Context: an optimization exercise on an open-source flow, tuned for small area, a short achievable clock period and few clock cycles per item. The choices shown serve that exercise and are no tape-out recipe. RTL that was checked went through simulation tests only; none was proved equivalent to the original. The series may have gaps, and a smaller design here may also do less where the tests do not look. No functional check of the RTL was part of runs 2 to 11.

### flow/design.v
module full_adder (
    input  a,
    input  b,
    input  cin,
    output sum,
    output cout
);
    wire axb;
    wire ab, ac, bc;
    xor (axb, a, b);             
    xor (sum, axb, cin);         
    and (ab, a, b);              
    and (ac, a, cin);            
    and (bc, b, cin);            
    or  (cout, ab, ac, bc);      
endmodule
module adder_8bit (
    input  [7:0] a,     
    input  [7:0] b,     
    input        cin,    
    output [7:0] sum,   
    output       cout  
);
    wire [6:0] c;
    full_adder fa0 (
        .a   (a[0]),
        .b   (b[0]),
        .cin (cin),
        .sum (sum[0]),
        .cout(c[0])
    );
    full_adder fa1 (a[1], b[1], c[0], sum[1], c[1]);
    full_adder fa2 (a[2], b[2], c[1], sum[2], c[2]);
    full_adder fa3 (a[3], b[3], c[2], sum[3], c[3]);
    full_adder fa4 (a[4], b[4], c[3], sum[4], c[4]);
    full_adder fa5 (a[5], b[5], c[4], sum[5], c[5]);
    full_adder fa6 (a[6], b[6], c[5], sum[6], c[6]);
    full_adder fa7 (
        .a   (a[7]),
        .b   (b[7]),
        .cin (c[6]),
        .sum (sum[7]),
        .cout(cout)
    );
endmodule
module logic_unit (
    input  [7:0] a,
    input  [7:0] b,
    input  [2:0] sel,       
    output reg [7:0] y
);
    always @(*) begin
        case (sel)
            3'b010: y = a & b;    
            3'b011: y = a | b;    
            3'b100: y = a ^ b;    
            3'b101: y = ~a;       
            default: y = 8'b0;
        endcase
    end
endmodule
module alu_top (
    input  [7:0] A,       
    input  [7:0] B,        
    input  [3:0] opcode,   
    output reg [7:0] result, 
    output        Z,          
    output        N,          
    output        C,          
    output        V           
);
    wire is_sub = (opcode == 4'b0001);
    wire [7:0] B_mod = is_sub ? ~B : B;
    wire       cin   = is_sub ? 1'b1 : 1'b0;
    wire [7:0] add_sum;
    wire       add_cout;
    adder_8bit U_ADD (
        .a   (A),
        .b   (B_mod),
        .cin (cin),
        .sum (add_sum),
        .cout(add_cout)
    );
    wire [7:0] logic_out;
    logic_unit U_LOGIC (
        .a   (A),
        .b   (B),
        .sel (opcode[2:0]),
        .y   (logic_out)
    );
    always @(*) begin
        case (opcode)
            4'b0000,  
            4'b0001:  
                result = add_sum;
            4'b0010,  
            4'b0011,  
            4'b0100,  
            4'b0101:  
                result = logic_out;
            default:
                result = 8'b0;
        endcase
    end
    assign Z = (result == 8'b0);
    assign N = result[7];
    assign C = add_cout & (opcode == 4'b0000 || opcode == 4'b0001);
    assign V = (opcode == 4'b0000) ?
               (~(A[7] ^ B[7]) & (A[7] ^ result[7])) :
               (opcode == 4'b0001) ?
               ((A[7] ^ B[7]) & (A[7] ^ result[7])) :
               1'b0;
endmodule
module alu_fsm_controlled (
    input        clk,
    input        rst,
    input        start,
    input  [7:0] A,
    input  [7:0] B,
    input  [3:0] opcode,
    output reg [7:0] result,
    output reg       Z,
    output reg       N,
    output reg       C,
    output reg       V,
    output            busy,
    output            done
);
    parameter EXEC = 2'b01;    
    parameter IDLE = 2'b00;    
    parameter DONE = 2'b10;    
    reg [1:0] state, next_state;
    wire [7:0] alu_result;
    wire Z_int, N_int, C_int, V_int;
    alu_top U_ALU (
        .A(A),
        .B(B),
        .opcode(opcode),
        .result(alu_result),
        .Z(Z_int),
        .N(N_int),
        .C(C_int),
        .V(V_int)
    );
    always @(posedge clk) begin
        if (rst)
            state <= IDLE;
        else
            state <= next_state;
    end
    always @(*) begin
        next_state = state;
        case (state)
            IDLE: begin
                if (start)
                    next_state = EXEC;
            end
            EXEC: begin
                next_state = DONE;
            end
            DONE: begin
                if (start)
                    next_state = EXEC;    
                else
                    next_state = IDLE;
            end
            default: next_state = IDLE;
        endcase
    end
    always @(posedge clk) begin
        if (state == EXEC) begin
            result <= alu_result;
            Z      <= Z_int;
            N      <= N_int;
            C      <= C_int;
            V      <= V_int;
        end
    end
    assign busy = (state == EXEC);
    assign done = (state == DONE);
endmodule
module signed_mag_multiplier (
    input        clk,
    input        rst,
    input        start,
    input  [7:0] A,
    input  [7:0] B,
    output reg [15:0] result,
    output            busy,
    output            done
);
    parameter IDLE      = 3'b000;
    parameter INIT      = 3'b001;
    parameter CHECK     = 3'b010;
    parameter ADD       = 3'b011;
    parameter SHIFT     = 3'b100;
    parameter COUNT_DEC = 3'b101;
    parameter DONE      = 3'b110;
    reg [2:0] state, next_state;
    reg [7:0] M;         
    reg [7:0] Q;         
    reg [7:0] ACC;       
    reg [2:0] COUNT;     
    reg       SIGN;      
    always @(posedge clk) begin
        if (rst)
            state <= IDLE;
        else
            state <= next_state;
    end
    always @(*) begin
        next_state = state;
        case (state)
            IDLE: begin
                if (start)
                    next_state = INIT;
            end
            INIT: begin
                next_state = CHECK;
            end
            CHECK: begin
                if (Q[0])
                    next_state = ADD;
                else
                    next_state = SHIFT;
            end
            ADD: begin
                next_state = SHIFT;
            end
            SHIFT: begin
                next_state = COUNT_DEC;
            end
            COUNT_DEC: begin
                if (COUNT == 3'b000)
                    next_state = DONE;
                else
                    next_state = CHECK;
            end
            DONE: begin
                if (start)
                    next_state = INIT;    
                else
                    next_state = IDLE;
            end
            default: next_state = IDLE;
        endcase
    end
    always @(posedge clk) begin
        case (state)
            INIT: begin
                M     <= A[7] ? (~A + 1'b1) : A;
                Q     <= B[7] ? (~B + 1'b1) : B;
                ACC   <= 8'b0;
                COUNT <= 3'd7;
                SIGN  <= A[7] ^ B[7];
            end
            ADD: begin
                ACC <= ACC + M;
            end
            SHIFT: begin
                {ACC, Q} <= {ACC, Q} >> 1;
            end
            COUNT_DEC: begin
                COUNT <= COUNT - 1'b1;
                if (COUNT == 3'b000)
                    result <= SIGN ? (~{ACC, Q} + 1'b1) : {ACC, Q};
            end
        endcase
    end
    assign busy = (state != IDLE && state != DONE);
    assign done = (state == DONE);
endmodule
module signed_restoring_divider (
    input        clk,
    input        rst,
    input        start,
    input  [7:0] A,         
    input  [7:0] B,         
    output reg [7:0] quotient,
    output reg [7:0] remainder,
    output            busy,
    output            done
);
    parameter IDLE      = 3'b000;
    parameter INIT      = 3'b001;
    parameter SHIFT     = 3'b010;
    parameter SUB       = 3'b011;
    parameter REST      = 3'b100;
    parameter COUNT_DEC = 3'b101;
    parameter DONE      = 3'b110;
    reg [2:0] state, next_state;
    reg [8:0] R;         
    reg [7:0] Q;         
    reg [7:0] M;         
    reg [2:0] COUNT;     
    reg       SIGN;      
    wire [8:0] R_sub = R - {1'b0, M};
    always @(posedge clk) begin
        if (rst)
            state <= IDLE;
        else
            state <= next_state;
    end
    always @(*) begin
        next_state = state;
        case (state)
            IDLE: begin
                if (start)
                    next_state = INIT;
            end
            INIT: begin
                next_state = SHIFT;
            end
            SHIFT: begin
                next_state = SUB;
            end
            SUB: begin
                if (R_sub[8])     
                    next_state = REST;
                else
                    next_state = COUNT_DEC;
            end
            REST: begin
                next_state = COUNT_DEC;
            end
            COUNT_DEC: begin
                if (COUNT == 3'b000)
                    next_state = DONE;
                else
                    next_state = SHIFT;
            end
            DONE: begin
                if (start)
                    next_state = INIT;    
                else
                    next_state = IDLE;
            end
            default: next_state = IDLE;
        endcase
    end
    always @(posedge clk) begin
        case (state)
            INIT: begin
                Q     <= A[7] ? (~A + 1'b1) : A;
                M     <= B[7] ? (~B + 1'b1) : B;
                R     <= 9'b0;
                COUNT <= 3'd7;
                SIGN  <= A[7] ^ B[7];
            end
            SHIFT: begin
                {R, Q} <= {R, Q} << 1;
            end
            SUB: begin
                R <= R_sub;
                if (!R_sub[8])
                    Q[0] <= 1'b1;
            end
            REST: begin
                R <= R + M;
                Q[0] <= 1'b0;
            end
            COUNT_DEC: begin
                COUNT <= COUNT - 1'b1;
                if (COUNT == 3'b000) begin
                    quotient  <= SIGN ? (~Q + 1'b1) : Q;
                    remainder <= R[7:0];    
                end
            end
        endcase
    end
    assign busy = (state != IDLE && state != DONE);
    assign done = (state == DONE);
endmodule
module execution_unit_top (
    input        clk,
    input        rst,
    input        start,
    input  [3:0] opcode,
    input  [7:0] A,
    input  [7:0] B,
    output reg [15:0] result,
    output            busy,
    output            done
);
    reg  [3:0] op_q;
    reg  [7:0] A_q;
    reg  [7:0] B_q;
    always @(posedge clk) begin
        if (start) begin
            op_q <= opcode;
            A_q  <= A;
            B_q  <= B;
        end
    end
    wire [7:0] alu_result;
    wire       alu_busy, alu_done;
    alu_fsm_controlled U_ALU (
        .clk(clk),
        .rst(rst),
        .start(start && (opcode < 4'b1000)),  
        .A(A_q),
        .B(B_q),
        .opcode(op_q),
        .result(alu_result),
        .busy(alu_busy),
        .done(alu_done)
    );
    wire [15:0] mul_result;
    wire        mul_busy, mul_done;
    signed_mag_multiplier U_MUL (
        .clk(clk),
        .rst(rst),
        .start(start && (opcode == 4'b1000)),
        .A(A_q),
        .B(B_q),
        .result(mul_result),
        .busy(mul_busy),
        .done(mul_done)
    );
    wire [7:0] div_quotient;
    wire [7:0] div_remainder;
    wire       div_busy, div_done;
    signed_restoring_divider U_DIV (
        .clk(clk),
        .rst(rst),
        .start(start && (opcode == 4'b1001)),
        .A(A_q),
        .B(B_q),
        .quotient(div_quotient),
        .remainder(div_remainder),
        .busy(div_busy),
        .done(div_done)
    );
    assign busy = alu_busy | mul_busy | div_busy;
    assign done = alu_done | mul_done | div_done;
    always @(*) begin
        case (op_q)
            4'b1000: result = mul_result;                
            4'b1001: result = {8'b0, div_quotient};      
            default: result = {8'b0, alu_result};        
        endcase
    end
endmodule
### flow/run.sh
#!/bin/bash
# synth_recipe.tcl (not shown) runs the flow's synth.tcl, then flattens the netlist and writes it again
# the make line also repeats each setting of config.mk as NAME=value (left out here)
make -C /OpenROAD-flow-scripts/flow DESIGN_CONFIG=/design/flow/config.mk WORK_HOME=/design/flow/orfs CLKGATE_MAP_FILE= SYNTH_SCRIPT=/design/flow/synth_recipe.tcl finish
### flow/config.mk
export PLATFORM = sky130hd
export DESIGN_NAME = execution_unit_top
export DESIGN_NICKNAME = execution_unit_top
export VERILOG_FILES = /design/flow/design.v
export SDC_FILE = /design/flow/constraint.sdc
export NUM_CORES = 4
export LEC_CHECK = 0
export CAP_MARGIN = 20
export CORE_MARGIN = 2
export CORE_UTILIZATION = 40
export SLEW_MARGIN = 20
### flow/constraint.sdc
create_clock -name core_clock -period 6.0 [get_ports {clk}]
set_input_delay 1.2000 -clock core_clock [delete_from_list [all_inputs] [get_ports {clk}]]
set_output_delay 1.2000 -clock core_clock [all_outputs]
set_load 0.01 [all_outputs]
==> flow_summary.json, run 1 <==
{
  "synth_flop_cell": "edfxtp_1",
  "largest_reg_flops": 16,
  "synth_xor_area_frac": 0.06200,
  "grt_start_max_net_pins": 27,
  "drt_wl_total_mm": 17.22,
  "crit_path_start_kind": "flop",
  "post-place-ws_ns": 1.758,
  "ff2ff_path_depth": 14,
  "post_cts_buffers": 0,
  "final_cells": 965,
  "max_cap_viol_count": 0,
  "insertion_delay_ns": 0.42,
  "busiest_layer": "met2",
  "grt_use_total": 0.1853,
  "hold_start": "U_ALU.state[0]",
  "multi_input_area_share": 0.4062,
  "syn_to_final_growth_pct": 18.72,
  "crit_type": "flop to flop",
  "startpoint": "op_q[2]",
  "setup_ws_ns": 1.686,
  "cts.sinks": 117,
  "top_layer_used": "met4",
  "hold_viol_final": 0,
  "n_tap_cell": 229,
  "mostFrequentLayoutCells": "edfxtp_1, nor2_1, inv_1, ha_1, xnor2_1",
  "clock_area_frac": 0.08192,
  "fillers": 1640,
  "ys_types": 65,
  "fmax_ghz": 0.2318,
  "drt-pass1-iter-count": 6,
  "grt_pass1_wl_mm": 27.79,
  "postSynthCellCount": 681,
  "buffer_area_frac": 0.05237,
  "hpwl_mm": 13.11,
  "crit_fanout": 11,
  "largestRegisters": "U_MUL.result x16, U_DIV.R x9",
  "synth_top_cell_area_share": 0.4543,
  "synth_top_family_by_area": "compound AO/OA/AOI/OAI gates",
  "cpPeakStageDelay_ns": 0.56,
  "root_buffer": "clkbuf_16",
  "yosysMostFrequentCell": "edfxtp_1",
  "drive_above_1_share": 0.08424,
  "synth-edff-count": 109,
  "antenna_found_initial": 0,
  "hold_path.class": "flop to flop",
  "wl_met2_mm": 7.982,
  "grt_pass1_vias": 5162,
  "yosys.area_share.adder": 0.1066,
  "grt_overflow": 0,
  "drtIter0Drc": 438,
  "num_rows": 49,
  "numCtsBuffers": 17,
  "yosysSeqAreaShare": 0.4766,
  "finalMaxSlewViolations": 0,
  "wl_met3_um": 740,
  "layout_min_cycle_time_ns": 4.314,
  "syn_nets": 760,
  "path_common_cell": "fa_1",
  "clkbuf_count": 18,
  "avgSynthCellArea_um2": 10.58,
  "largest-register": "U_MUL.result",
  "core_area_mm2": 0.01784,
  "signal_buffers": 47,
  "use_met2": 0.2976,
  "slowest_stage": "edfxtp_1",
  "setup_viol": 0,
  "cp_cell_sequence": "nor4_2 > buf_4 > xnor2_1 > fa_1 > inv_1 > fa_1 > fa_1 > fa_1 > fa_1 > inv_1 > fa_1 > or2_2 > a21oi_1 > o21ba_2",
  "multi_input_gates": 484,
  "r2r-end": "U_ALU.result[6]",
  "viasPerCell": 5.419,
  "path_buf_inv": 3,
  "run_status": "timing/DRC/antenna clean",
  "initial_core_util": 0.4038,
  "io_buffers": 40,
  "largest_class": "multi-input gates",
  "place_congestion": 0.9045,
  "cts_tree": "yes",
  "synth-simple-area-share": 0.1386,
  "place_area_mm2": 0.007858,
  "met1_usage": 0.2583,
  "fin_area_mm2": 0.008553,
  "synthTopCellsByCount": "edfxtp_1, nor2_1, inv_1",
  "final.period_utilization": 0.7190,
  "holdPathStages": 1,
  "post-route-drc-count": 0,
  "timing.rr.start": "op_q[2]",
  "ys_top_cells_by_area": "edfxtp_1, ha_1, xnor2_1, nor2_1, inv_1",
  "synth.mux.area_fraction": 0.03005,
  "num_vias": 5229,
  "die-area_mm2": 0.01910,
  "tightest_slew_ns": 1.005,
  "synth-compound-area-share": 0.1436,
  "crit_arrival_ns": 4.61,
  "num-nets-final": 802,
  "use_met3": 0.02875,
  "yosysTopAreaCell": "edfxtp_1",
  "required_ns": 6.30,
  "ys_warn_count": 6,
  "ant_nets": 0,
  "reg2reg_slack_ns": 1.69,
  "crit_end": "U_ALU.result[6]",
  "n_all_inverters": 56,
  "cp.depth": 14,
  "final_common_cell": "edfxtp_1",
  "io-pin-count": 41,
  "worst_slew_margin_rel": 0.3231,
  "dieHeight_um": 138.2,
  "cp_top_family": "adder cells",
  "placed_cells": 933,
  "rsz0062_at_grt": "false",
  "multi_input_area_mm2": 0.003475,
  "routedWlPerCell_um": 17.85,
  "wl_met1_mm": 8.206,
  "endpoint_kind": "flop",
  "cts_resized": 0,
  "ys_ff_latch": 117,
  "antenna_cells": 0,
  "hold_slack_ns": 0.4397,
  "design.seq.count": 117,
  "holdPathEnd": "U_ALU.state[0]",
  "cts.clk_slew.worst_paths_ns": 0.06,
  "async_flop_share": 0,
  "hold_buffers": 0,
  "syn_area_mm2": 0.007204,
  "cts_buffer_depth": 2,
  "htree_levels": 4,
  "die_w_um": 138.2,
  "setup_tns_ns": 0
}
Testbench counts for the RTL of run 1, summed over its fixed seeds: cycles 23,117, ops 2,400.
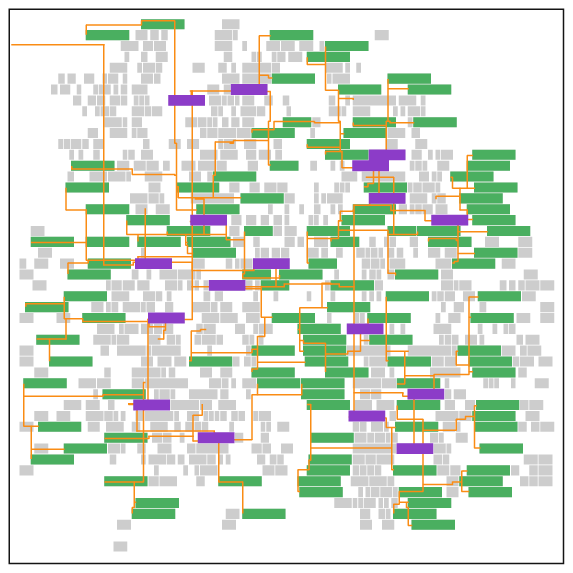
Fig. 1. Routed clock nets over the placement (run 1).
Scale: 4 px per µm.
legend:
  clock-net drivers:
    color: purple
    count: 17
  clock wires:
    color: orange
    length: 1790 µm
  flip-flops:
    color: green
    count: 117
flops lie: spread over the die
routed clock nets: 18
final setup skew: 0.006455 ns

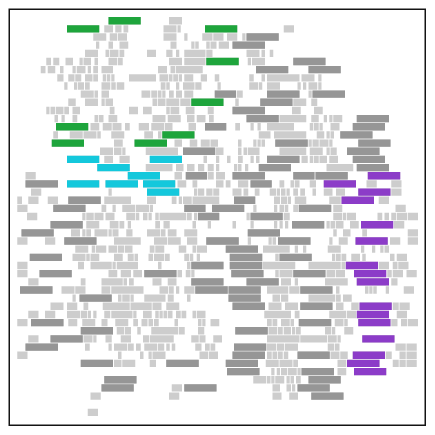
Fig. 2. Sequential cells grouped by signal name (run 1).
Scale: 3 px per µm.
legend:
  U_DIV.R:
    color: green
    sequential_cells: 9
  U_MUL.result:
    color: purple
    sequential_cells: 16
  U_DIV.M:
    color: cyan
    sequential_cells: 8
Seq/total area: 0.4014
Reg area: 0.003433 mm²
final core occ: 0.4794

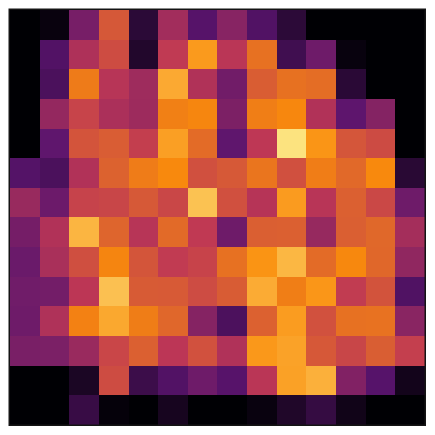
Fig. 3. Local utilization (run 1).
Scale: 3 px per µm. 14 x 14 tiles, from black (low) to pale yellow (high), 0 to 100% covered.
mean over tiles: 43%
tiles over 75% full: 9.7%
emptiest ninth of the die: north-east
nearly empty tiles: 13%
fullest tile: 94%

==> run 1 -> run 2 <==
==> flow/design.v (replaced) <==
module execution_unit_top (
    input        clk,
    input        rst,
    input        start,
    input  [3:0] opcode,
    input  [7:0] A,
    input  [7:0] B,
    output reg [15:0] result,
    output reg        busy,
    output reg        done
);
    reg  [7:0] X;        
    reg        aux;      
    reg        isdiv;    
    reg  [1:0] cnt;      
    function [7:0] cneg(input [7:0] x, input s);
        integer i;
        reg     nz;
        begin
            nz = 1'b0;
            for (i = 0; i < 8; i = i + 1) begin
                cneg[i] = x[i] ^ (s & nz);
                nz      = nz | x[i];
            end
        end
    endfunction
    function [15:0] booth_step(input [7:0] acc, input [7:0] q, input qm,
                               input [7:0] m);
        reg        one, two, neg;
        reg [9:0]  pp;
        reg [10:0] sum;
        begin
            one = q[0] ^ qm;
            two = (q[1] & ~q[0] & ~qm) | (~q[1] & q[0] & qm);
            neg = q[1] & ~(q[0] & qm);
            pp  = two ? {m[7], m, 1'b0} : one ? {{2{m[7]}}, m} : 10'd0;
            pp  = pp ^ {10{neg}};
            sum = {{2{acc[7]}}, acc, 1'b1} + {pp, neg};
            booth_step = {sum[10:1], q[7:2]};
        end
    endfunction
    function [15:0] div_step(input [7:0] r, input [7:0] q, input [7:0] d);
        reg [7:0] sh;
        reg [8:0] t;
        begin
            sh = {r[6:0], q[7]};
            t  = {1'b0, sh} - {1'b0, d};
            div_step = {t[8] ? sh : t[7:0], q[6:0], ~t[8]};
        end
    endfunction
    reg [7:0] alu;
    wire [8:0] addsub = {A, 1'b1} + {B ^ {8{opcode[0]}}, opcode[0]};
    always @(*) begin
        case (opcode[2:0])
            3'd0, 3'd1: alu = addsub[8:1];
            3'd2:       alu = A & B;
            3'd3:       alu = A | B;
            3'd4:       alu = A ^ B;
            3'd5:       alu = ~A;
            default:    alu = 8'd0;
        endcase
    end
    wire [15:0] mul0 = booth_step(8'd0, B, 1'b0, A);
    wire [7:0] ma  = cneg(A, A[7]);
    wire [7:0] mb  = cneg(B, B[7]);
    wire       big = |mb[7:2];
    wire       q7  = ~big & ~mb[1] & (ma[7] | ~mb[0]);
    wire       r7  = ma[7] & ~(q7 & mb[0]);
    wire [1:0] sh6 = {r7, ma[6]};
    wire       q6  = ~big & (sh6 >= mb[1:0]);
    wire [1:0] r6  = q6 ? sh6 - mb[1:0] : sh6;
    wire [15:0] div0 = {6'd0, r6, ma[5:0], q7, q6};
    wire [15:0] muln = booth_step(result[15:8], result[7:0], aux, X);
    wire [15:0] diva = div_step(result[15:8], result[7:0], X);
    wire [15:0] divn = div_step(diva[15:8], diva[7:0], X);
    wire [7:0]  quo  = cneg(divn[7:0], aux);
    wire        last = cnt[1];
    always @(posedge clk) begin
        if (busy) begin
            cnt <= cnt + 2'd1;
            if (!isdiv) begin
                result <= muln;
                aux    <= result[1];
            end else if (last) begin
                result <= {8'h00, quo};
            end else begin
                result <= divn;
            end
        end else begin
            cnt   <= 2'd0;
            isdiv <= opcode[0];
            if (!opcode[3]) begin
                result <= {8'h00, alu};
            end else if (!opcode[0]) begin
                result <= mul0;
                X      <= A;
                aux    <= B[1];
            end else begin
                result <= div0;
                X      <= mb;
                aux    <= A[7] ^ B[7];
            end
        end
    end
    always @(posedge clk) begin
        if (rst) begin
            busy <= 1'b0;
            done <= 1'b0;
        end else if (busy) begin
            busy <= ~last;
            done <= last;
        end else begin
            busy <= start & opcode[3];
            done <= start & ~opcode[3];
        end
    end
endmodule
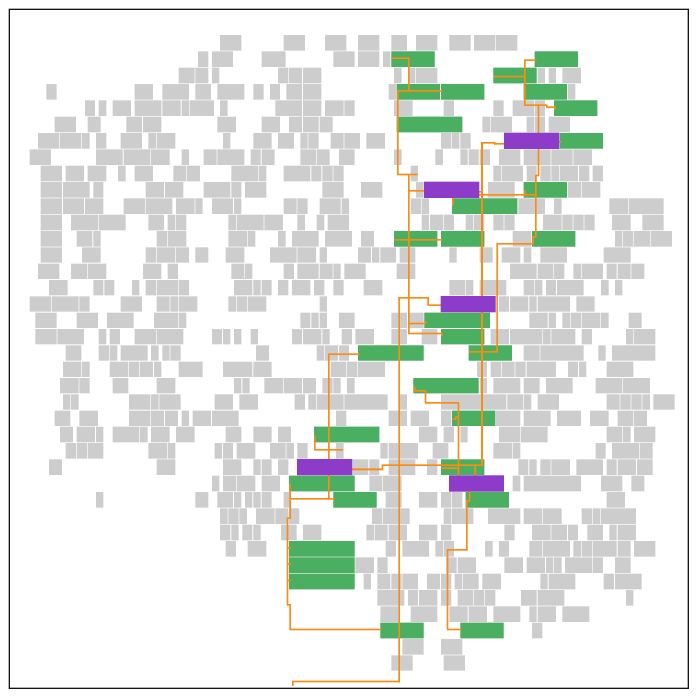
Fig. 4. Routed clock nets over the placement (run 2).
Scale: 6 px per µm.
legend:
  clock-net drivers:
    color: purple
    count: 5
  clock wires:
    color: orange
    length: 526 µm
  flip-flops:
    color: green
    count: 30
routed clock nets: 6
Clock Latency Late Sink: 0.28 ns
final setup skew: 0.004745 ns

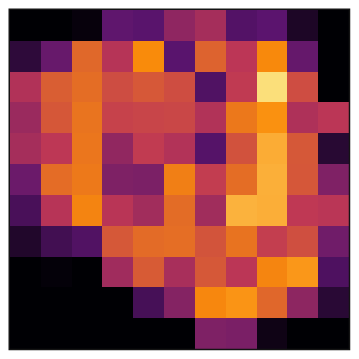
Fig. 5. Local utilization (run 2).
Scale: 3 px per µm. 11 x 11 tiles, from black (low) to pale yellow (high), 0 to 100% covered.
mean over tiles: 41%
nearly empty tiles: 17%
emptiest ninth of the die: south-west

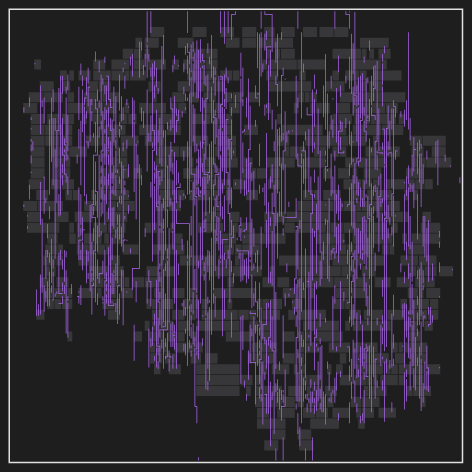
Fig. 6. Signal wires on met2 (run 2).
Scale: 4 px per µm.
main direction: vertical
wire length on this layer: 6690 µm
share of all routed wire: 46%
routed wire length: 14.44 mm
grt met2 use: 0.3723
via count: 4658

==> flow_summary.json, run 2 <==
{
  "synth-compound-area-share": 0.2771,
  "largest_class": "multi-input gates",
  "dieHeight_um": 112.9,
  "largest_reg_flops": 16,
  "buffer_area_frac": 0.07951,
  "crit_path_start_kind": "flop",
  "ant_nets": 0,
  "post-route-drc-count": 0,
  "io_buffers": 40,
  "clock_area_frac": 0.03040,
  "largest-register": "result",
  "syn_to_final_growth_pct": 12.73,
  "syn_nets": 690,
  "final.period_utilization": 0.7175,
  "cts_buffer_depth": 2,
  "grt_use_total": 0.2268,
  "post-place-ws_ns": 1.549,
  "finalMaxSlewViolations": 0,
  "run_status": "timing/DRC/antenna clean",
  "startpoint": "X[0]",
  "holdPathStages": 1,
  "n_tap_cell": 143,
  "setup_ws_ns": 1.695,
  "worst_slew_margin_rel": 0.3598,
  "reg2reg_slack_ns": 1.70,
  "ff2ff_path_depth": 15,
  "cts_resized": 0,
  "utilization": 0.4646,
  "signal_buffers": 44,
  "use_met3": 0.01875,
  "grt_pass1_wl_mm": 23.28,
  "ys_warn_count": 1,
  "synth_flop_cell": "dfxtp_1",
  "setup_viol": 0,
  "routedWlPerCell_um": 18.68,
  "met1_usage": 0.3228,
  "final_cells": 773,
  "yosysSeqAreaShare": 0.1476,
  "max_cap_viol_count": 0,
  "ys_top_cells_by_area": "ha_1, dfxtp_1, xnor2_1, edfxtp_1, xor2_1",
  "async_flop_share": 0,
  "synth.mux.area_fraction": 0.04877,
  "synth-simple-area-share": 0.1861,
  "synth_top_family_by_area": "compound AO/OA/AOI/OAI gates",
  "grt_overflow": 0,
  "synth_top_cell_area_share": 0.1371,
  "fmax_ghz": 0.2323,
  "cpPeakStageDelay_ns": 0.73,
  "antenna_cells": 0,
  "crit_fanout": 15,
  "final_common_cell": "ha_1",
  "antenna_found_initial": 0,
  "numCtsBuffers": 5,
  "hold_viol_final": 0,
  "hold_slack_ns": 0.4301,
  "grt_start_max_net_pins": 45,
  "cts_tree": "yes",
  "crit_end": "result[11]",
  "io-pin-count": 41,
  "wl_met3_um": 746,
  "synthTopCellsByCount": "ha_1, nor2_1, nand2_1",
  "ys_types": 80,
  "busiest_layer": "met2",
  "multi_input_gates": 509,
  "crit_arrival_ns": 4.47,
  "endpoint_kind": "flop",
  "crit_type": "flop to flop",
  "cp.depth": 15,
  "cp_cell_sequence": "ha_1 > fa_1 > nor2b_1 > o31a_1 > o21ai_4 > nor2_1 > a21oi_2 > fa_1 > nor2b_4 > o21a_4 > a311oi_4 > a21oi_2 > mux2_2 > a22oi_1 > o21ai_1",
  "yosysTopAreaCell": "ha_1",
  "die_w_um": 112.9,
  "tightest_slew_ns": 0.9545,
  "synth_xor_area_frac": 0.1255,
  "hold_buffers": 0,
  "drtIter0Drc": 363,
  "r2r-end": "result[11]",
  "avgSynthCellArea_um2": 7.755,
  "postSynthCellCount": 612,
  "fin_area_mm2": 0.005350,
  "mostFrequentLayoutCells": "ha_1, nor2_1, nand2_1, o21ai_0, xnor2_1",
  "die-area_mm2": 0.01275,
  "core_area_mm2": 0.01152,
  "yosysMostFrequentCell": "ha_1",
  "ys_ff_latch": 30,
  "fillers": 1139,
  "rsz0062_at_grt": "false",
  "viasPerCell": 6.026,
  "wl_met1_mm": 6.827,
  "syn_area_mm2": 0.004746,
  "top_layer_used": "met4",
  "post_cts_buffers": 0,
  "seq_share": 0.1310,
  "root_buffer": "clkbuf_16",
  "place_congestion": 0.8581,
  "design.seq.count": 30,
  "setup_tns_ns": 0,
  "yosys.area_share.adder": 0.1497,
  "slowest_stage": "a21oi_2"
}
==> run 2 -> run 3 <==
--- a/flow/config.mk
+++ b/flow/config.mk
@@ -5,7 +5,9 @@
 export SDC_FILE = /design/flow/constraint.sdc
 export NUM_CORES = 4
 export LEC_CHECK = 0
+export ABC_AREA = 1
 export CAP_MARGIN = 20
 export CORE_MARGIN = 2
 export CORE_UTILIZATION = 40
+export SETUP_SLACK_MARGIN = 2.5
 export SLEW_MARGIN = 20
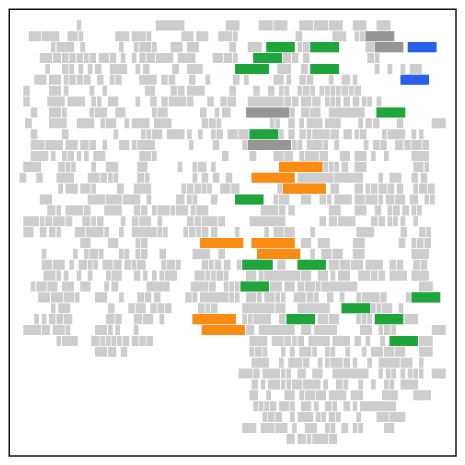
Fig. 7. Sequential cells grouped by signal name (run 3).
Scale: 4 px per µm.
legend:
  result:
    color: green
    sequential_cells: 16
  X:
    color: orange
    sequential_cells: 8
    where: center
  cnt:
    color: blue
    sequential_cells: 2

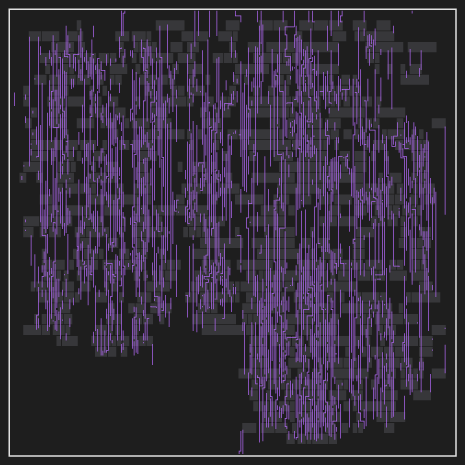
Fig. 8. Signal wires on met2 (run 3).
Scale: 4 px per µm.
wire length on this layer: 7430 µm
longest straight run: 42.5 µm
share of all routed wire: 48%
nets with wire on the layer: 688
main direction: vertical

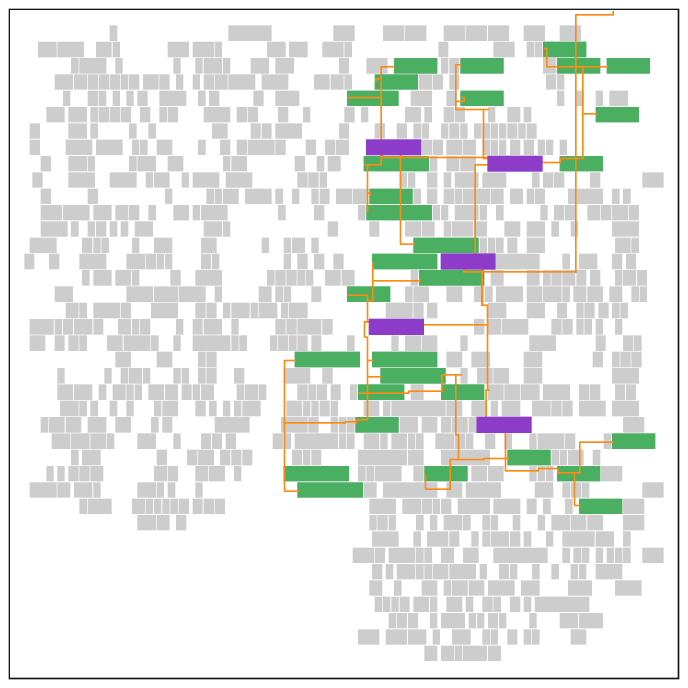
Fig. 9. Routed clock nets over the placement (run 3).
Scale: 6 px per µm.
legend:
  clock wires:
    color: orange
    length: 483 µm
  flip-flops:
    color: green
    count: 30
  clock-net drivers:
    color: purple
    count: 5
routed clock nets: 6
final setup skew: 0.005406 ns

==> flow_summary.json, run 3 <==
{
  "syn_area_mm2": 0.004604,
  "yosys.area_share.adder": 0.1543,
  "finalMaxSlewViolations": 0,
  "cts_resized": 44,
  "crit_path_start_kind": "flop",
  "yosysTopAreaCell": "ha_1",
  "wl_met3_um": 776,
  "ys_types": 55,
  "numCtsBuffers": 5,
  "largest_reg_flops": 16,
  "post-place-ws_ns": 1.402,
  "cp_top_family": "simple AND/OR/NAND/NOR gates",
  "dieHeight_um": 111.3,
  "yosysMostFrequentCell": "nand2_1",
  "clock_area_frac": 0.02430,
  "busiest_layer": "met2",
  "grt_pass1_vias": 4723,
  "multi_input_area_mm2": 0.003597,
  "synthTopCellsByCount": "nand2_1, inv_1, o21ai_0",
  "cp.depth": 22,
  "grt_use_total": 0.2374,
  "synth_top_cell_area_share": 0.1413,
  "num_vias": 5136,
  "syn_nets": 786,
  "num_rows": 39,
  "synth-compound-area-share": 0.2345,
  "synth_xor_area_frac": 0.05897,
  "n_tap_cell": 143,
  "synth_top_family_by_area": "simple AND/OR/NAND/NOR gates",
  "mostFrequentLayoutCells": "nand2_1, inv_1, o21ai_0, nand3_1, a21oi_1",
  "crit_end": "result[7]",
  "final.period_utilization": 0.5729,
  "antenna_cells": 0,
  "cpPeakStageDelay_ns": 0.43,
  "rsz0062_at_grt": "true",
  "drt_wl_total_mm": 15.46,
  "setup_viol": 0,
  "drtIter0Drc": 328,
  "yosysSeqAreaShare": 0.1522,
  "r2r-end": "result[7]",
  "grt_pass1_wl_mm": 23.96,
  "insertion_delay_ns": 0.28,
  "final_common_cell": "nand2_1",
  "final_cells": 916,
  "buffer_area_frac": 0.1117,
  "hold_slack_ns": 0.4307,
  "register_area_um2": 705.7,
  "io-pin-count": 41,
  "postSynthCellCount": 708,
  "run_status": "timing/DRC/antenna clean",
  "design.seq.count": 30,
  "fin_area_mm2": 0.005612,
  "root_buffer": "clkbuf_16",
  "post-route-drc-count": 0,
  "cts.sinks": 30,
  "place_area_mm2": 0.005112,
  "ys_ff_latch": 30,
  "synth_flop_cell": "dfxtp_1",
  "required_ns": 6.16,
  "ys_warn_count": 1,
  "synth-edff-count": 10,
  "clkbuf_count": 5,
  "holdPathStages": 1,
  "wl_met1_mm": 6.794,
  "hpwl_mm": 12.01,
  "core_area_mm2": 0.01132,
  "path_common_cell": "nand2_1",
  "async_flop_share": 0,
  "syn_to_final_growth_pct": 21.87,
  "io_buffers": 40,
  "htree_levels": 2,
  "drive_above_1_share": 0.1630,
  "setup_ws_ns": 2.563,
  "tightest_slew_ns": 0.5759,
  "avgSynthCellArea_um2": 6.503
}
==> run 3 -> run 4 <==
--- a/flow/config.mk
+++ b/flow/config.mk
@@ -8,6 +8,6 @@
 export ABC_AREA = 1
 export CAP_MARGIN = 20
 export CORE_MARGIN = 2
-export CORE_UTILIZATION = 40
+export CORE_UTILIZATION = 65
 export SETUP_SLACK_MARGIN = 2.5
 export SLEW_MARGIN = 20
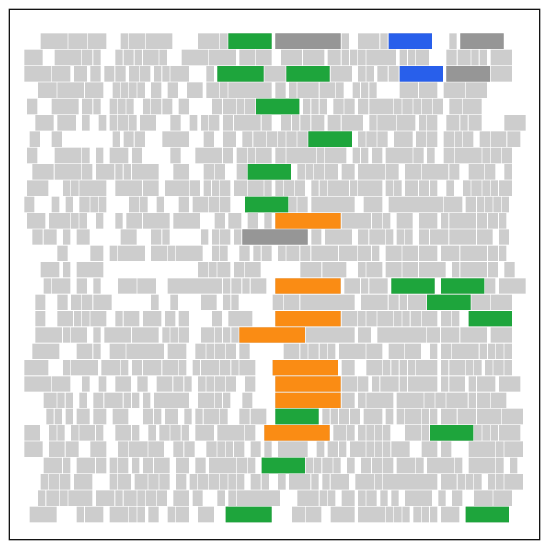
Fig. 10. Sequential cells grouped by signal name (run 4).
Scale: 6 px per µm.
legend:
  X:
    color: orange
    sequential_cells: 8
  result:
    color: green
    sequential_cells: 16
  cnt:
    color: blue
    sequential_cells: 2
Reg area: 703.2 µm²
final core occ: 0.8055
Seq/total area: 0.1278

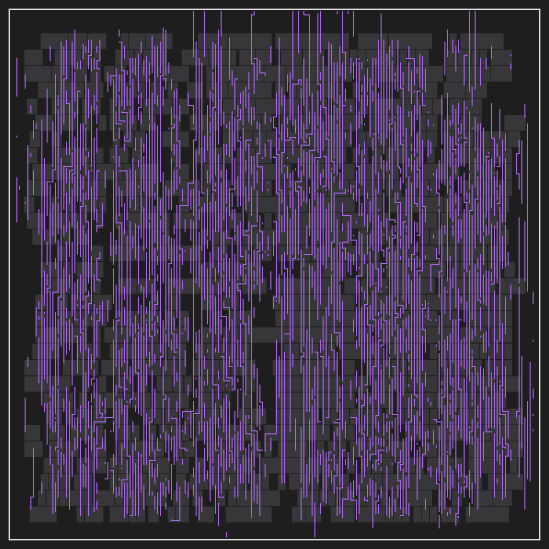
Fig. 11. Signal wires on met2 (run 4).
Scale: 6 px per µm.
nets with wire on the layer: 722
longest straight run: 47.6 µm

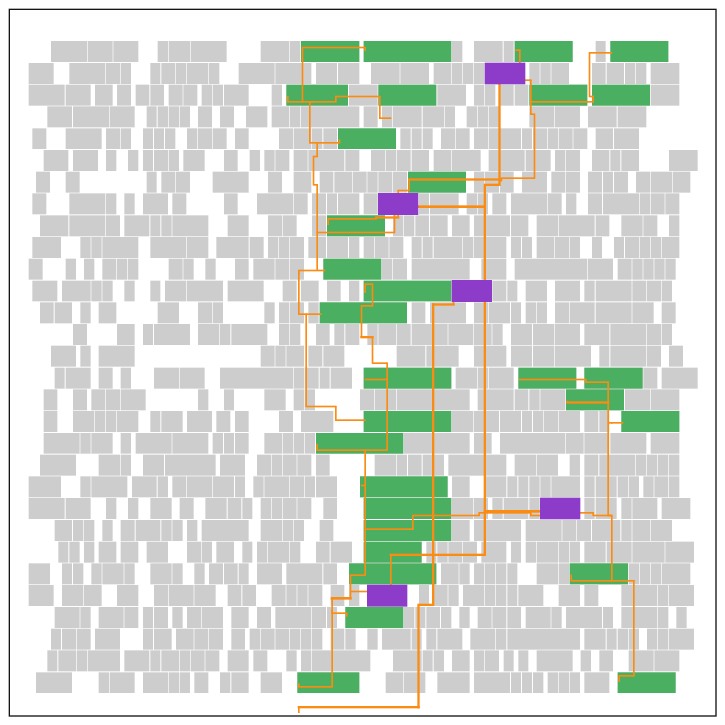
Fig. 12. Routed clock nets over the placement (run 4).
Scale: 8 px per µm.
legend:
  clock wires:
    color: orange
    length: 538 µm
  clock-net drivers:
    color: purple
    count: 5
  flip-flops:
    color: green
    count: 30
routed clock nets: 6

==> flow_summary.json, run 4 <==
{
  "holdPathEnd": "cnt[0]",
  "synth_top_cell_area_share": 0.1413,
  "synth_xor_area_frac": 0.05897,
  "place_congestion": 0.9846,
  "dieHeight_um": 88.17,
  "num_rows": 30,
  "ant_nets": 0,
  "clock_skew_ns": 0.006565,
  "initial_core_util": 0.6740,
  "finalMaxSlewViolations": 0,
  "reg2reg_slack_ns": 2.42,
  "setup_viol": 0,
  "hold_path.class": "flop to flop",
  "cts_resized": 40,
  "cp.depth": 25,
  "postSynthCellCount": 708,
  "syn_area_mm2": 0.004604,
  "worst_slew_margin_rel": 0.4885,
  "hold_buffers": 0,
  "cpPeakStageDelay_ns": 0.42,
  "drtIter0Drc": 520,
  "crit_type": "flop to flop",
  "slowest_stage": "edfxtp_1",
  "cts_buffer_depth": 2,
  "root_buffer": "clkbuf_8",
  "fmax_ghz": 0.2797,
  "synth.mux.area_fraction": 0,
  "crit_arrival_ns": 3.82,
  "max_cap_viol_count": 0,
  "grt_use_total": 0.3960,
  "final_common_cell": "nand2_1",
  "cts_tree": "yes",
  "ff2ff_path_depth": 25,
  "hold_slack_ns": 0.4415,
  "grt_pass1_wl_mm": 23.98,
  "clkbuf_count": 6,
  "rsz0062_at_grt": "true",
  "cts.sinks": 30,
  "wl_met2_mm": 7.668,
  "yosysMostFrequentCell": "nand2_1",
  "drt_wl_total_mm": 16.62,
  "endpoint_kind": "flop",
  "crit_fanout": 5,
  "multi_input_gates": 568,
  "io_buffers": 40,
  "r2r-end": "result[7]",
  "synth-compound-area-share": 0.2345,
  "wl_met3_mm": 1.667,
  "viasPerCell": 6.421,
  "required_ns": 6.24,
  "synth-edff-count": 10,
  "hold_viol_final": 0,
  "avgSynthCellArea_um2": 6.503,
  "path_buf_inv": 3,
  "setup_ws_ns": 2.424,
  "placed_cells": 830,
  "use_met3": 0.06221,
  "multi_input_area_mm2": 0.003572,
  "wl_met1_mm": 5.966,
  "design.seq.count": 30,
  "yosysTopAreaCell": "ha_1",
  "timing.rr.start": "X[2]",
  "insertion_delay_ns": 0.30,
  "place_area_mm2": 0.005039,
  "crit_path_start_kind": "flop",
  "syn_nets": 786,
  "n_tap_cell": 96,
  "syn_to_final_growth_pct": 19.51,
  "cts.clk_slew.worst_paths_ns": 0.07,
  "fillers": 503,
  "die_w_um": 88.17,
  "cp_top_family": "simple AND/OR/NAND/NOR gates",
  "drive_above_1_share": 0.1665,
  "setup_tns_ns": 0,
  "final_cells": 871,
  "core_area_mm2": 0.006832,
  "busiest_layer": "met2",
  "largest_class": "multi-input gates",
  "ys_top_cells_by_area": "ha_1, nand2_1, dfxtp_1, inv_1, edfxtp_1",
  "yosysSeqAreaShare": 0.1522,
  "post-route-drc-count": 0,
  "startpoint": "X[2]",
  "ys_ff_latch": 30,
  "drt-pass1-iter-count": 9,
  "run_status": "timing/DRC/antenna clean",
  "top_layer_used": "met4",
  "ys_types": 55,
  "htree_levels": 2,
  "largest_reg_flops": 16,
  "die-area_mm2": 0.007773
}
==> run 4 -> run 5 <==
==> flow/design.v (replaced) <==
module execution_unit_top (
    input        clk,
    input        rst,
    input        start,
    input  [3:0] opcode,
    input  [7:0] A,
    input  [7:0] B,
    output reg [15:0] result,
    output reg        busy,
    output reg        done
);
    reg  [7:0] X;        
    reg        aux;      
    reg        isdiv;    
    reg  [2:0] cnt;      
    function [9:0] cneg(input [9:0] x, input s);
        integer i;
        reg     nz;
        begin
            nz = 1'b0;
            for (i = 0; i < 10; i = i + 1) begin
                cneg[i] = x[i] ^ (s & nz);
                nz      = nz | x[i];
            end
        end
    endfunction
    reg [7:0] alu;
    wire [8:0] addsub = {A, 1'b1} + {B ^ {8{opcode[0]}}, opcode[0]};
    always @(*) begin
        case (opcode[2:0])
            3'd0, 3'd1: alu = addsub[8:1];
            3'd2:       alu = A & B;
            3'd3:       alu = A | B;
            3'd4:       alu = A ^ B;
            3'd5:       alu = ~A;
            default:    alu = 8'd0;
        endcase
    end
    wire [9:0]  mv   = B[0] ? {{2{A[7]}}, A} : B[1] ? {A[7], A, 1'b0} : 10'd0;
    wire [9:0]  mp   = cneg(mv, B[1]);
    wire [15:0] mul0 = {mp, B[7:2]};
    wire [7:0] ma  = cneg({2'b00, A}, A[7]);
    wire [7:0] mb  = cneg({2'b00, B}, B[7]);
    wire       q7  = ~|mb[7:1] & (ma[7] | ~mb[0]);
    wire       r7  = ma[7] & ~(q7 & mb[0]);
    wire [1:0] s6  = {r7, ma[6]};
    wire [2:0] t6  = {1'b0, s6} - {1'b0, mb[1:0]};
    wire       q6  = ~|mb[7:2] & ~t6[2];
    wire [1:0] r6  = q6 ? t6[1:0] : s6;
    wire [15:0] div0 = {6'd0, r6, ma[5:0], q7, q6};
    wire       rneg = result[15];
    wire       one  = isdiv | (result[0] ^ aux);
    wire       two  = ~isdiv & ((result[1] & ~result[0] & ~aux) |
                                (~result[1] & result[0] & aux));
    wire       neg  = isdiv ? ~rneg : (result[1] & ~(result[0] & aux));
    wire       xs   = X[7] & ~isdiv;
    wire [9:0] pp   = (two ? {X[7], X, 1'b0} : one ? {xs, xs, X} : 10'd0)
                      ^ {10{neg}};
    wire [9:0] op1  = isdiv ? {rneg, result[15:8], result[7]}
                            : {{2{rneg}}, result[15:8]};
    wire [10:0] sum = {op1, 1'b1} + {pp, neg};
    wire [9:0]  s   = sum[10:1];
    wire        qb  = ~s[7] | ~|X;
    wire [7:0]  quo = cneg({2'b00, result[6:0], qb}, aux);
    wire        last = isdiv ? (cnt == 3'd5) : (cnt == 3'd2);
    always @(posedge clk) begin
        if (busy) begin
            cnt <= cnt + 3'd1;
            if (!isdiv) begin
                result <= {s, result[7:2]};
                aux    <= result[1];
            end else if (last) begin
                result <= {8'h00, quo};
            end else begin
                result <= {s[7:0], result[6:0], qb};
            end
        end else begin
            cnt   <= 3'd0;
            isdiv <= opcode[0];
            if (!opcode[3]) begin
                result <= {8'h00, alu};
            end else if (!opcode[0]) begin
                result <= mul0;
                X      <= A;
                aux    <= B[1];
            end else begin
                result <= div0;
                X      <= mb;
                aux    <= A[7] ^ B[7];
            end
        end
    end
    always @(posedge clk) begin
        if (rst) begin
            busy <= 1'b0;
            done <= 1'b0;
        end else if (busy) begin
            busy <= ~last;
            done <= last;
        end else begin
            busy <= start & opcode[3];
            done <= start & ~opcode[3];
        end
    end
endmodule
--- a/flow/config.mk
+++ b/flow/config.mk
@@ -8,6 +8,6 @@
 export ABC_AREA = 1
 export CAP_MARGIN = 20
 export CORE_MARGIN = 2
-export CORE_UTILIZATION = 65
-export SETUP_SLACK_MARGIN = 2.5
+export CORE_UTILIZATION = 40
+export SETUP_SLACK_MARGIN = 3.0
 export SLEW_MARGIN = 20
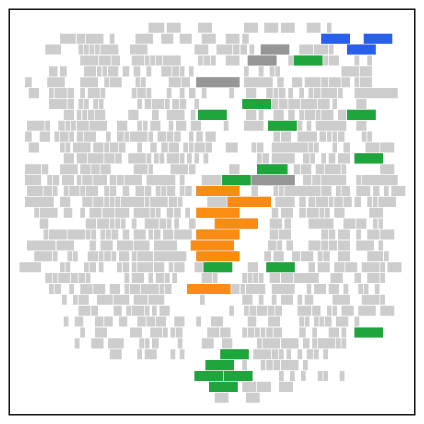
Fig. 13. Sequential cells grouped by signal name (run 5).
Scale: 4 px per µm.
legend:
  cnt:
    color: blue
    sequential_cells: 3
  X:
    color: orange
    sequential_cells: 8
    where: center
  result:
    color: green
    sequential_cells: 16
not colored: 4
Seq/total area: 0.1429

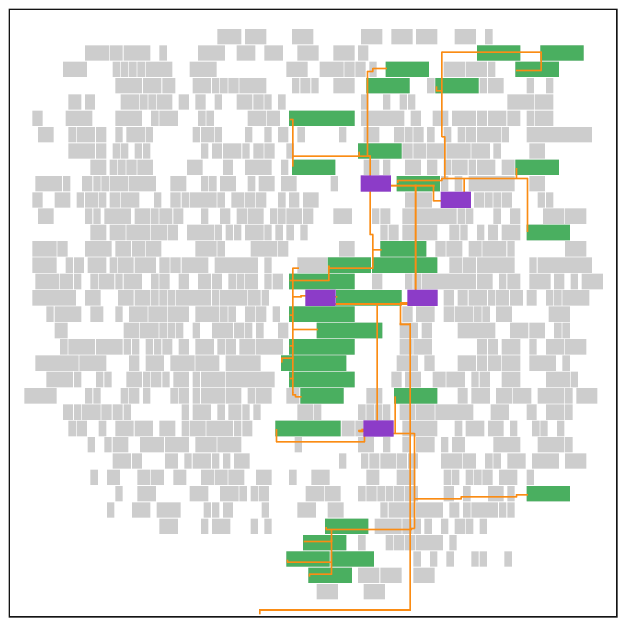
Fig. 14. Routed clock nets over the placement (run 5).
Scale: 6 px per µm.
legend:
  clock wires:
    color: orange
    length: 477 µm
  flip-flops:
    color: green
    count: 31
  clock-net drivers:
    color: purple
    count: 5
routed clock nets: 6

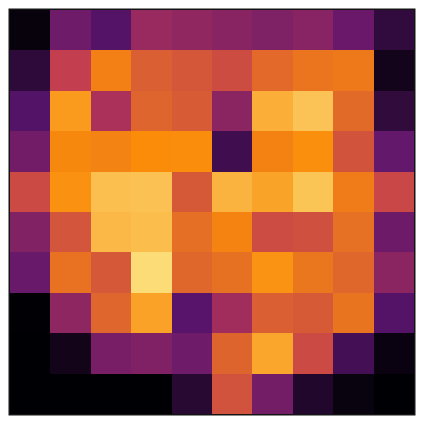
Fig. 15. Local utilization (run 5).
Scale: 4 px per µm. 10 x 10 tiles, from black (low) to pale yellow (high), 0 to 100% covered.
mean over tiles: 48%
nearly empty tiles: 7.0%
emptiest ninth of the die: south-west
final core occ: 0.5495
Core ar.: 0.009196 mm²

==> flow_summary.json, run 5 <==
{
  "run_status": "timing/DRC/antenna clean",
  "startpoint": "aux",
  "rsz0062_at_grt": "true",
  "grt_overflow": 0,
  "r2r-end": "result[5]",
  "multi_input_area_mm2": 0.002937,
  "synth_top_family_by_area": "simple AND/OR/NAND/NOR gates",
  "required_ns": 6.18,
  "cp_top_family": "simple AND/OR/NAND/NOR gates",
  "grt_pass1_wl_mm": 19.65,
  "worst_slew_margin_rel": 0.5788,
  "cts_resized": 122,
  "routedWlPerCell_um": 16.49,
  "final_cells": 767,
  "die-area_mm2": 0.01020,
  "viasPerCell": 5.536,
  "num-nets-final": 714,
  "slowest_stage": "edfxtp_1",
  "hpwl_mm": 8.949,
  "holdPathStages": 1,
  "syn_to_final_growth_pct": 34.23,
  "post_cts_buffers": 29,
  "use_met2": 0.4041,
  "die_w_um": 101.0,
  "wl_met2_mm": 5.965,
  "crit_type": "flop to flop",
  "n_all_inverters": 68,
  "grt_use_total": 0.2455,
  "hold_start": "cnt[0]",
  "crit_fanout": 8,
  "async_flop_share": 0,
  "hold_path.class": "flop to flop",
  "finalMaxSlewViolations": 0,
  "post-route-drc-count": 0,
  "signal_buffers": 89,
  "num_rows": 35,
  "ys_types": 52,
  "synth-simple-area-share": 0.2822,
  "largest_reg_flops": 16,
  "place_area_mm2": 0.004258,
  "max_cap_viol_count": 0,
  "buffer_area_frac": 0.1711,
  "ys_ff_latch": 31,
  "io_buffers": 40,
  "register_area_um2": 721.9,
  "top_layer_used": "met4",
  "place_congestion": 0.9224,
  "endpoint_kind": "flop",
  "hold_viol_final": 0,
  "wl_met1_mm": 5.482,
  "synth_top_cell_area_share": 0.1326,
  "final.period_utilization": 0.5285,
  "path_common_cell": "nand2_1",
  "synth.mux.area_fraction": 0,
  "cpPeakStageDelay_ns": 0.47,
  "n_tap_cell": 111,
  "setup_ws_ns": 2.829,
  "path_buf_inv": 0,
  "final_common_cell": "nand2_1",
  "synth_xor_area_frac": 0.08840,
  "multi_input_area_share": 0.5811,
  "antenna_found_initial": 0,
  "avgSynthCellArea_um2": 6.570,
  "cts_tree": "yes",
  "placed_cells": 710,
  "htree_levels": 2,
  "crit_arrival_ns": 3.35,
  "initial_core_util": 0.4094,
  "post-place-ws_ns": 1.634,
  "synth-compound-area-share": 0.2270,
  "yosys.area_share.adder": 0.1216,
  "fmax_ghz": 0.3154,
  "layout_min_cycle_time_ns": 3.171,
  "cp.depth": 19,
  "ff2ff_path_depth": 19
}
==> run 5 -> run 6 <==
==> flow/design.v (replaced) <==
module execution_unit_top (
    input        clk,
    input        rst,
    input        start,
    input  [3:0] opcode,
    input  [7:0] A,
    input  [7:0] B,
    output     [15:0] result,
    output reg        busy,
    output reg        done
);
    reg [15:0] R;        
    reg        addm;     
    reg        cin;      
    reg  [7:0] X;        
    reg        aux;      
    reg        isdiv;    
    reg  [2:0] cnt;      
    function [9:0] cneg(input [9:0] x, input s);
        integer i;
        reg     nz;
        begin
            nz = 1'b0;
            for (i = 0; i < 10; i = i + 1) begin
                cneg[i] = x[i] ^ (s & nz);
                nz      = nz | x[i];
            end
        end
    endfunction
    reg [15:0] alu;
    always @(*) begin
        case (opcode[2:0])
            3'd0:    alu = {A & B, A ^ B};
            3'd1:    alu = {A & ~B, ~(A ^ B)};
            3'd2:    alu = {8'h00, A & B};
            3'd3:    alu = {8'h00, A | B};
            3'd4:    alu = {8'h00, A ^ B};
            3'd5:    alu = {8'h00, ~A};
            default: alu = 16'h0000;
        endcase
    end
    wire [9:0]  mv   = B[0] ? {{2{A[7]}}, A} : B[1] ? {A[7], A, 1'b0} : 10'd0;
    wire [9:0]  mp   = cneg(mv, B[1]);
    wire [15:0] mul0 = {mp, B[7:2]};
    wire [7:0] ma  = cneg({2'b00, A}, A[7]);
    wire [7:0] mb  = cneg({2'b00, B}, B[7]);
    wire       bz  = (B == 8'h00);
    wire       b1  = (B == 8'h01) | (B == 8'hFF);
    wire       b2  = (B == 8'h02) | (B == 8'hFE);
    wire       q7  = bz | (b1 & ma[7]);
    wire       q6  = bz | (b1 & ma[6]) | (b2 & ma[7]);
    wire [1:0] r6  = b1 ? 2'b00 : b2 ? {1'b0, ma[6]} : ma[7:6];
    wire [15:0] div0 = {6'd0, r6, ma[5:0], q7, q6};
    wire       rneg = R[15];
    wire       one  = isdiv | (R[0] ^ aux);
    wire       two  = ~isdiv & ((R[1] & ~R[0] & ~aux) |
                                (~R[1] & R[0] & aux));
    wire       neg  = isdiv ? ~rneg : (R[1] & ~(R[0] & aux));
    wire       xs   = X[7] & ~isdiv;
    wire [9:0] pp   = (two ? {X[7], X, 1'b0} : one ? {xs, xs, X} : 10'd0)
                      ^ {10{neg}};
    wire [9:0] op1  = isdiv ? {rneg, R[15:8], R[7]}
                            : {{2{rneg}}, R[15:8]};
    wire [10:0] sum = {op1, 1'b1} + {pp, neg};
    wire [9:0]  s   = sum[10:1];
    wire        qb  = ~s[7] | ~|X;
    wire [7:0]  quo = cneg({2'b00, R[6:0], qb}, aux);
    wire        last = isdiv ? (cnt == 3'd5) : (cnt == 3'd2);
    always @(posedge clk) begin
        addm <= ~busy & ~opcode[3] & ~opcode[2] & ~opcode[1];
        cin  <= opcode[0];
        if (busy) begin
            cnt <= cnt + 3'd1;
            if (!isdiv) begin
                R      <= {s, R[7:2]};
                aux    <= R[1];
            end else if (last) begin
                R      <= {8'h00, quo};
            end else begin
                R      <= {s[7:0], R[6:0], qb};
            end
        end else begin
            cnt   <= 3'd0;
            isdiv <= opcode[0];
            if (!opcode[3]) begin
                R      <= alu;
            end else if (!opcode[0]) begin
                R      <= mul0;
                X      <= A;
                aux    <= B[1];
            end else begin
                R      <= div0;
                X      <= mb;
                aux    <= A[7] ^ B[7];
            end
        end
    end
    always @(posedge clk) begin
        if (rst) begin
            busy <= 1'b0;
            done <= 1'b0;
        end else if (busy) begin
            busy <= ~last;
            done <= last;
        end else begin
            busy <= start & opcode[3];
            done <= start & ~opcode[3];
        end
    end
    reg [7:0] gg, pp2;
    reg [7:0] cy;
    integer   lv, j;
    always @(*) begin
        gg[0]  = cin;
        pp2[0] = 1'b0;
        for (j = 1; j < 8; j = j + 1) begin
            gg[j]  = R[8 + j - 1];
            pp2[j] = R[j - 1];
        end
        for (lv = 1; lv < 8; lv = lv * 2) begin
            for (j = 7; j >= 0; j = j - 1) begin
                if ((j / lv) % 2 == 1) begin
                    gg[j]  = gg[j] | (pp2[j] & gg[(j / lv) * lv - 1]);
                    pp2[j] = pp2[j] & pp2[(j / lv) * lv - 1];
                end
            end
        end
        cy = gg;
    end
    assign result = {R[15:8] & {8{~addm}}, R[7:0] ^ (cy & {8{addm}})};
endmodule
--- a/flow/config.mk
+++ b/flow/config.mk
@@ -9,5 +9,5 @@
 export CAP_MARGIN = 20
 export CORE_MARGIN = 2
 export CORE_UTILIZATION = 40
-export SETUP_SLACK_MARGIN = 3.0
+export SETUP_SLACK_MARGIN = 2.5
 export SLEW_MARGIN = 20
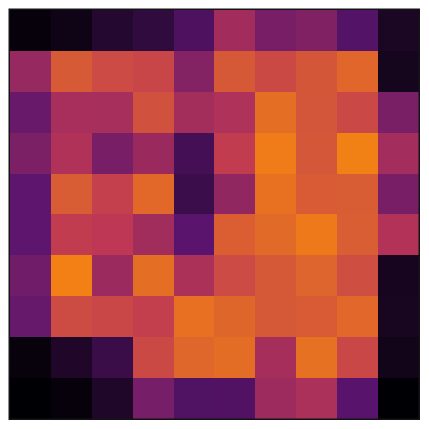
Fig. 16. Local utilization (run 6).
Scale: 4 px per µm. 10 x 10 tiles, from black (low) to pale yellow (high), 0 to 100% covered.
nearly empty tiles: 5.0%
fullest tile: 72%
densest ninth of the die: east
Initial Util: 0.4150
Core ar.: 0.009284 mm²
final core occ: 0.4894

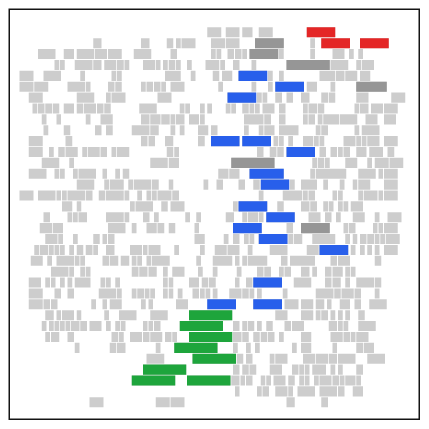
Fig. 17. Sequential cells grouped by signal name (run 6).
Scale: 4 px per µm.
legend:
  cnt:
    color: red
    sequential_cells: 3
  X:
    color: green
    sequential_cells: 8
    where: south
  R:
    color: blue
    sequential_cells: 16
Reg area: 765.7 µm²

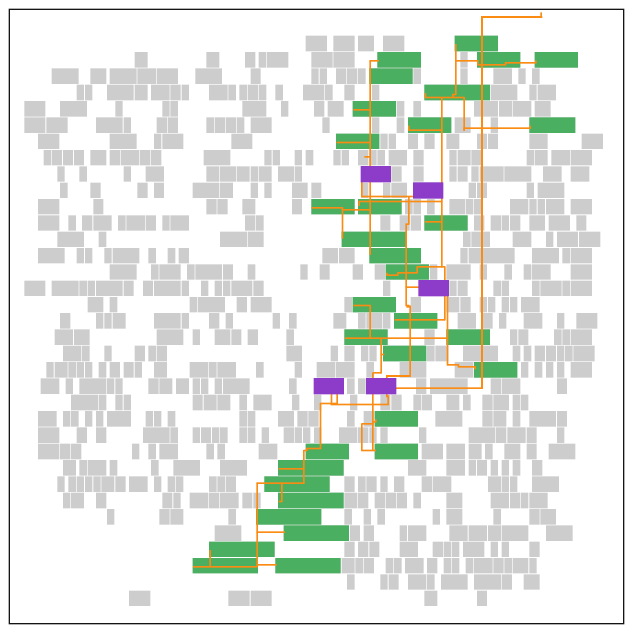
Fig. 18. Routed clock nets over the placement (run 6).
Scale: 6 px per µm.
legend:
  flip-flops:
    color: green
    count: 33
  clock-net drivers:
    color: purple
    count: 5
  clock wires:
    color: orange
    length: 500 µm
routed clock nets: 6
final setup skew: 0.01596 ns
Clock Latency Late Sink: 0.29 ns

==> flow_summary.json, run 6 <==
{
  "run_status": "timing/DRC/antenna clean",
  "startpoint": "R[0]",
  "io-pin-count": 41,
  "synth-edff-count": 10,
  "multi_input_area_mm2": 0.002756,
  "required_ns": 4.80,
  "seq_share": 0.1685,
  "wl_met1_mm": 5.809,
  "numCtsBuffers": 5,
  "use_met3": 0.02599,
  "endpoint_kind": "output pin",
  "clkbuf_count": 6,
  "cp_cell_sequence": "nand2_1 > nand2_1 > a21oi_2 > o21ai_0 > nand2_1 > o22ai_2 > a22oi_2 > xor2_1 > clkdlybuf4s50_1",
  "post-place-ws_ns": 2.044,
  "synth-compound-area-share": 0.2514,
  "synthTopCellsByCount": "nand2_1, inv_1, o21ai_0",
  "crit_fanout": 6,
  "multi_input_gates": 455,
  "num_rows": 35,
  "worst_slew_margin_rel": 0.4141,
  "timing.rr.start": "isdiv",
  "yosysMostFrequentCell": "nand2_1",
  "placed_cells": 741,
  "fin_area_mm2": 0.004543,
  "synth.mux.area_fraction": 0,
  "path_buf_inv": 1,
  "ys_ff_latch": 33,
  "die_w_um": 102.1,
  "finalMaxSlewViolations": 0,
  "cts.clk_slew.worst_paths_ns": 0.08,
  "yosysTopAreaCell": "dfxtp_1",
  "busiest_layer": "met2",
  "hold_viol_final": 0,
  "clock_area_frac": 0.01818,
  "syn_nets": 645,
  "met1_usage": 0.3258,
  "crit_type": "flop to output pin",
  "r2r-end": "R[7]",
  "signal_buffers": 48,
  "cts_buffer_depth": 2,
  "antenna_cells": 0,
  "grt_use_total": 0.2484,
  "grt_pass1_vias": 3835,
  "io_buffers": 40,
  "num_vias": 4029,
  "setup_tns_ns": 0,
  "num-nets-final": 683,
  "postSynthCellCount": 587,
  "grt_overflow": 0,
  "dieHeight_um": 102.1,
  "rsz0062_at_grt": "true",
  "synth_top_family_by_area": "compound AO/OA/AOI/OAI gates",
  "synth_top_cell_area_share": 0.1195,
  "synth_flop_cell": "dfxtp_1",
  "yosys.area_share.adder": 0.1137,
  "slowest_stage": "clkdlybuf4s50_1",
  "multi_input_area_share": 0.6067,
  "syn_to_final_growth_pct": 17.93,
  "drt-pass1-iter-count": 4,
  "post_cts_buffers": 1,
  "largest_class": "multi-input gates",
  "final.period_utilization": 0.5633,
  "hpwl_mm": 9.890,
  "tightest_slew_ns": 0.8756,
  "holdPathStages": 1,
  "grt_start_max_net_pins": 38,
  "root_buffer": "clkbuf_8",
  "synth-simple-area-share": 0.2498,
  "largest_reg_flops": 16,
  "top_layer_used": "met4"
}
==> run 6 -> run 7 <==
--- a/flow/config.mk
+++ b/flow/config.mk
@@ -11,3 +11,4 @@
 export CORE_UTILIZATION = 40
 export SETUP_SLACK_MARGIN = 2.5
 export SLEW_MARGIN = 20
+export TNS_END_PERCENT = 5
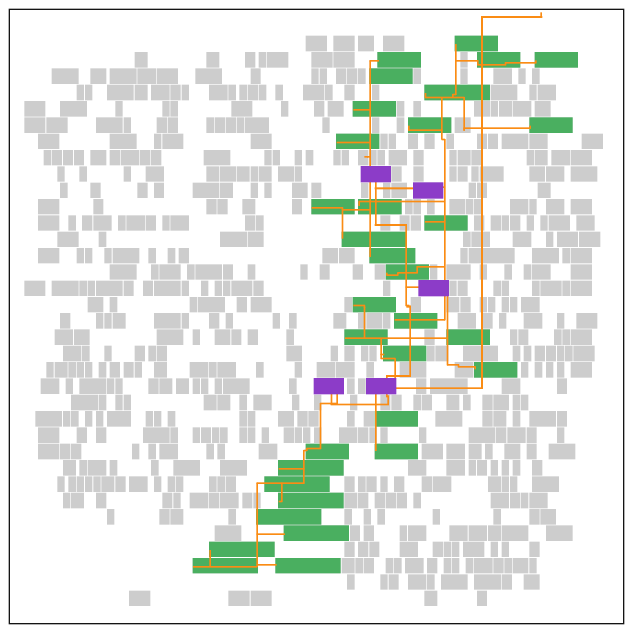
Fig. 19. Routed clock nets over the placement (run 7).
Scale: 6 px per µm.
legend:
  flip-flops:
    color: green
    count: 33
  clock-net drivers:
    color: purple
    count: 5
  clock wires:
    color: orange
    length: 499 µm
routed clock nets: 6
final setup skew: 0.01733 ns

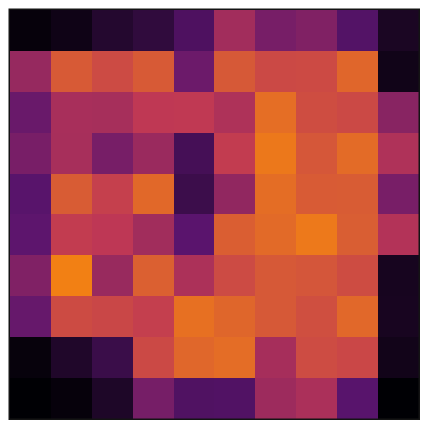
Fig. 20. Local utilization (run 7).
Scale: 4 px per µm. 10 x 10 tiles, from black (low) to pale yellow (high), 0 to 100% covered.
fullest tile: 72%
nearly empty tiles: 5.0%
mean over tiles: 42%
emptiest ninth of the die: south-west

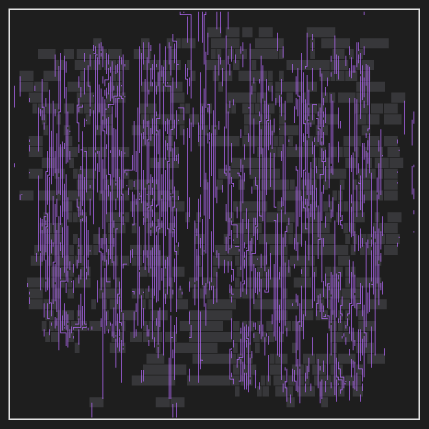
Fig. 21. Signal wires on met2 (run 7).
Scale: 4 px per µm.
wire length on this layer: 5810 µm
longest straight run: 67.3 µm
nets with wire on the layer: 517
via count: 4044
routed wire length: 12.49 mm

==> flow_summary.json, run 7 <==
{
  "largest_class": "multi-input gates",
  "cts.clk_slew.worst_paths_ns": 0.08,
  "cp.depth": 10,
  "synth-edff-count": 10,
  "hold_buffers": 0,
  "holdPathEnd": "cnt[0]",
  "layout_min_cycle_time_ns": 3.447,
  "drt-pass1-iter-count": 4,
  "yosysMostFrequentCell": "nand2_1",
  "initial_core_util": 0.4150,
  "endpoint_kind": "output pin",
  "required_ns": 4.80,
  "use_met3": 0.02599,
  "synth.mux.area_fraction": 0,
  "post-place-ws_ns": 2.044,
  "antenna_cells": 0,
  "ys_types": 45,
  "register_area_um2": 762.0,
  "crit_arrival_ns": 2.25,
  "clock_area_frac": 0.01832,
  "synth_xor_area_frac": 0.08639,
  "wl_met2_mm": 5.811,
  "ant_nets": 0,
  "timing.rr.start": "isdiv",
  "holdPathStages": 1,
  "busiest_layer": "met2",
  "post_cts_buffers": 1,
  "fillers": 990,
  "hold_slack_ns": 0.4773,
  "finalMaxSlewViolations": 0,
  "final_cells": 751,
  "wl_met1_mm": 5.676,
  "hold_viol_final": 0,
  "reg2reg_slack_ns": 2.64,
  "numCtsBuffers": 5,
  "die-area_mm2": 0.01043,
  "fmax_ghz": 0.2901,
  "top_layer_used": "met4",
  "rsz0062_at_grt": "true",
  "hold_start": "cnt[0]",
  "root_buffer": "clkbuf_8",
  "cts_buffer_depth": 2,
  "slowest_stage": "clkdlybuf4s50_1",
  "final_common_cell": "nand2_1",
  "cpPeakStageDelay_ns": 0.55,
  "cts_tree": "yes",
  "max_cap_viol_count": 0,
  "r2r-end": "R[14]",
  "utilization": 0.4856,
  "run_status": "timing/DRC/antenna clean",
  "multi_input_gates": 455,
  "path_buf_inv": 3,
  "yosysTopAreaCell": "dfxtp_1",
  "startpoint": "R[0]",
  "core_area_mm2": 0.009284,
  "crit_type": "flop to output pin",
  "fin_area_mm2": 0.004508,
  "ys_ff_latch": 33,
  "dieHeight_um": 102.1,
  "synth-simple-area-share": 0.2498,
  "drtIter0Drc": 175,
  "setup_ws_ns": 2.553,
  "placed_cells": 741,
  "yosysSeqAreaShare": 0.1975,
  "die_w_um": 102.1,
  "hold_path.class": "flop to flop",
  "synthTopCellsByCount": "nand2_1, inv_1, o21ai_0",
  "insertion_delay_ns": 0.29,
  "cts.sinks": 33,
  "viasPerCell": 5.385,
  "io_buffers": 40,
  "synth_top_cell_area_share": 0.1195,
  "path_common_cell": "nand2_1",
  "synth-compound-area-share": 0.2514,
  "clkbuf_count": 6,
  "ys_top_cells_by_area": "dfxtp_1, nand2_1, ha_1, edfxtp_1, o21ai_0",
  "met1_usage": 0.3258,
  "mostFrequentLayoutCells": "nand2_1, inv_1, o21ai_0, nor2_1, clkdlybuf4s50_1",
  "grt_overflow": 0,
  "io-pin-count": 41,
  "wl_met3_um": 644,
  "avgSynthCellArea_um2": 6.563,
  "yosys.area_share.adder": 0.1137,
  "place_area_mm2": 0.004350,
  "multi_input_area_share": 0.6100,
  "postSynthCellCount": 587,
  "cp_top_family": "buffers and inverters",
  "htree_levels": 2,
  "crit_end": "result[4]",
  "num-nets-final": 679,
  "hpwl_mm": 9.890,
  "final.period_utilization": 0.5745,
  "post-route-drc-count": 0,
  "syn_area_mm2": 0.003852,
  "ff2ff_path_depth": 14,
  "tightest_slew_ns": 0.8890,
  "place_congestion": 0.9869,
  "syn_to_final_growth_pct": 17.02,
  "antenna_found_initial": 0,
  "multi_input_area_mm2": 0.002750,
  "num_rows": 35,
  "largest-register": "R",
  "use_met2": 0.4205,
  "ys_warn_count": 1,
  "synth_top_family_by_area": "compound AO/OA/AOI/OAI gates",
  "design.seq.count": 33,
  "grt_pass1_wl_mm": 19.98,
  "worst_slew_margin_rel": 0.4051,
  "crit_fanout": 6,
  "n_all_inverters": 81,
  "async_flop_share": 0,
  "signal_buffers": 45,
  "drive_above_1_share": 0.06752,
  "cts_resized": 4,
  "routedWlPerCell_um": 16.63,
  "syn_nets": 645,
  "largestRegisters": "R x16, X x8, cnt x3",
  "setup_tns_ns": 0,
  "buffer_area_frac": 0.09853,
  "cp_cell_sequence": "nand2_1 > nand2_1 > a21oi_2 > o21ai_0 > nand2_1 > o22ai_2 > buf_4 > buf_4 > xor2_1 > clkdlybuf4s50_1",
  "setup_viol": 0,
  "grt_pass1_vias": 3831,
  "n_tap_cell": 129,
  "largest_reg_flops": 16,
  "seq_share": 0.1690
}
==> run 7 -> run 8 <==
--- a/flow/config.mk
+++ b/flow/config.mk
@@ -9,6 +9,5 @@
 export CAP_MARGIN = 20
 export CORE_MARGIN = 2
 export CORE_UTILIZATION = 40
-export SETUP_SLACK_MARGIN = 2.5
+export SETUP_SLACK_MARGIN = 3.2
 export SLEW_MARGIN = 20
-export TNS_END_PERCENT = 5
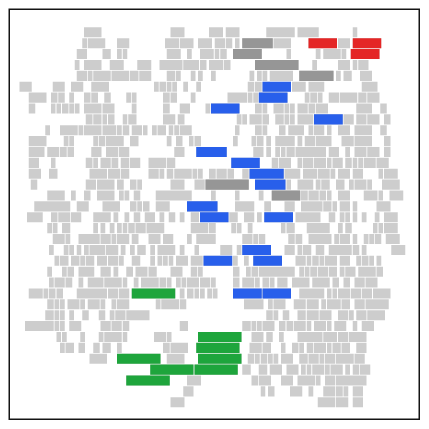
Fig. 22. Sequential cells grouped by signal name (run 8).
Scale: 4 px per µm.
legend:
  R:
    color: blue
    sequential_cells: 16
  X:
    color: green
    sequential_cells: 8
    where: south
  cnt:
    color: red
    sequential_cells: 3
not colored: 6

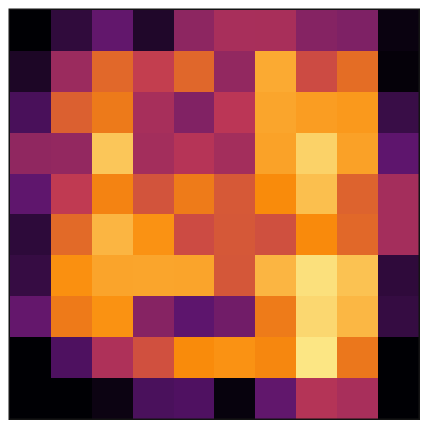
Fig. 23. Local utilization (run 8).
Scale: 4 px per µm. 10 x 10 tiles, from black (low) to pale yellow (high), 0 to 100% covered.
nearly empty tiles: 7.0%
mean over tiles: 49%
tiles over 75% full: 23%
fullest tile: 95%
final core occ: 0.5685

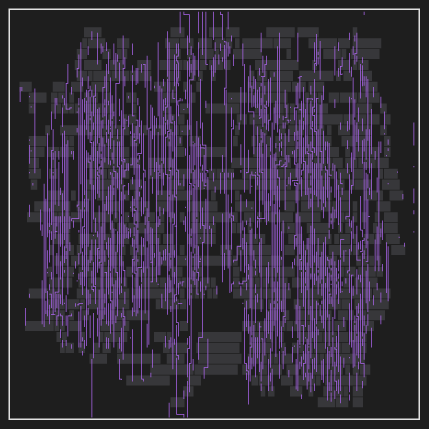
Fig. 24. Signal wires on met2 (run 8).
Scale: 4 px per µm.
share of all routed wire: 46%
nets with wire on the layer: 595
main direction: vertical
longest straight run: 57.1 µm
routed wire length: 13.76 mm
via count: 4468
grt met2 use: 0.4241

==> flow_summary.json, run 8 <==
{
  "yosysTopAreaCell": "dfxtp_1",
  "grt_use_total": 0.2620,
  "io_buffers": 40,
  "synth-edff-count": 10,
  "postSynthCellCount": 587,
  "n_tap_cell": 129,
  "crit_fanout": 8,
  "syn_area_mm2": 0.003852,
  "wl_met2_mm": 6.397,
  "ys_warn_count": 1,
  "path_buf_inv": 3,
  "top_layer_used": "met4",
  "antenna_cells": 0,
  "drive_above_1_share": 0.2633,
  "synthTopCellsByCount": "nand2_1, inv_1, o21ai_0",
  "synth_top_family_by_area": "compound AO/OA/AOI/OAI gates",
  "multi_input_area_share": 0.5804,
  "hold_slack_ns": 0.4684,
  "crit_path_start_kind": "flop",
  "timing.rr.start": "R[0]",
  "finalMaxSlewViolations": 0,
  "final_common_cell": "nand2_1",
  "final_cells": 805,
  "crit_type": "flop to flop",
  "crit_arrival_ns": 3.29,
  "avgSynthCellArea_um2": 6.563,
  "ys_top_cells_by_area": "dfxtp_1, nand2_1, ha_1, edfxtp_1, o21ai_0",
  "clock_area_frac": 0.01588,
  "rsz0062_at_grt": "true",
  "hold_path.class": "flop to flop",
  "yosysMostFrequentCell": "nand2_1",
  "core_area_mm2": 0.009284,
  "startpoint": "R[0]",
  "cp_top_family": "simple AND/OR/NAND/NOR gates",
  "clkbuf_count": 7,
  "r2r-end": "R[4]",
  "ys_ff_latch": 33,
  "routedWlPerCell_um": 17.09,
  "buffer_area_frac": 0.1631,
  "post-place-ws_ns": 2.063,
  "async_flop_share": 0,
  "viasPerCell": 5.550,
  "largest_class": "multi-input gates",
  "grt_pass1_wl_mm": 21.08,
  "tightest_slew_ns": 0.5521,
  "required_ns": 6.18,
  "syn_to_final_growth_pct": 36.99,
  "drt-pass1-iter-count": 5,
  "use_met3": 0.02736,
  "busiest_layer": "met2",
  "post_cts_buffers": 35,
  "design.seq.count": 33,
  "die_w_um": 102.1,
  "cts.sinks": 33,
  "run_status": "timing/DRC/antenna clean",
  "clock_skew_ns": 0.01422,
  "max_cap_viol_count": 0,
  "dieHeight_um": 102.1,
  "htree_levels": 2,
  "initial_core_util": 0.4150,
  "mostFrequentLayoutCells": "nand2_1, inv_1, buf_4, nor2_1, o21ai_0",
  "largestRegisters": "R x16, X x8, cnt x3",
  "insertion_delay_ns": 0.29,
  "io-pin-count": 41
}
==> run 8 -> run 9 <==
==> flow/flow/run.sh (new file) <==
#!/bin/bash
# Layout flow: the standard ORFS flow (standard.sh), with two changes:
#  - no full/half-adder cell extraction in synthesis (ADDER_MAP_FILE empty),
#    so abc maps the adders together with the rest of the logic;
#  - the port buffers that global placement inserts are buf_2 cells.
# Each tool's output is in orfs/logs/ and the make output in flow_make.log.
set -euo pipefail
bash standard.sh finish ADDER_MAP_FILE= \
    "BUFFER_PORTS_ARGS=-buffer_cell sky130_fd_sc_hd__buf_2" \
    > flow_make.log 2>&1
==> flow/standard.sh (new file) <==
#!/bin/bash
# synth_recipe.tcl (not shown) runs the flow's synth.tcl, then flattens the netlist and writes it again
# the make line also repeats each setting of config.mk as NAME=value (left out here)
make -C /OpenROAD-flow-scripts/flow DESIGN_CONFIG=/design/flow/config.mk WORK_HOME=/design/flow/orfs CLKGATE_MAP_FILE= SYNTH_SCRIPT=/design/flow/synth_recipe.tcl "${@:-finish}"
--- a/flow/config.mk
+++ b/flow/config.mk
@@ -9,5 +9,5 @@
 export CAP_MARGIN = 20
 export CORE_MARGIN = 2
 export CORE_UTILIZATION = 40
-export SETUP_SLACK_MARGIN = 3.2
+export SETUP_SLACK_MARGIN = 2.5
 export SLEW_MARGIN = 20
removed: flow/run.sh
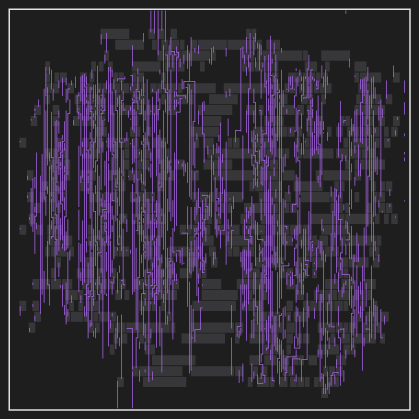
Fig. 25. Signal wires on met2 (run 9).
Scale: 4 px per µm.
wire length on this layer: 5680 µm
share of all routed wire: 47%
nets with wire on the layer: 537

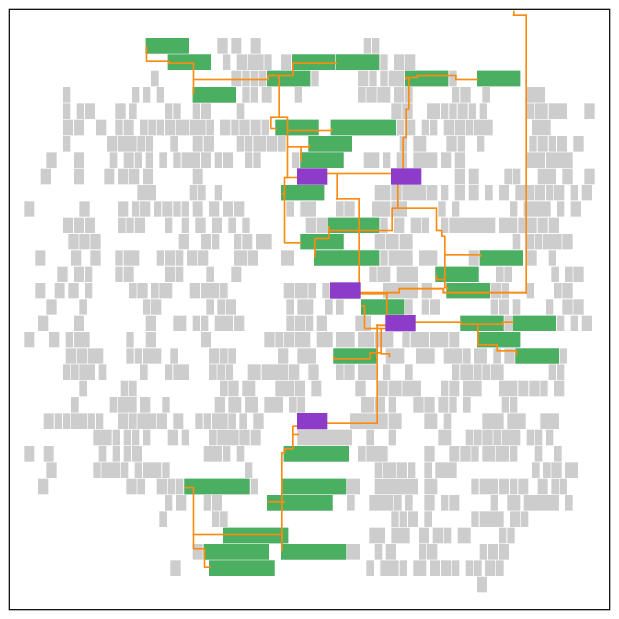
Fig. 26. Routed clock nets over the placement (run 9).
Scale: 6 px per µm.
legend:
  clock-net drivers:
    color: purple
    count: 5
  clock wires:
    color: orange
    length: 476 µm
  flip-flops:
    color: green
    count: 33
routed clock nets: 6

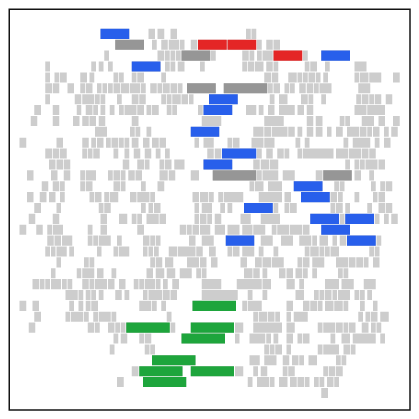
Fig. 27. Sequential cells grouped by signal name (run 9).
Scale: 4 px per µm.
legend:
  R:
    color: blue
    sequential_cells: 16
  X:
    color: green
    sequential_cells: 8
    where: south
  cnt:
    color: red
    sequential_cells: 3
not colored: 6
Reg area: 764.5 µm²
final core occ: 0.4587

==> flow_summary.json, run 9 <==
{
  "core_area_mm2": 0.008806,
  "antenna_found_initial": 0,
  "avgSynthCellArea_um2": 6.040,
  "hold_start": "cnt[0]",
  "post_cts_buffers": 1,
  "ys_types": 50,
  "synth-simple-area-share": 0.3765,
  "design.seq.count": 33,
  "place_congestion": 0.9537,
  "drt_wl_total_mm": 12.13,
  "wl_met2_mm": 5.680,
  "routedWlPerCell_um": 16.36,
  "yosys.area_share.adder": 0,
  "cts.clk_slew.worst_paths_ns": 0.08,
  "largest-register": "R",
  "final.period_utilization": 0.5556,
  "crit_arrival_ns": 2.13,
  "syn_nets": 631,
  "synth_flop_cell": "dfxtp_1",
  "rsz0062_at_grt": "true",
  "buffer_area_frac": 0.05328,
  "endpoint_kind": "output pin",
  "io-pin-count": 41,
  "top_layer_used": "met4",
  "use_met3": 0.03203,
  "cts.sinks": 33,
  "cpPeakStageDelay_ns": 0.38,
  "drive_above_1_share": 0.1501,
  "hpwl_mm": 9.596,
  "setup_viol": 0,
  "hold_viol_final": 0,
  "synth_top_cell_area_share": 0.1441,
  "yosysTopAreaCell": "nand2_1",
  "place_area_mm2": 0.003897,
  "cp.depth": 12,
  "ff2ff_path_depth": 18,
  "grt_start_max_net_pins": 24,
  "use_met2": 0.4137,
  "slowest_stage": "dfxtp_4",
  "cts_resized": 1,
  "wl_met1_mm": 5.301,
  "ys_warn_count": 1,
  "n_all_inverters": 71,
  "synth-compound-area-share": 0.2412,
  "ys_top_cells_by_area": "nand2_1, dfxtp_1, o21ai_0, edfxtp_1, nand3_1",
  "wl_met3_um": 883,
  "drt-pass1-iter-count": 5,
  "postSynthCellCount": 608,
  "crit_fanout": 7,
  "holdPathEnd": "cnt[0]",
  "max_cap_viol_count": 0,
  "ys_ff_latch": 33,
  "required_ns": 4.80,
  "setup_tns_ns": 0,
  "post-route-drc-count": 0,
  "numCtsBuffers": 5,
  "drtIter0Drc": 234,
  "worst_slew_margin_rel": 0.4182,
  "mostFrequentLayoutCells": "nand2_1, inv_1, o21ai_0, nor2_1, nand3_1",
  "grt_use_total": 0.2477,
  "cts_tree": "yes",
  "reg2reg_slack_ns": 2.79,
  "initial_core_util": 0.4170,
  "crit_end": "result[7]",
  "cts_buffer_depth": 2,
  "num-nets-final": 655,
  "tightest_slew_ns": 0.8660,
  "grt_overflow": 0,
  "holdPathStages": 1,
  "final_cells": 741,
  "root_buffer": "clkbuf_8",
  "synth.mux.area_fraction": 0,
  "path_buf_inv": 2,
  "ant_nets": 0,
  "synth_xor_area_frac": 0.06917,
  "seq_share": 0.1893,
  "grt_pass1_wl_mm": 19.55,
  "io_buffers": 40,
  "cp_top_family": "compound AO/OA/AOI/OAI gates",
  "hold_buffers": 0,
  "r2r-end": "R[5]",
  "finalMaxSlewViolations": 0,
  "layout_min_cycle_time_ns": 3.334,
  "run_status": "timing/DRC/antenna clean"
}
==> run 9 -> run 10 <==
==> flow/design.v (replaced) <==
module execution_unit_top (
    input        clk,
    input        rst,
    input        start,
    input  [3:0] opcode,
    input  [7:0] A,
    input  [7:0] B,
    output     [15:0] result,
    output reg        busy,
    output reg        done
);
    reg [15:0] R;        
    reg        addm;     
    reg  [7:0] X;        
    reg        sgn;      
    reg        isdiv;    
    reg  [2:0] cnt;      
    reg        bone;     
    reg        btwo;     
    reg        bneg;     
    function [9:0] cneg(input [9:0] x, input s);
        integer i;
        reg     nz;
        begin
            nz = 1'b0;
            for (i = 0; i < 10; i = i + 1) begin
                cneg[i] = x[i] ^ (s & nz);
                nz      = nz | x[i];
            end
        end
    endfunction
    function [2:0] booth(input q1, input q0, input qm);
        begin
            booth[2] = q0 ^ qm;
            booth[1] = (q1 & ~q0 & ~qm) | (~q1 & q0 & qm);
            booth[0] = q1 & ~(q0 & qm);
        end
    endfunction
    wire [7:0] bx   = B ^ {8{opcode[0]}};
    wire [4:0] slo  = {1'b0, A[3:0]} + {1'b0, bx[3:0]} + {4'd0, opcode[0]};
    wire [3:0] shi0 = A[7:4] + bx[7:4];
    wire [3:0] shi1 = A[7:4] + bx[7:4] + 4'd1;
    reg [15:0] alu;
    always @(*) begin
        case (opcode[2:0])
            3'd0, 3'd1: alu = {3'b000, slo[4], shi1, shi0, slo[3:0]};
            3'd2:       alu = {8'h00, A & B};
            3'd3:       alu = {8'h00, A | B};
            3'd4:       alu = {8'h00, A ^ B};
            3'd5:       alu = {8'h00, ~A};
            default:    alu = 16'h0000;
        endcase
    end
    wire [9:0]  mv   = B[0] ? {{2{A[7]}}, A} : B[1] ? {A[7], A, 1'b0} : 10'd0;
    wire [9:0]  mp   = cneg(mv, B[1]);
    wire [15:0] mul0 = {mp, B[7:2]};
    wire [7:0] ma  = cneg({2'b00, A}, A[7]);
    wire [7:0] mb  = cneg({2'b00, B}, B[7]);
    wire       bz  = (B == 8'h00);
    wire       b1  = (B == 8'h01) | (B == 8'hFF);
    wire       b2  = (B == 8'h02) | (B == 8'hFE);
    wire       q7  = bz | (b1 & ma[7]);
    wire       q6  = bz | (b1 & ma[6]) | (b2 & ma[7]);
    wire [1:0] r6  = b1 ? 2'b00 : b2 ? {1'b0, ma[6]} : ma[7:6];
    wire [15:0] div0 = {6'd0, r6, ma[5:0], q7, q6};
    wire       rneg = R[15];
    wire       xs   = X[7] & ~isdiv;
    wire [9:0] pp   = (btwo ? {X[7], X, 1'b0} : bone ? {xs, xs, X} : 10'd0)
                      ^ {10{bneg}};
    wire [9:0] op1  = isdiv ? {rneg, R[15:8], R[7]}
                            : {{2{rneg}}, R[15:8]};
    wire [9:0] s    = op1 + pp + {9'd0, bneg};
    wire        qb  = ~s[7] | ~|X;
    wire [7:0]  quo = cneg({2'b00, R[6:0], qb}, sgn);
    wire        last = isdiv ? (cnt == 3'd5) : (cnt == 3'd2);
    always @(posedge clk) begin
        addm <= ~busy & ~opcode[3] & ~opcode[2] & ~opcode[1];
        if (busy) begin
            cnt <= cnt + 3'd1;
            if (!isdiv) begin
                R                  <= {s, R[7:2]};
                {bone, btwo, bneg} <= booth(R[3], R[2], R[1]);
            end else begin
                R                  <= last ? {8'h00, quo}
                                           : {s[7:0], R[6:0], qb};
                {bone, btwo, bneg} <= {2'b10, qb};
            end
        end else begin
            cnt   <= 3'd0;
            isdiv <= opcode[0];
            if (!opcode[3]) begin
                R <= alu;
            end else if (!opcode[0]) begin
                R                  <= mul0;
                X                  <= A;
                {bone, btwo, bneg} <= booth(B[3], B[2], B[1]);
            end else begin
                R                  <= div0;
                X                  <= mb;
                sgn                <= A[7] ^ B[7];
                {bone, btwo, bneg} <= 3'b101;
            end
        end
    end
    always @(posedge clk) begin
        if (rst) begin
            busy <= 1'b0;
            done <= 1'b0;
        end else if (busy) begin
            busy <= ~last;
            done <= last;
        end else begin
            busy <= start & opcode[3];
            done <= start & ~opcode[3];
        end
    end
    wire hsel = addm & R[12];
    assign result = {R[15:8] & {8{~addm}},
                     hsel ? R[11:8] : R[7:4],
                     R[3:0]};
endmodule
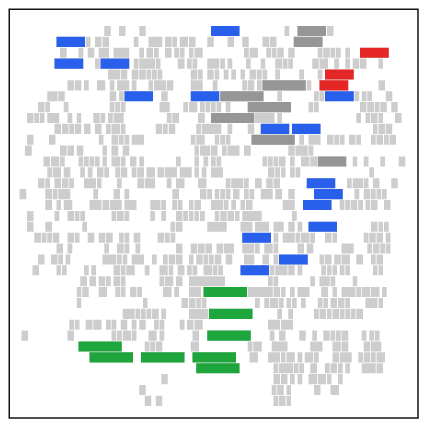
Fig. 28. Sequential cells grouped by signal name (run 10).
Scale: 4 px per µm.
legend:
  R:
    color: blue
    sequential_cells: 16
  cnt:
    color: red
    sequential_cells: 3
  X:
    color: green
    sequential_cells: 8
    where: south
Reg area: 830.8 µm²
final core occ: 0.4501

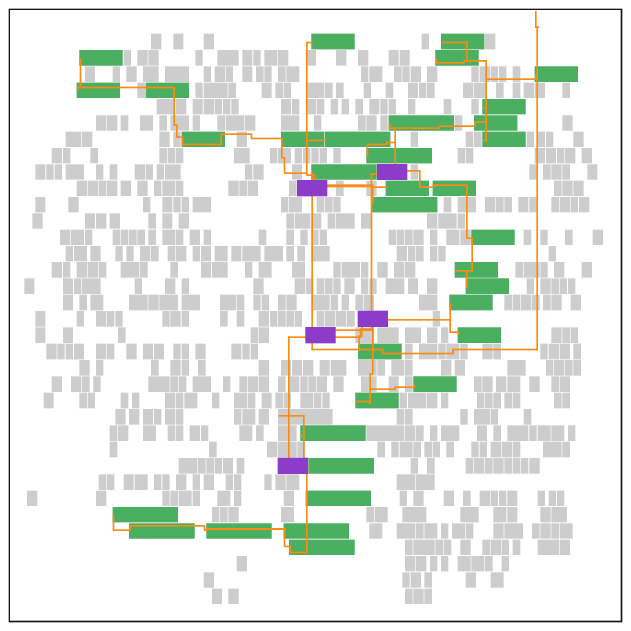
Fig. 29. Routed clock nets over the placement (run 10).
Scale: 6 px per µm.
legend:
  clock-net drivers:
    color: purple
    count: 5
  clock wires:
    color: orange
    length: 550 µm
  flip-flops:
    color: green
    count: 35
routed clock nets: 6
Clock Latency Late Sink: 0.30 ns
final setup skew: 0.009290 ns

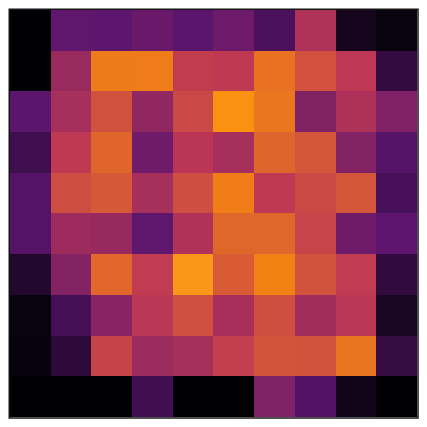
Fig. 30. Local utilization (run 10).
Scale: 4 px per µm. 10 x 10 tiles, from black (low) to pale yellow (high), 0 to 100% covered.
densest ninth of the die: center
nearly empty tiles: 8.0%
mean over tiles: 39%
Core ar.: 0.009240 mm²
Initial Util: 0.4141

==> flow_summary.json, run 10 <==
{
  "root_buffer": "clkbuf_8",
  "synth_xor_area_frac": 0.03891,
  "hold_viol_final": 0,
  "multi_input_area_mm2": 0.002485,
  "multi_input_area_share": 0.5975,
  "reg2reg_slack_ns": 3.07,
  "synth-simple-area-share": 0.3774,
  "crit_type": "input port to flop",
  "syn_to_final_growth_pct": 8.699,
  "startpoint": "opcode[0]",
  "synth_flop_cell": "dfxtp_1",
  "grt_pass1_wl_mm": 20.04,
  "crit_fanout": 31,
  "rsz0062_at_grt": "false",
  "fillers": 1034,
  "met1_usage": 0.3223,
  "synth-compound-area-share": 0.2325,
  "cts_resized": 0,
  "cp_top_family": "simple AND/OR/NAND/NOR gates",
  "postSynthCellCount": 657,
  "required_ns": 6.16,
  "ff2ff_path_depth": 18,
  "cpPeakStageDelay_ns": 0.42,
  "largest_reg_flops": 16,
  "r2r-end": "R[6]",
  "path_buf_inv": 2,
  "yosys.area_share.adder": 0,
  "wl_met2_mm": 5.735,
  "num-nets-final": 703,
  "ant_nets": 0,
  "cts_tree": "yes",
  "antenna_cells": 0,
  "setup_ws_ns": 2.762,
  "wl_met3_um": 983,
  "num_vias": 4430,
  "hold_path.class": "flop to flop",
  "cts.sinks": 35,
  "yosysMostFrequentCell": "nand2_1",
  "yosysTopAreaCell": "nand2_1",
  "crit_path_start_kind": "input port",
  "crit_end": "R[3]",
  "ys_warn_count": 1,
  "crit_arrival_ns": 3.39,
  "final_cells": 810,
  "clkbuf_count": 6,
  "layout_min_cycle_time_ns": 3.238,
  "grt_use_total": 0.2501,
  "use_met3": 0.03934,
  "place_congestion": 0.9581,
  "synth.mux.area_fraction": 0,
  "dieHeight_um": 101.8,
  "setup_viol": 0,
  "hold_slack_ns": 0.4609,
  "yosysSeqAreaShare": 0.2171,
  "routedWlPerCell_um": 15.68,
  "design.seq.count": 35,
  "busiest_layer": "met2",
  "placed_cells": 802,
  "n_all_inverters": 99,
  "synthTopCellsByCount": "nand2_1, inv_1, nor2_1",
  "largestRegisters": "R x16, X x8, cnt x3",
  "run_status": "timing/DRC/antenna clean",
  "wl_met1_mm": 5.497,
  "synth_top_family_by_area": "simple AND/OR/NAND/NOR gates",
  "drt_wl_total_mm": 12.70,
  "slowest_stage": "buf_2",
  "ys_top_cells_by_area": "nand2_1, dfxtp_1, edfxtp_1, inv_1, nand3_1",
  "largest-register": "R",
  "hpwl_mm": 10.36,
  "buffer_area_frac": 0.04813,
  "io-pin-count": 41,
  "syn_nets": 680,
  "final.period_utilization": 0.5396,
  "die-area_mm2": 0.01036,
  "num_rows": 35,
  "largest_class": "multi-input gates",
  "holdPathEnd": "cnt[0]",
  "top_layer_used": "met4",
  "endpoint_kind": "flop",
  "seq_share": 0.1998,
  "synth-edff-count": 13,
  "die_w_um": 101.8,
  "timing.rr.start": "bneg",
  "io_buffers": 40,
  "numCtsBuffers": 5,
  "finalMaxSlewViolations": 0,
  "worst_slew_margin_rel": 0.3149,
  "syn_area_mm2": 0.003826,
  "cts.clk_slew.worst_paths_ns": 0.08,
  "tightest_slew_ns": 1.027,
  "signal_buffers": 40,
  "mostFrequentLayoutCells": "nand2_1, inv_1, nor2_1, nand3_1, o21ai_0",
  "place_area_mm2": 0.004051,
  "viasPerCell": 5.469,
  "n_tap_cell": 129,
  "max_cap_viol_count": 0,
  "hold_start": "cnt[0]",
  "grt_start_max_net_pins": 32,
  "post-route-drc-count": 0,
  "drtIter0Drc": 368,
  "hold_buffers": 0,
  "drt-pass1-iter-count": 5,
  "cp.depth": 14,
  "use_met2": 0.4124,
  "cts_buffer_depth": 2,
  "clock_area_frac": 0.02587,
  "post_cts_buffers": 0,
  "ys_ff_latch": 35,
  "holdPathStages": 1,
  "drive_above_1_share": 0.1116,
  "post-place-ws_ns": 2.512,
  "ys_types": 44,
  "setup_tns_ns": 0,
  "fin_area_mm2": 0.004159,
  "antenna_found_initial": 0,
  "grt_pass1_vias": 4014,
  "synth_top_cell_area_share": 0.1678,
  "final_common_cell": "nand2_1",
  "async_flop_share": 0,
  "grt_overflow": 0,
  "avgSynthCellArea_um2": 5.824,
  "multi_input_gates": 499,
  "fmax_ghz": 0.3089,
  "htree_levels": 2,
  "cp_cell_sequence": "buf_2 > inv_1 > nand2_1 > nand2_1 > xor2_1 > nor2_1 > a31oi_1 > nor2_1 > nor2_1 > or2_2 > nand3_1 > o211ai_1 > nand2_1 > o2111ai_1"
}
==> run 10 -> run 11 <==
--- a/flow/config.mk
+++ b/flow/config.mk
@@ -9,5 +9,5 @@
 export CAP_MARGIN = 20
 export CORE_MARGIN = 2
 export CORE_UTILIZATION = 40
-export SETUP_SLACK_MARGIN = 2.5
+export SETUP_SLACK_MARGIN = 3.0
 export SLEW_MARGIN = 20
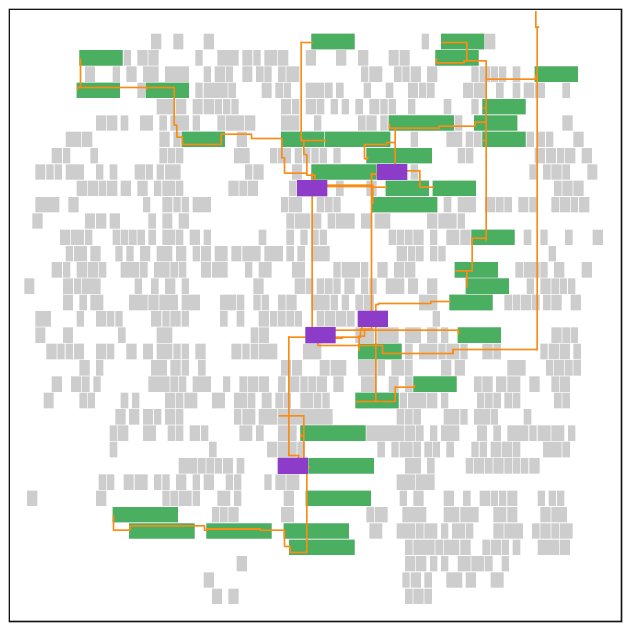
Fig. 31. Routed clock nets over the placement (run 11).
Scale: 6 px per µm.
legend:
  flip-flops:
    color: green
    count: 35
  clock-net drivers:
    color: purple
    count: 5
  clock wires:
    color: orange
    length: 573 µm
routed clock nets: 6
final setup skew: 0.009610 ns

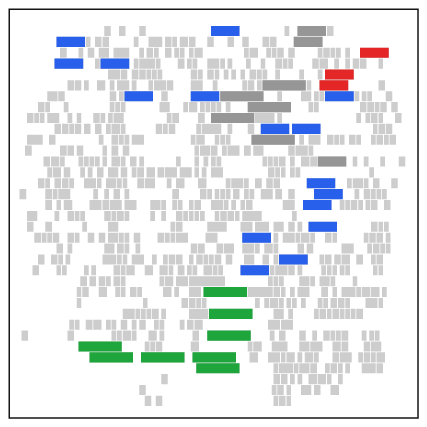
Fig. 32. Sequential cells grouped by signal name (run 11).
Scale: 4 px per µm.
legend:
  X:
    color: green
    sequential_cells: 8
    where: south
  cnt:
    color: red
    sequential_cells: 3
  R:
    color: blue
    sequential_cells: 16
not colored: 8

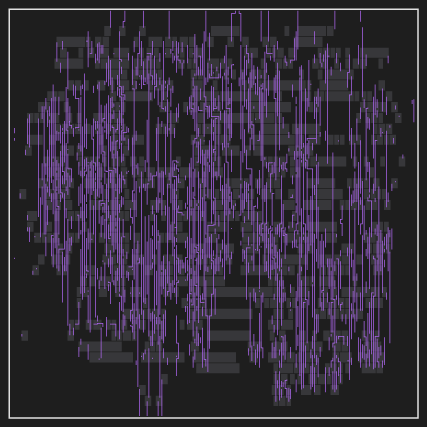
Fig. 33. Signal wires on met2 (run 11).
Scale: 4 px per µm.
wire length on this layer: 5890 µm
longest straight run: 48.3 µm
main direction: vertical
nets with wire on the layer: 589
share of all routed wire: 46%
routed wire length: 12.89 mm
grt met2 use: 0.4119

==> flow_summary.json, run 11 <==
{
  "cp.depth": 12,
  "async_flop_share": 0,
  "ff2ff_path_depth": 18,
  "grt_use_total": 0.2499,
  "post-place-ws_ns": 2.512,
  "place_congestion": 0.9581,
  "met1_usage": 0.3223,
  "grt_start_max_net_pins": 32,
  "mostFrequentLayoutCells": "nand2_1, inv_1, nor2_1, nand3_1, o21ai_0",
  "final_common_cell": "nand2_1",
  "hold_viol_final": 0,
  "ys_top_cells_by_area": "nand2_1, dfxtp_1, edfxtp_1, inv_1, nand3_1",
  "max_cap_viol_count": 0,
  "synth_xor_area_frac": 0.03891,
  "synthTopCellsByCount": "nand2_1, inv_1, nor2_1",
  "post-route-drc-count": 0,
  "cts_buffer_depth": 2,
  "crit_end": "R[13]",
  "fillers": 1027,
  "wl_met2_mm": 5.892,
  "viasPerCell": 5.473,
  "drive_above_1_share": 0.1360,
  "syn_nets": 680,
  "multi_input_area_mm2": 0.002496,
  "grt_pass1_wl_mm": 20.00,
  "grt_pass1_vias": 4011,
  "signal_buffers": 50,
  "top_layer_used": "met4",
  "antenna_cells": 0,
  "path_common_cell": "inv_1",
  "num-nets-final": 713,
  "root_buffer": "clkbuf_8",
  "place_area_mm2": 0.004051,
  "worst_slew_margin_rel": 0.3271,
  "seq_share": 0.1948,
  "yosys.area_share.adder": 0,
  "crit_path_start_kind": "input port",
  "multi_input_gates": 499,
  "placed_cells": 802,
  "insertion_delay_ns": 0.30,
  "synth_top_cell_area_share": 0.1678,
  "cts_resized": 2,
  "setup_ws_ns": 3.185,
  "slowest_stage": "or2_2",
  "ys_ff_latch": 35,
  "avgSynthCellArea_um2": 5.824,
  "largest_reg_flops": 16,
  "synth-compound-area-share": 0.2325,
  "cp_cell_sequence": "buf_2 > inv_1 > o22ai_1 > o21ai_1 > inv_1 > a21oi_2 > o21ai_2 > a21oi_1 > inv_1 > or2_2 > nand3_1 > o221ai_1",
  "register_area_um2": 830.8,
  "post_cts_buffers": 0,
  "dieHeight_um": 101.8,
  "drtIter0Drc": 393,
  "holdPathEnd": "cnt[0]",
  "initial_core_util": 0.4141,
  "hpwl_mm": 10.36,
  "htree_levels": 2,
  "path_buf_inv": 4,
  "layout_min_cycle_time_ns": 2.815,
  "hold_start": "cnt[0]",
  "yosysSeqAreaShare": 0.2171,
  "synth-edff-count": 13,
  "synth.mux.area_fraction": 0,
  "num_rows": 35,
  "num_vias": 4488,
  "use_met3": 0.03934,
  "routedWlPerCell_um": 15.71,
  "rsz0062_at_grt": "true",
  "crit_type": "input port to flop",
  "cpPeakStageDelay_ns": 0.28,
  "postSynthCellCount": 657,
  "clkbuf_count": 6,
  "crit_arrival_ns": 2.98,
  "synth_flop_cell": "dfxtp_1",
  "startpoint": "B[0]",
  "ys_types": 44,
  "wl_met1_mm": 5.506,
  "syn_area_mm2": 0.003826,
  "busiest_layer": "met2",
  "final.period_utilization": 0.4692,
  "fmax_ghz": 0.3552,
  "cp_top_family": "compound AO/OA/AOI/OAI gates",
  "n_tap_cell": 129,
  "antenna_found_initial": 0,
  "syn_to_final_growth_pct": 11.45,
  "synth-simple-area-share": 0.3774,
  "synth_top_family_by_area": "simple AND/OR/NAND/NOR gates",
  "yosysTopAreaCell": "nand2_1",
  "die-area_mm2": 0.01036,
  "die_w_um": 101.8,
  "ys_warn_count": 1,
  "cts_tree": "yes",
  "largestRegisters": "R x16, X x8, cnt x3",
  "largest-register": "R",
  "yosysMostFrequentCell": "nand2_1",
  "n_all_inverters": 99,
  "io_buffers": 40,
  "run_status": "timing/DRC/antenna clean",
  "final_cells": 820,
  "setup_viol": 0,
  "reg2reg_slack_ns": 3.24,
  "endpoint_kind": "flop",
  "hold_path.class": "flop to flop",
  "buffer_area_frac": 0.06661,
  "holdPathStages": 1,
  "tightest_slew_ns": 1.008,
  "cts.sinks": 35,
  "drt-pass1-iter-count": 5,
  "io-pin-count": 41,
  "crit_fanout": 11,
  "design.seq.count": 35,
  "ant_nets": 0,
  "r2r-end": "R[6]",
  "multi_input_area_share": 0.5854,
  "finalMaxSlewViolations": 0
}
==> run 11 -> run 12 <==
--- a/flow/design.v
+++ b/flow/design.v
@@ -63,6 +63,9 @@
     wire       q6  = bz | (b1 & ma[6]) | (b2 & ma[7]);
     wire [1:0] r6  = b1 ? 2'b00 : b2 ? {1'b0, ma[6]} : ma[7:6];
     wire [15:0] div0 = {6'd0, r6, ma[5:0], q7, q6};
+    wire       dshort = {1'b0, ma} < {mb, 1'b0};
+    wire       dq1    = ma >= mb;
+    wire [7:0] dquo   = {{7{dq1 & (A[7] ^ B[7])}}, dq1};
     wire       rneg = R[15];
     wire       xs   = X[7] & ~isdiv;
     wire [9:0] pp   = (btwo ? {X[7], X, 1'b0} : bone ? {xs, xs, X} : 10'd0)
@@ -95,7 +98,7 @@
                 X                  <= A;
                 {bone, btwo, bneg} <= booth(B[3], B[2], B[1]);
             end else begin
-                R                  <= div0;
+                R                  <= dshort ? {8'h00, dquo} : div0;
                 X                  <= mb;
                 sgn                <= A[7] ^ B[7];
                 {bone, btwo, bneg} <= 3'b101;
@@ -110,8 +113,8 @@
             busy <= ~last;
             done <= last;
         end else begin
-            busy <= start & opcode[3];
-            done <= start & ~opcode[3];
+            busy <= start & opcode[3] & ~(opcode[0] & dshort);
+            done <= start & (~opcode[3] | (opcode[0] & dshort));
         end
     end
     wire hsel = addm & R[12];
--- a/flow/config.mk
+++ b/flow/config.mk
@@ -9,5 +9,5 @@
 export CAP_MARGIN = 20
 export CORE_MARGIN = 2
 export CORE_UTILIZATION = 40
-export SETUP_SLACK_MARGIN = 3.0
+export SETUP_SLACK_MARGIN = 3.4
 export SLEW_MARGIN = 20
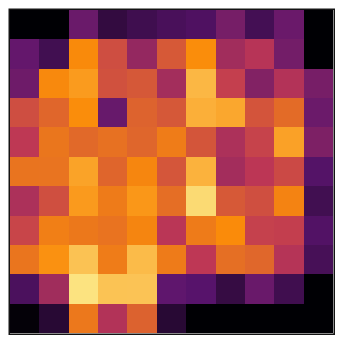
Fig. 34. Local utilization (run 12).
Scale: 3 px per µm. 11 x 11 tiles, from black (low) to pale yellow (high), 0 to 100% covered.
nearly empty tiles: 9.1%
tiles over 75% full: 15%
fullest tile: 94%
emptiest ninth of the die: south-east
mean over tiles: 49%

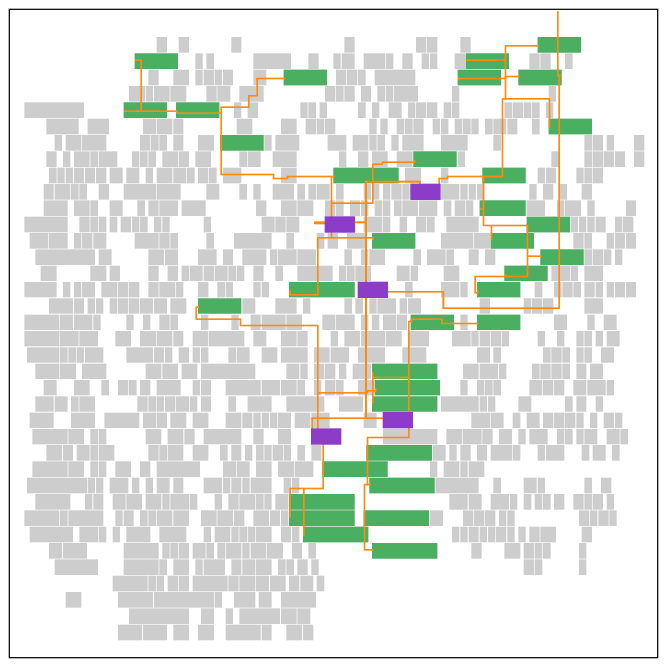
Fig. 35. Routed clock nets over the placement (run 12).
Scale: 6 px per µm.
legend:
  clock wires:
    color: orange
    length: 563 µm
  clock-net drivers:
    color: purple
    count: 5
  flip-flops:
    color: green
    count: 35
routed clock nets: 6

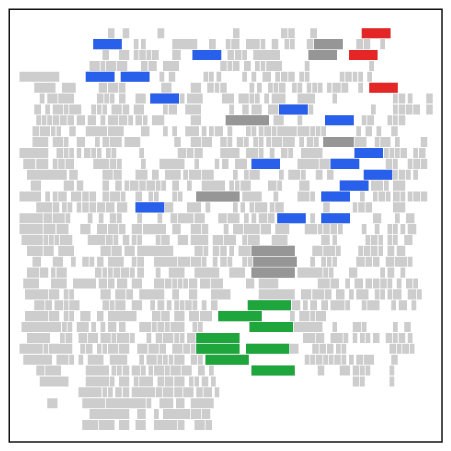
Fig. 36. Sequential cells grouped by signal name (run 12).
Scale: 4 px per µm.
legend:
  X:
    color: green
    sequential_cells: 8
    where: south
  cnt:
    color: red
    sequential_cells: 3
  R:
    color: blue
    sequential_cells: 16

==> flow_summary.json, run 12 <==
{
  "numCtsBuffers": 5,
  "syn_to_final_growth_pct": 36.22,
  "cpPeakStageDelay_ns": 0.24,
  "n_all_inverters": 101,
  "clock_skew_ns": 0.01782,
  "final_common_cell": "nand2_1",
  "yosysMostFrequentCell": "nand2_1",
  "reg2reg_slack_ns": 3.36,
  "yosysSeqAreaShare": 0.1927,
  "ys_ff_latch": 35,
  "cp_cell_sequence": "buf_8 > clkinvlp_4 > nand4_1 > inv_2 > nand4_1 > xor2_2 > nor3b_4 > nand3b_1 > nand3_2 > nand3_4 > o211ai_1 > nand3_1 > o211ai_1",
  "drive_above_1_share": 0.3186,
  "top_layer_used": "met4",
  "wl_met2_mm": 7.651,
  "design.seq.count": 35,
  "place_area_mm2": 0.004627,
  "grt_use_total": 0.2694,
  "post-route-drc-count": 0,
  "ff2ff_path_depth": 18,
  "wl_met1_mm": 6.739,
  "required_ns": 6.23,
  "busiest_layer": "met2",
  "postSynthCellCount": 722,
  "viasPerCell": 5.612,
  "num-nets-final": 838,
  "signal_buffers": 109,
  "cp.depth": 13,
  "r2r-end": "R[6]",
  "hpwl_mm": 11.67,
  "seq_share": 0.1417,
  "setup_viol": 0,
  "finalMaxSlewViolations": 0,
  "io_buffers": 40,
  "setup_ws_ns": 2.956,
  "crit_type": "input port to flop",
  "fmax_ghz": 0.3286,
  "rsz0062_at_grt": "true",
  "slowest_stage": "xor2_2",
  "grt_pass1_wl_mm": 24.56,
  "fin_area_mm2": 0.005873,
  "multi_input_area_share": 0.5831,
  "utilization": 0.5638,
  "cts_buffer_depth": 2,
  "layout_min_cycle_time_ns": 3.044,
  "post-place-ws_ns": 2.271,
  "synth_top_cell_area_share": 0.1672,
  "drt-pass1-iter-count": 5,
  "synth_xor_area_frac": 0.07661,
  "die_w_um": 107.8,
  "largestRegisters": "R x16, X x8, cnt x3",
  "antenna_cells": 0,
  "max_cap_viol_count": 0,
  "run_status": "timing/DRC/antenna clean",
  "n_tap_cell": 136,
  "hold_slack_ns": 0.4692,
  "worst_slew_margin_rel": 0.5296,
  "synthTopCellsByCount": "nand2_1, inv_1, nor2_1",
  "io-pin-count": 41,
  "ant_nets": 0,
  "holdPathStages": 1,
  "dieHeight_um": 107.8,
  "crit_fanout": 8,
  "ys_top_cells_by_area": "nand2_1, dfxtp_1, edfxtp_1, nand3_1, inv_1",
  "largest-register": "R",
  "final.period_utilization": 0.5073,
  "grt_overflow": 0,
  "synth-compound-area-share": 0.1994,
  "drtIter0Drc": 450,
  "timing.rr.start": "isdiv",
  "startpoint": "A[3]",
  "root_buffer": "clkbuf_8",
  "place_congestion": 0.9789,
  "setup_tns_ns": 0,
  "synth-simple-area-share": 0.4031,
  "fillers": 1026,
  "ys_types": 52,
  "placed_cells": 875,
  "crit_end": "R[2]",
  "cts_resized": 89,
  "insertion_delay_ns": 0.30,
  "synth-edff-count": 13,
  "die-area_mm2": 0.01163,
  "hold_viol_final": 0,
  "post_cts_buffers": 42,
  "register_area_um2": 832.0,
  "hold_start": "cnt[0]",
  "clock_area_frac": 0.01832,
  "cts_tree": "yes",
  "routedWlPerCell_um": 17.04,
  "path_buf_inv": 3,
  "cts.clk_slew.worst_paths_ns": 0.09,
  "met1_usage": 0.3429,
  "avgSynthCellArea_um2": 5.972,
  "largest_class": "multi-input gates",
  "multi_input_gates": 563,
  "antenna_found_initial": 0,
  "initial_core_util": 0.4139,
  "crit_path_start_kind": "input port",
  "yosys.area_share.adder": 0.002322,
  "clkbuf_count": 6,
  "syn_nets": 745,
  "wl_met3_mm": 1.116,
  "hold_buffers": 0,
  "grt_start_max_net_pins": 34,
  "synth_top_family_by_area": "simple AND/OR/NAND/NOR gates",
  "htree_levels": 2,
  "use_met3": 0.03390,
  "mostFrequentLayoutCells": "nand2_1, inv_1, buf_4, nand3_1, nor2_1",
  "grt_pass1_vias": 4920,
  "endpoint_kind": "flop",
  "holdPathEnd": "cnt[0]",
  "cp_top_family": "simple AND/OR/NAND/NOR gates",
  "synth.mux.area_fraction": 0,
  "largest_reg_flops": 16,
  "multi_input_area_mm2": 0.003425
}
Testbench counts for the RTL of run 12, summed over its fixed seeds: cycles 3,869, ops 2,400.
==> run 12 -> run 13 <==
--- a/flow/config.mk
+++ b/flow/config.mk
@@ -9,5 +9,5 @@
 export CAP_MARGIN = 20
 export CORE_MARGIN = 2
 export CORE_UTILIZATION = 40
-export SETUP_SLACK_MARGIN = 3.4
+export SETUP_SLACK_MARGIN = 3.0
 export SLEW_MARGIN = 20
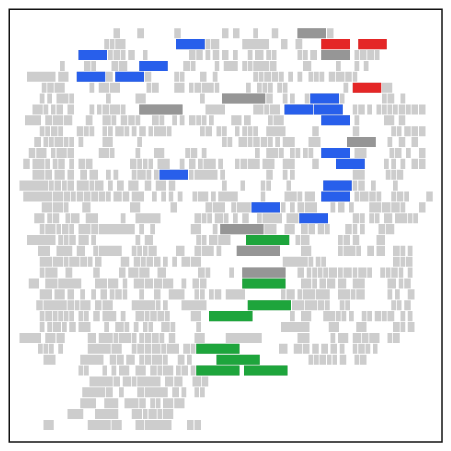
Fig. 37. Sequential cells grouped by signal name (run 13).
Scale: 4 px per µm.
legend:
  cnt:
    color: red
    sequential_cells: 3
  R:
    color: blue
    sequential_cells: 16
  X:
    color: green
    sequential_cells: 8
    where: south
Seq/total area: 0.1602
final core occ: 0.4979

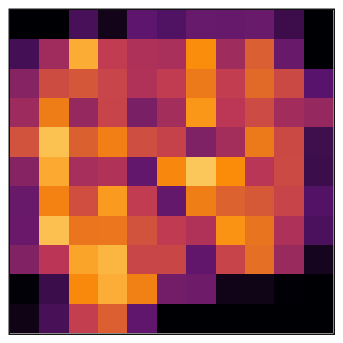
Fig. 38. Local utilization (run 13).
Scale: 3 px per µm. 11 x 11 tiles, from black (low) to pale yellow (high), 0 to 100% covered.
densest ninth of the die: west
emptiest ninth of the die: south-east
fullest tile: 88%
Core ar.: 0.01042 mm²
Initial Util: 0.4139

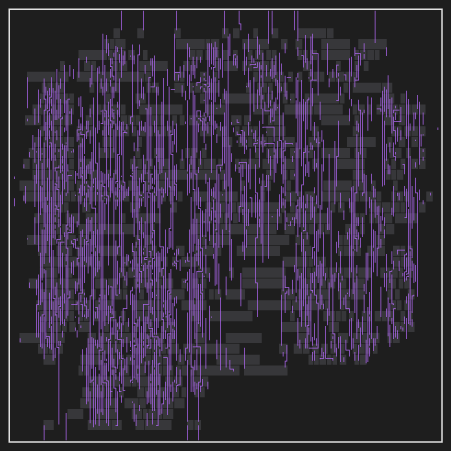
Fig. 39. Signal wires on met2 (run 13).
Scale: 4 px per µm.
share of all routed wire: 45%
wire length on this layer: 6700 µm
main direction: vertical

==> flow_summary.json, run 13 <==
{
  "run_status": "timing/DRC/antenna clean",
  "synth.mux.area_fraction": 0,
  "cpPeakStageDelay_ns": 0.26,
  "drive_above_1_share": 0.2107,
  "register_area_um2": 830.8,
  "fmax_ghz": 0.3297,
  "finalMaxSlewViolations": 0,
  "grt_overflow": 0,
  "clock_skew_ns": 0.01841,
  "wl_met3_mm": 1.171,
  "required_ns": 6.19,
  "signal_buffers": 76,
  "numCtsBuffers": 5,
  "holdPathEnd": "cnt[0]",
  "wl_met1_mm": 6.384,
  "hold_slack_ns": 0.4659,
  "holdPathStages": 1,
  "use_met3": 0.03390,
  "synth_top_family_by_area": "simple AND/OR/NAND/NOR gates",
  "setup_ws_ns": 2.967,
  "cp.depth": 15,
  "hold_viol_final": 0,
  "syn_to_final_growth_pct": 20.28,
  "cts.sinks": 35,
  "root_buffer": "clkbuf_8",
  "fin_area_mm2": 0.005186,
  "synth-compound-area-share": 0.1994,
  "grt_pass1_wl_mm": 23.26,
  "antenna_cells": 0,
  "syn_area_mm2": 0.004312,
  "multi_input_gates": 563,
  "cp_top_family": "simple AND/OR/NAND/NOR gates",
  "ys_types": 52,
  "hold_buffers": 0,
  "grt_start_max_net_pins": 34,
  "layout_min_cycle_time_ns": 3.033,
  "yosys.area_share.adder": 0.002322,
  "rsz0062_at_grt": "true",
  "post-place-ws_ns": 2.241,
  "synth-edff-count": 13,
  "place_congestion": 1.001,
  "cp_cell_sequence": "buf_4 > inv_4 > nand4_1 > nand2_1 > xor2_2 > nor2_1 > o21ai_0 > nand3b_1 > nand3_2 > nand3_4 > nand2_2 > nand2_2 > nand2_2 > a21oi_2 > nand2_1",
  "cts_tree": "yes",
  "timing.rr.start": "btwo",
  "top_layer_used": "met4",
  "dieHeight_um": 107.8,
  "design.seq.count": 35,
  "clock_area_frac": 0.02075,
  "largestRegisters": "R x16, X x8, cnt x3",
  "avgSynthCellArea_um2": 5.972,
  "io-pin-count": 41,
  "synth_top_cell_area_share": 0.1672,
  "hold_path.class": "flop to flop",
  "mostFrequentLayoutCells": "nand2_1, inv_1, nand3_1, nor2_1, o21ai_0",
  "crit_arrival_ns": 3.22,
  "ys_top_cells_by_area": "nand2_1, dfxtp_1, edfxtp_1, nand3_1, inv_1",
  "final.period_utilization": 0.5055,
  "setup_tns_ns": 0,
  "yosysMostFrequentCell": "nand2_1",
  "r2r-end": "R[6]",
  "yosysTopAreaCell": "nand2_1",
  "crit_path_start_kind": "input port"
}

==> notes/layouts.md <==
Pictures saved along the way, in no particular order.

Local utilization.
Plate I
Scale: 4 px per µm. 9 x 9 tiles, from black (low) to pale yellow (high), 0 to 100% covered.
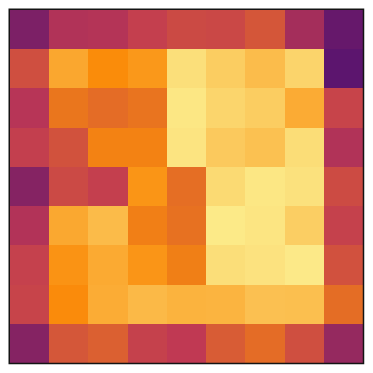
Plate II
Scale: 3 px per µm. 11 x 11 tiles, from black (low) to pale yellow (high), 0 to 100% covered.
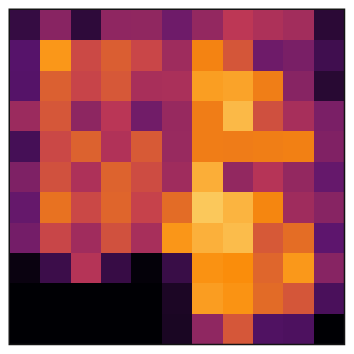
Plate III
Scale: 4 px per µm. 10 x 10 tiles, from black (low) to pale yellow (high), 0 to 100% covered.
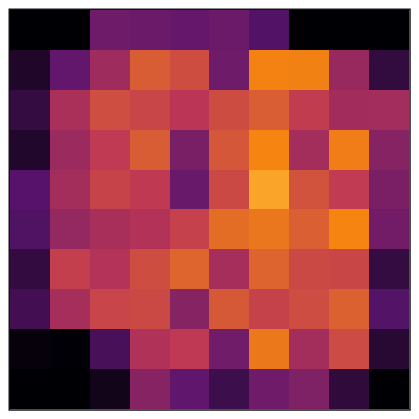
run 9: Plate III
run 3: Plate II
run 4: Plate I
- highest utilization: Plate I
- largest die: Plate II

Key to Plate I:
tiles over 75% full: 43%
fullest tile: 95%
mean over tiles: 69%


==> screenshots <==
Signal wires on met2.
picture 1
Scale: 4 px per µm.
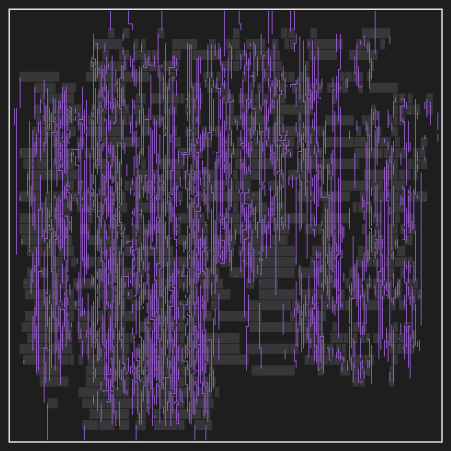
picture 2
Scale: 4 px per µm.
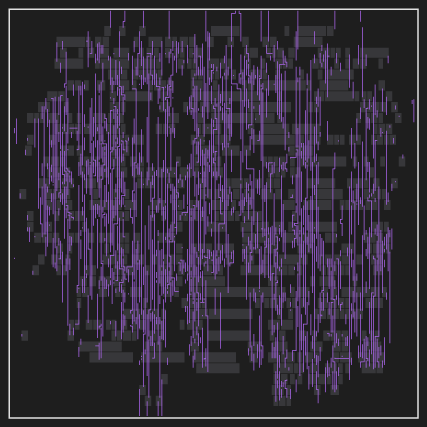
picture 3
Scale: 4 px per µm.
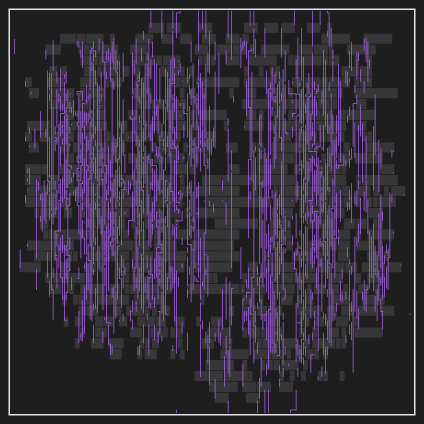
picture 4
Scale: 3 px per µm.
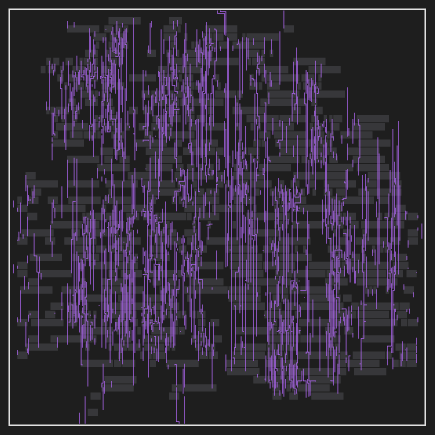
Run 5 is picture 3.
Run 12 is picture 1.
Run 10 is picture 2.
Run 1 is picture 4.

Key to picture 2:
nets with wire on the layer: 578
wire length on this layer: 5740 µm
share of all routed wire: 45%
longest straight run: 48.3 µm

## separate check: timing with driven ports
Ports are ideal in the flow. The routed layouts listed here were re-timed in OpenROAD.
Step 1 assumes that a clkbuf_16 drives the clock port and a buf_2 every other input.
Step 2, shift: input delay + t, output delay - t, t = (earliest + latest rising clock arrival at the registers) / 2. This alone moves slack from input paths to output paths.
Three values: no drivers, after step 1, after step 2; two values: the first two.
| run | shift t [ns] | slack for setup (ns) | worst setup path at the end |
|---|---|---|---|
| run 1 | 0.461 | 1.686 / 1.686 / 1.686 | register to register |
| run 2 | 0.316 | 1.695 / 1.695 / 1.473 | input to register |
| run 3 | 0.306 | 2.563 / 2.563 / 2.359 | input to register |
| run 4 | 0.327 | 2.424 / 2.424 / 2.287 | input to register |
| run 5 | 0.312 | 2.829 / 2.829 / 2.606 | input to register |
| run 6 | 0.315 | 2.620 / 2.587 / 2.374 | input to register |
| run 7 | 0.317 | 2.553 / 2.519 / 2.281 | input to register |
| run 8 | 0.315 | 2.888 / 2.860 / 2.864 | input to register |
| run 9 | 0.319 | 2.666 / 2.633 / 2.533 | input to register |
| run 10 | 0.328 | 2.762 / 2.777 / 2.449 | input to register |
| run 11 | 0.331 | 3.185 / 3.202 / 2.871 | input to register |
| run 12 | 0.328 | 2.956 / 2.948 / 2.620 | input to register |
| run 13 | 0.325 | 2.967 / 2.942 / 2.618 | input to register |
After both steps setup and hold are still met in every run listed. The setup slack of run 13, which loses most, moves by -0.025 ns with the drivers and by -0.349 ns with both steps.
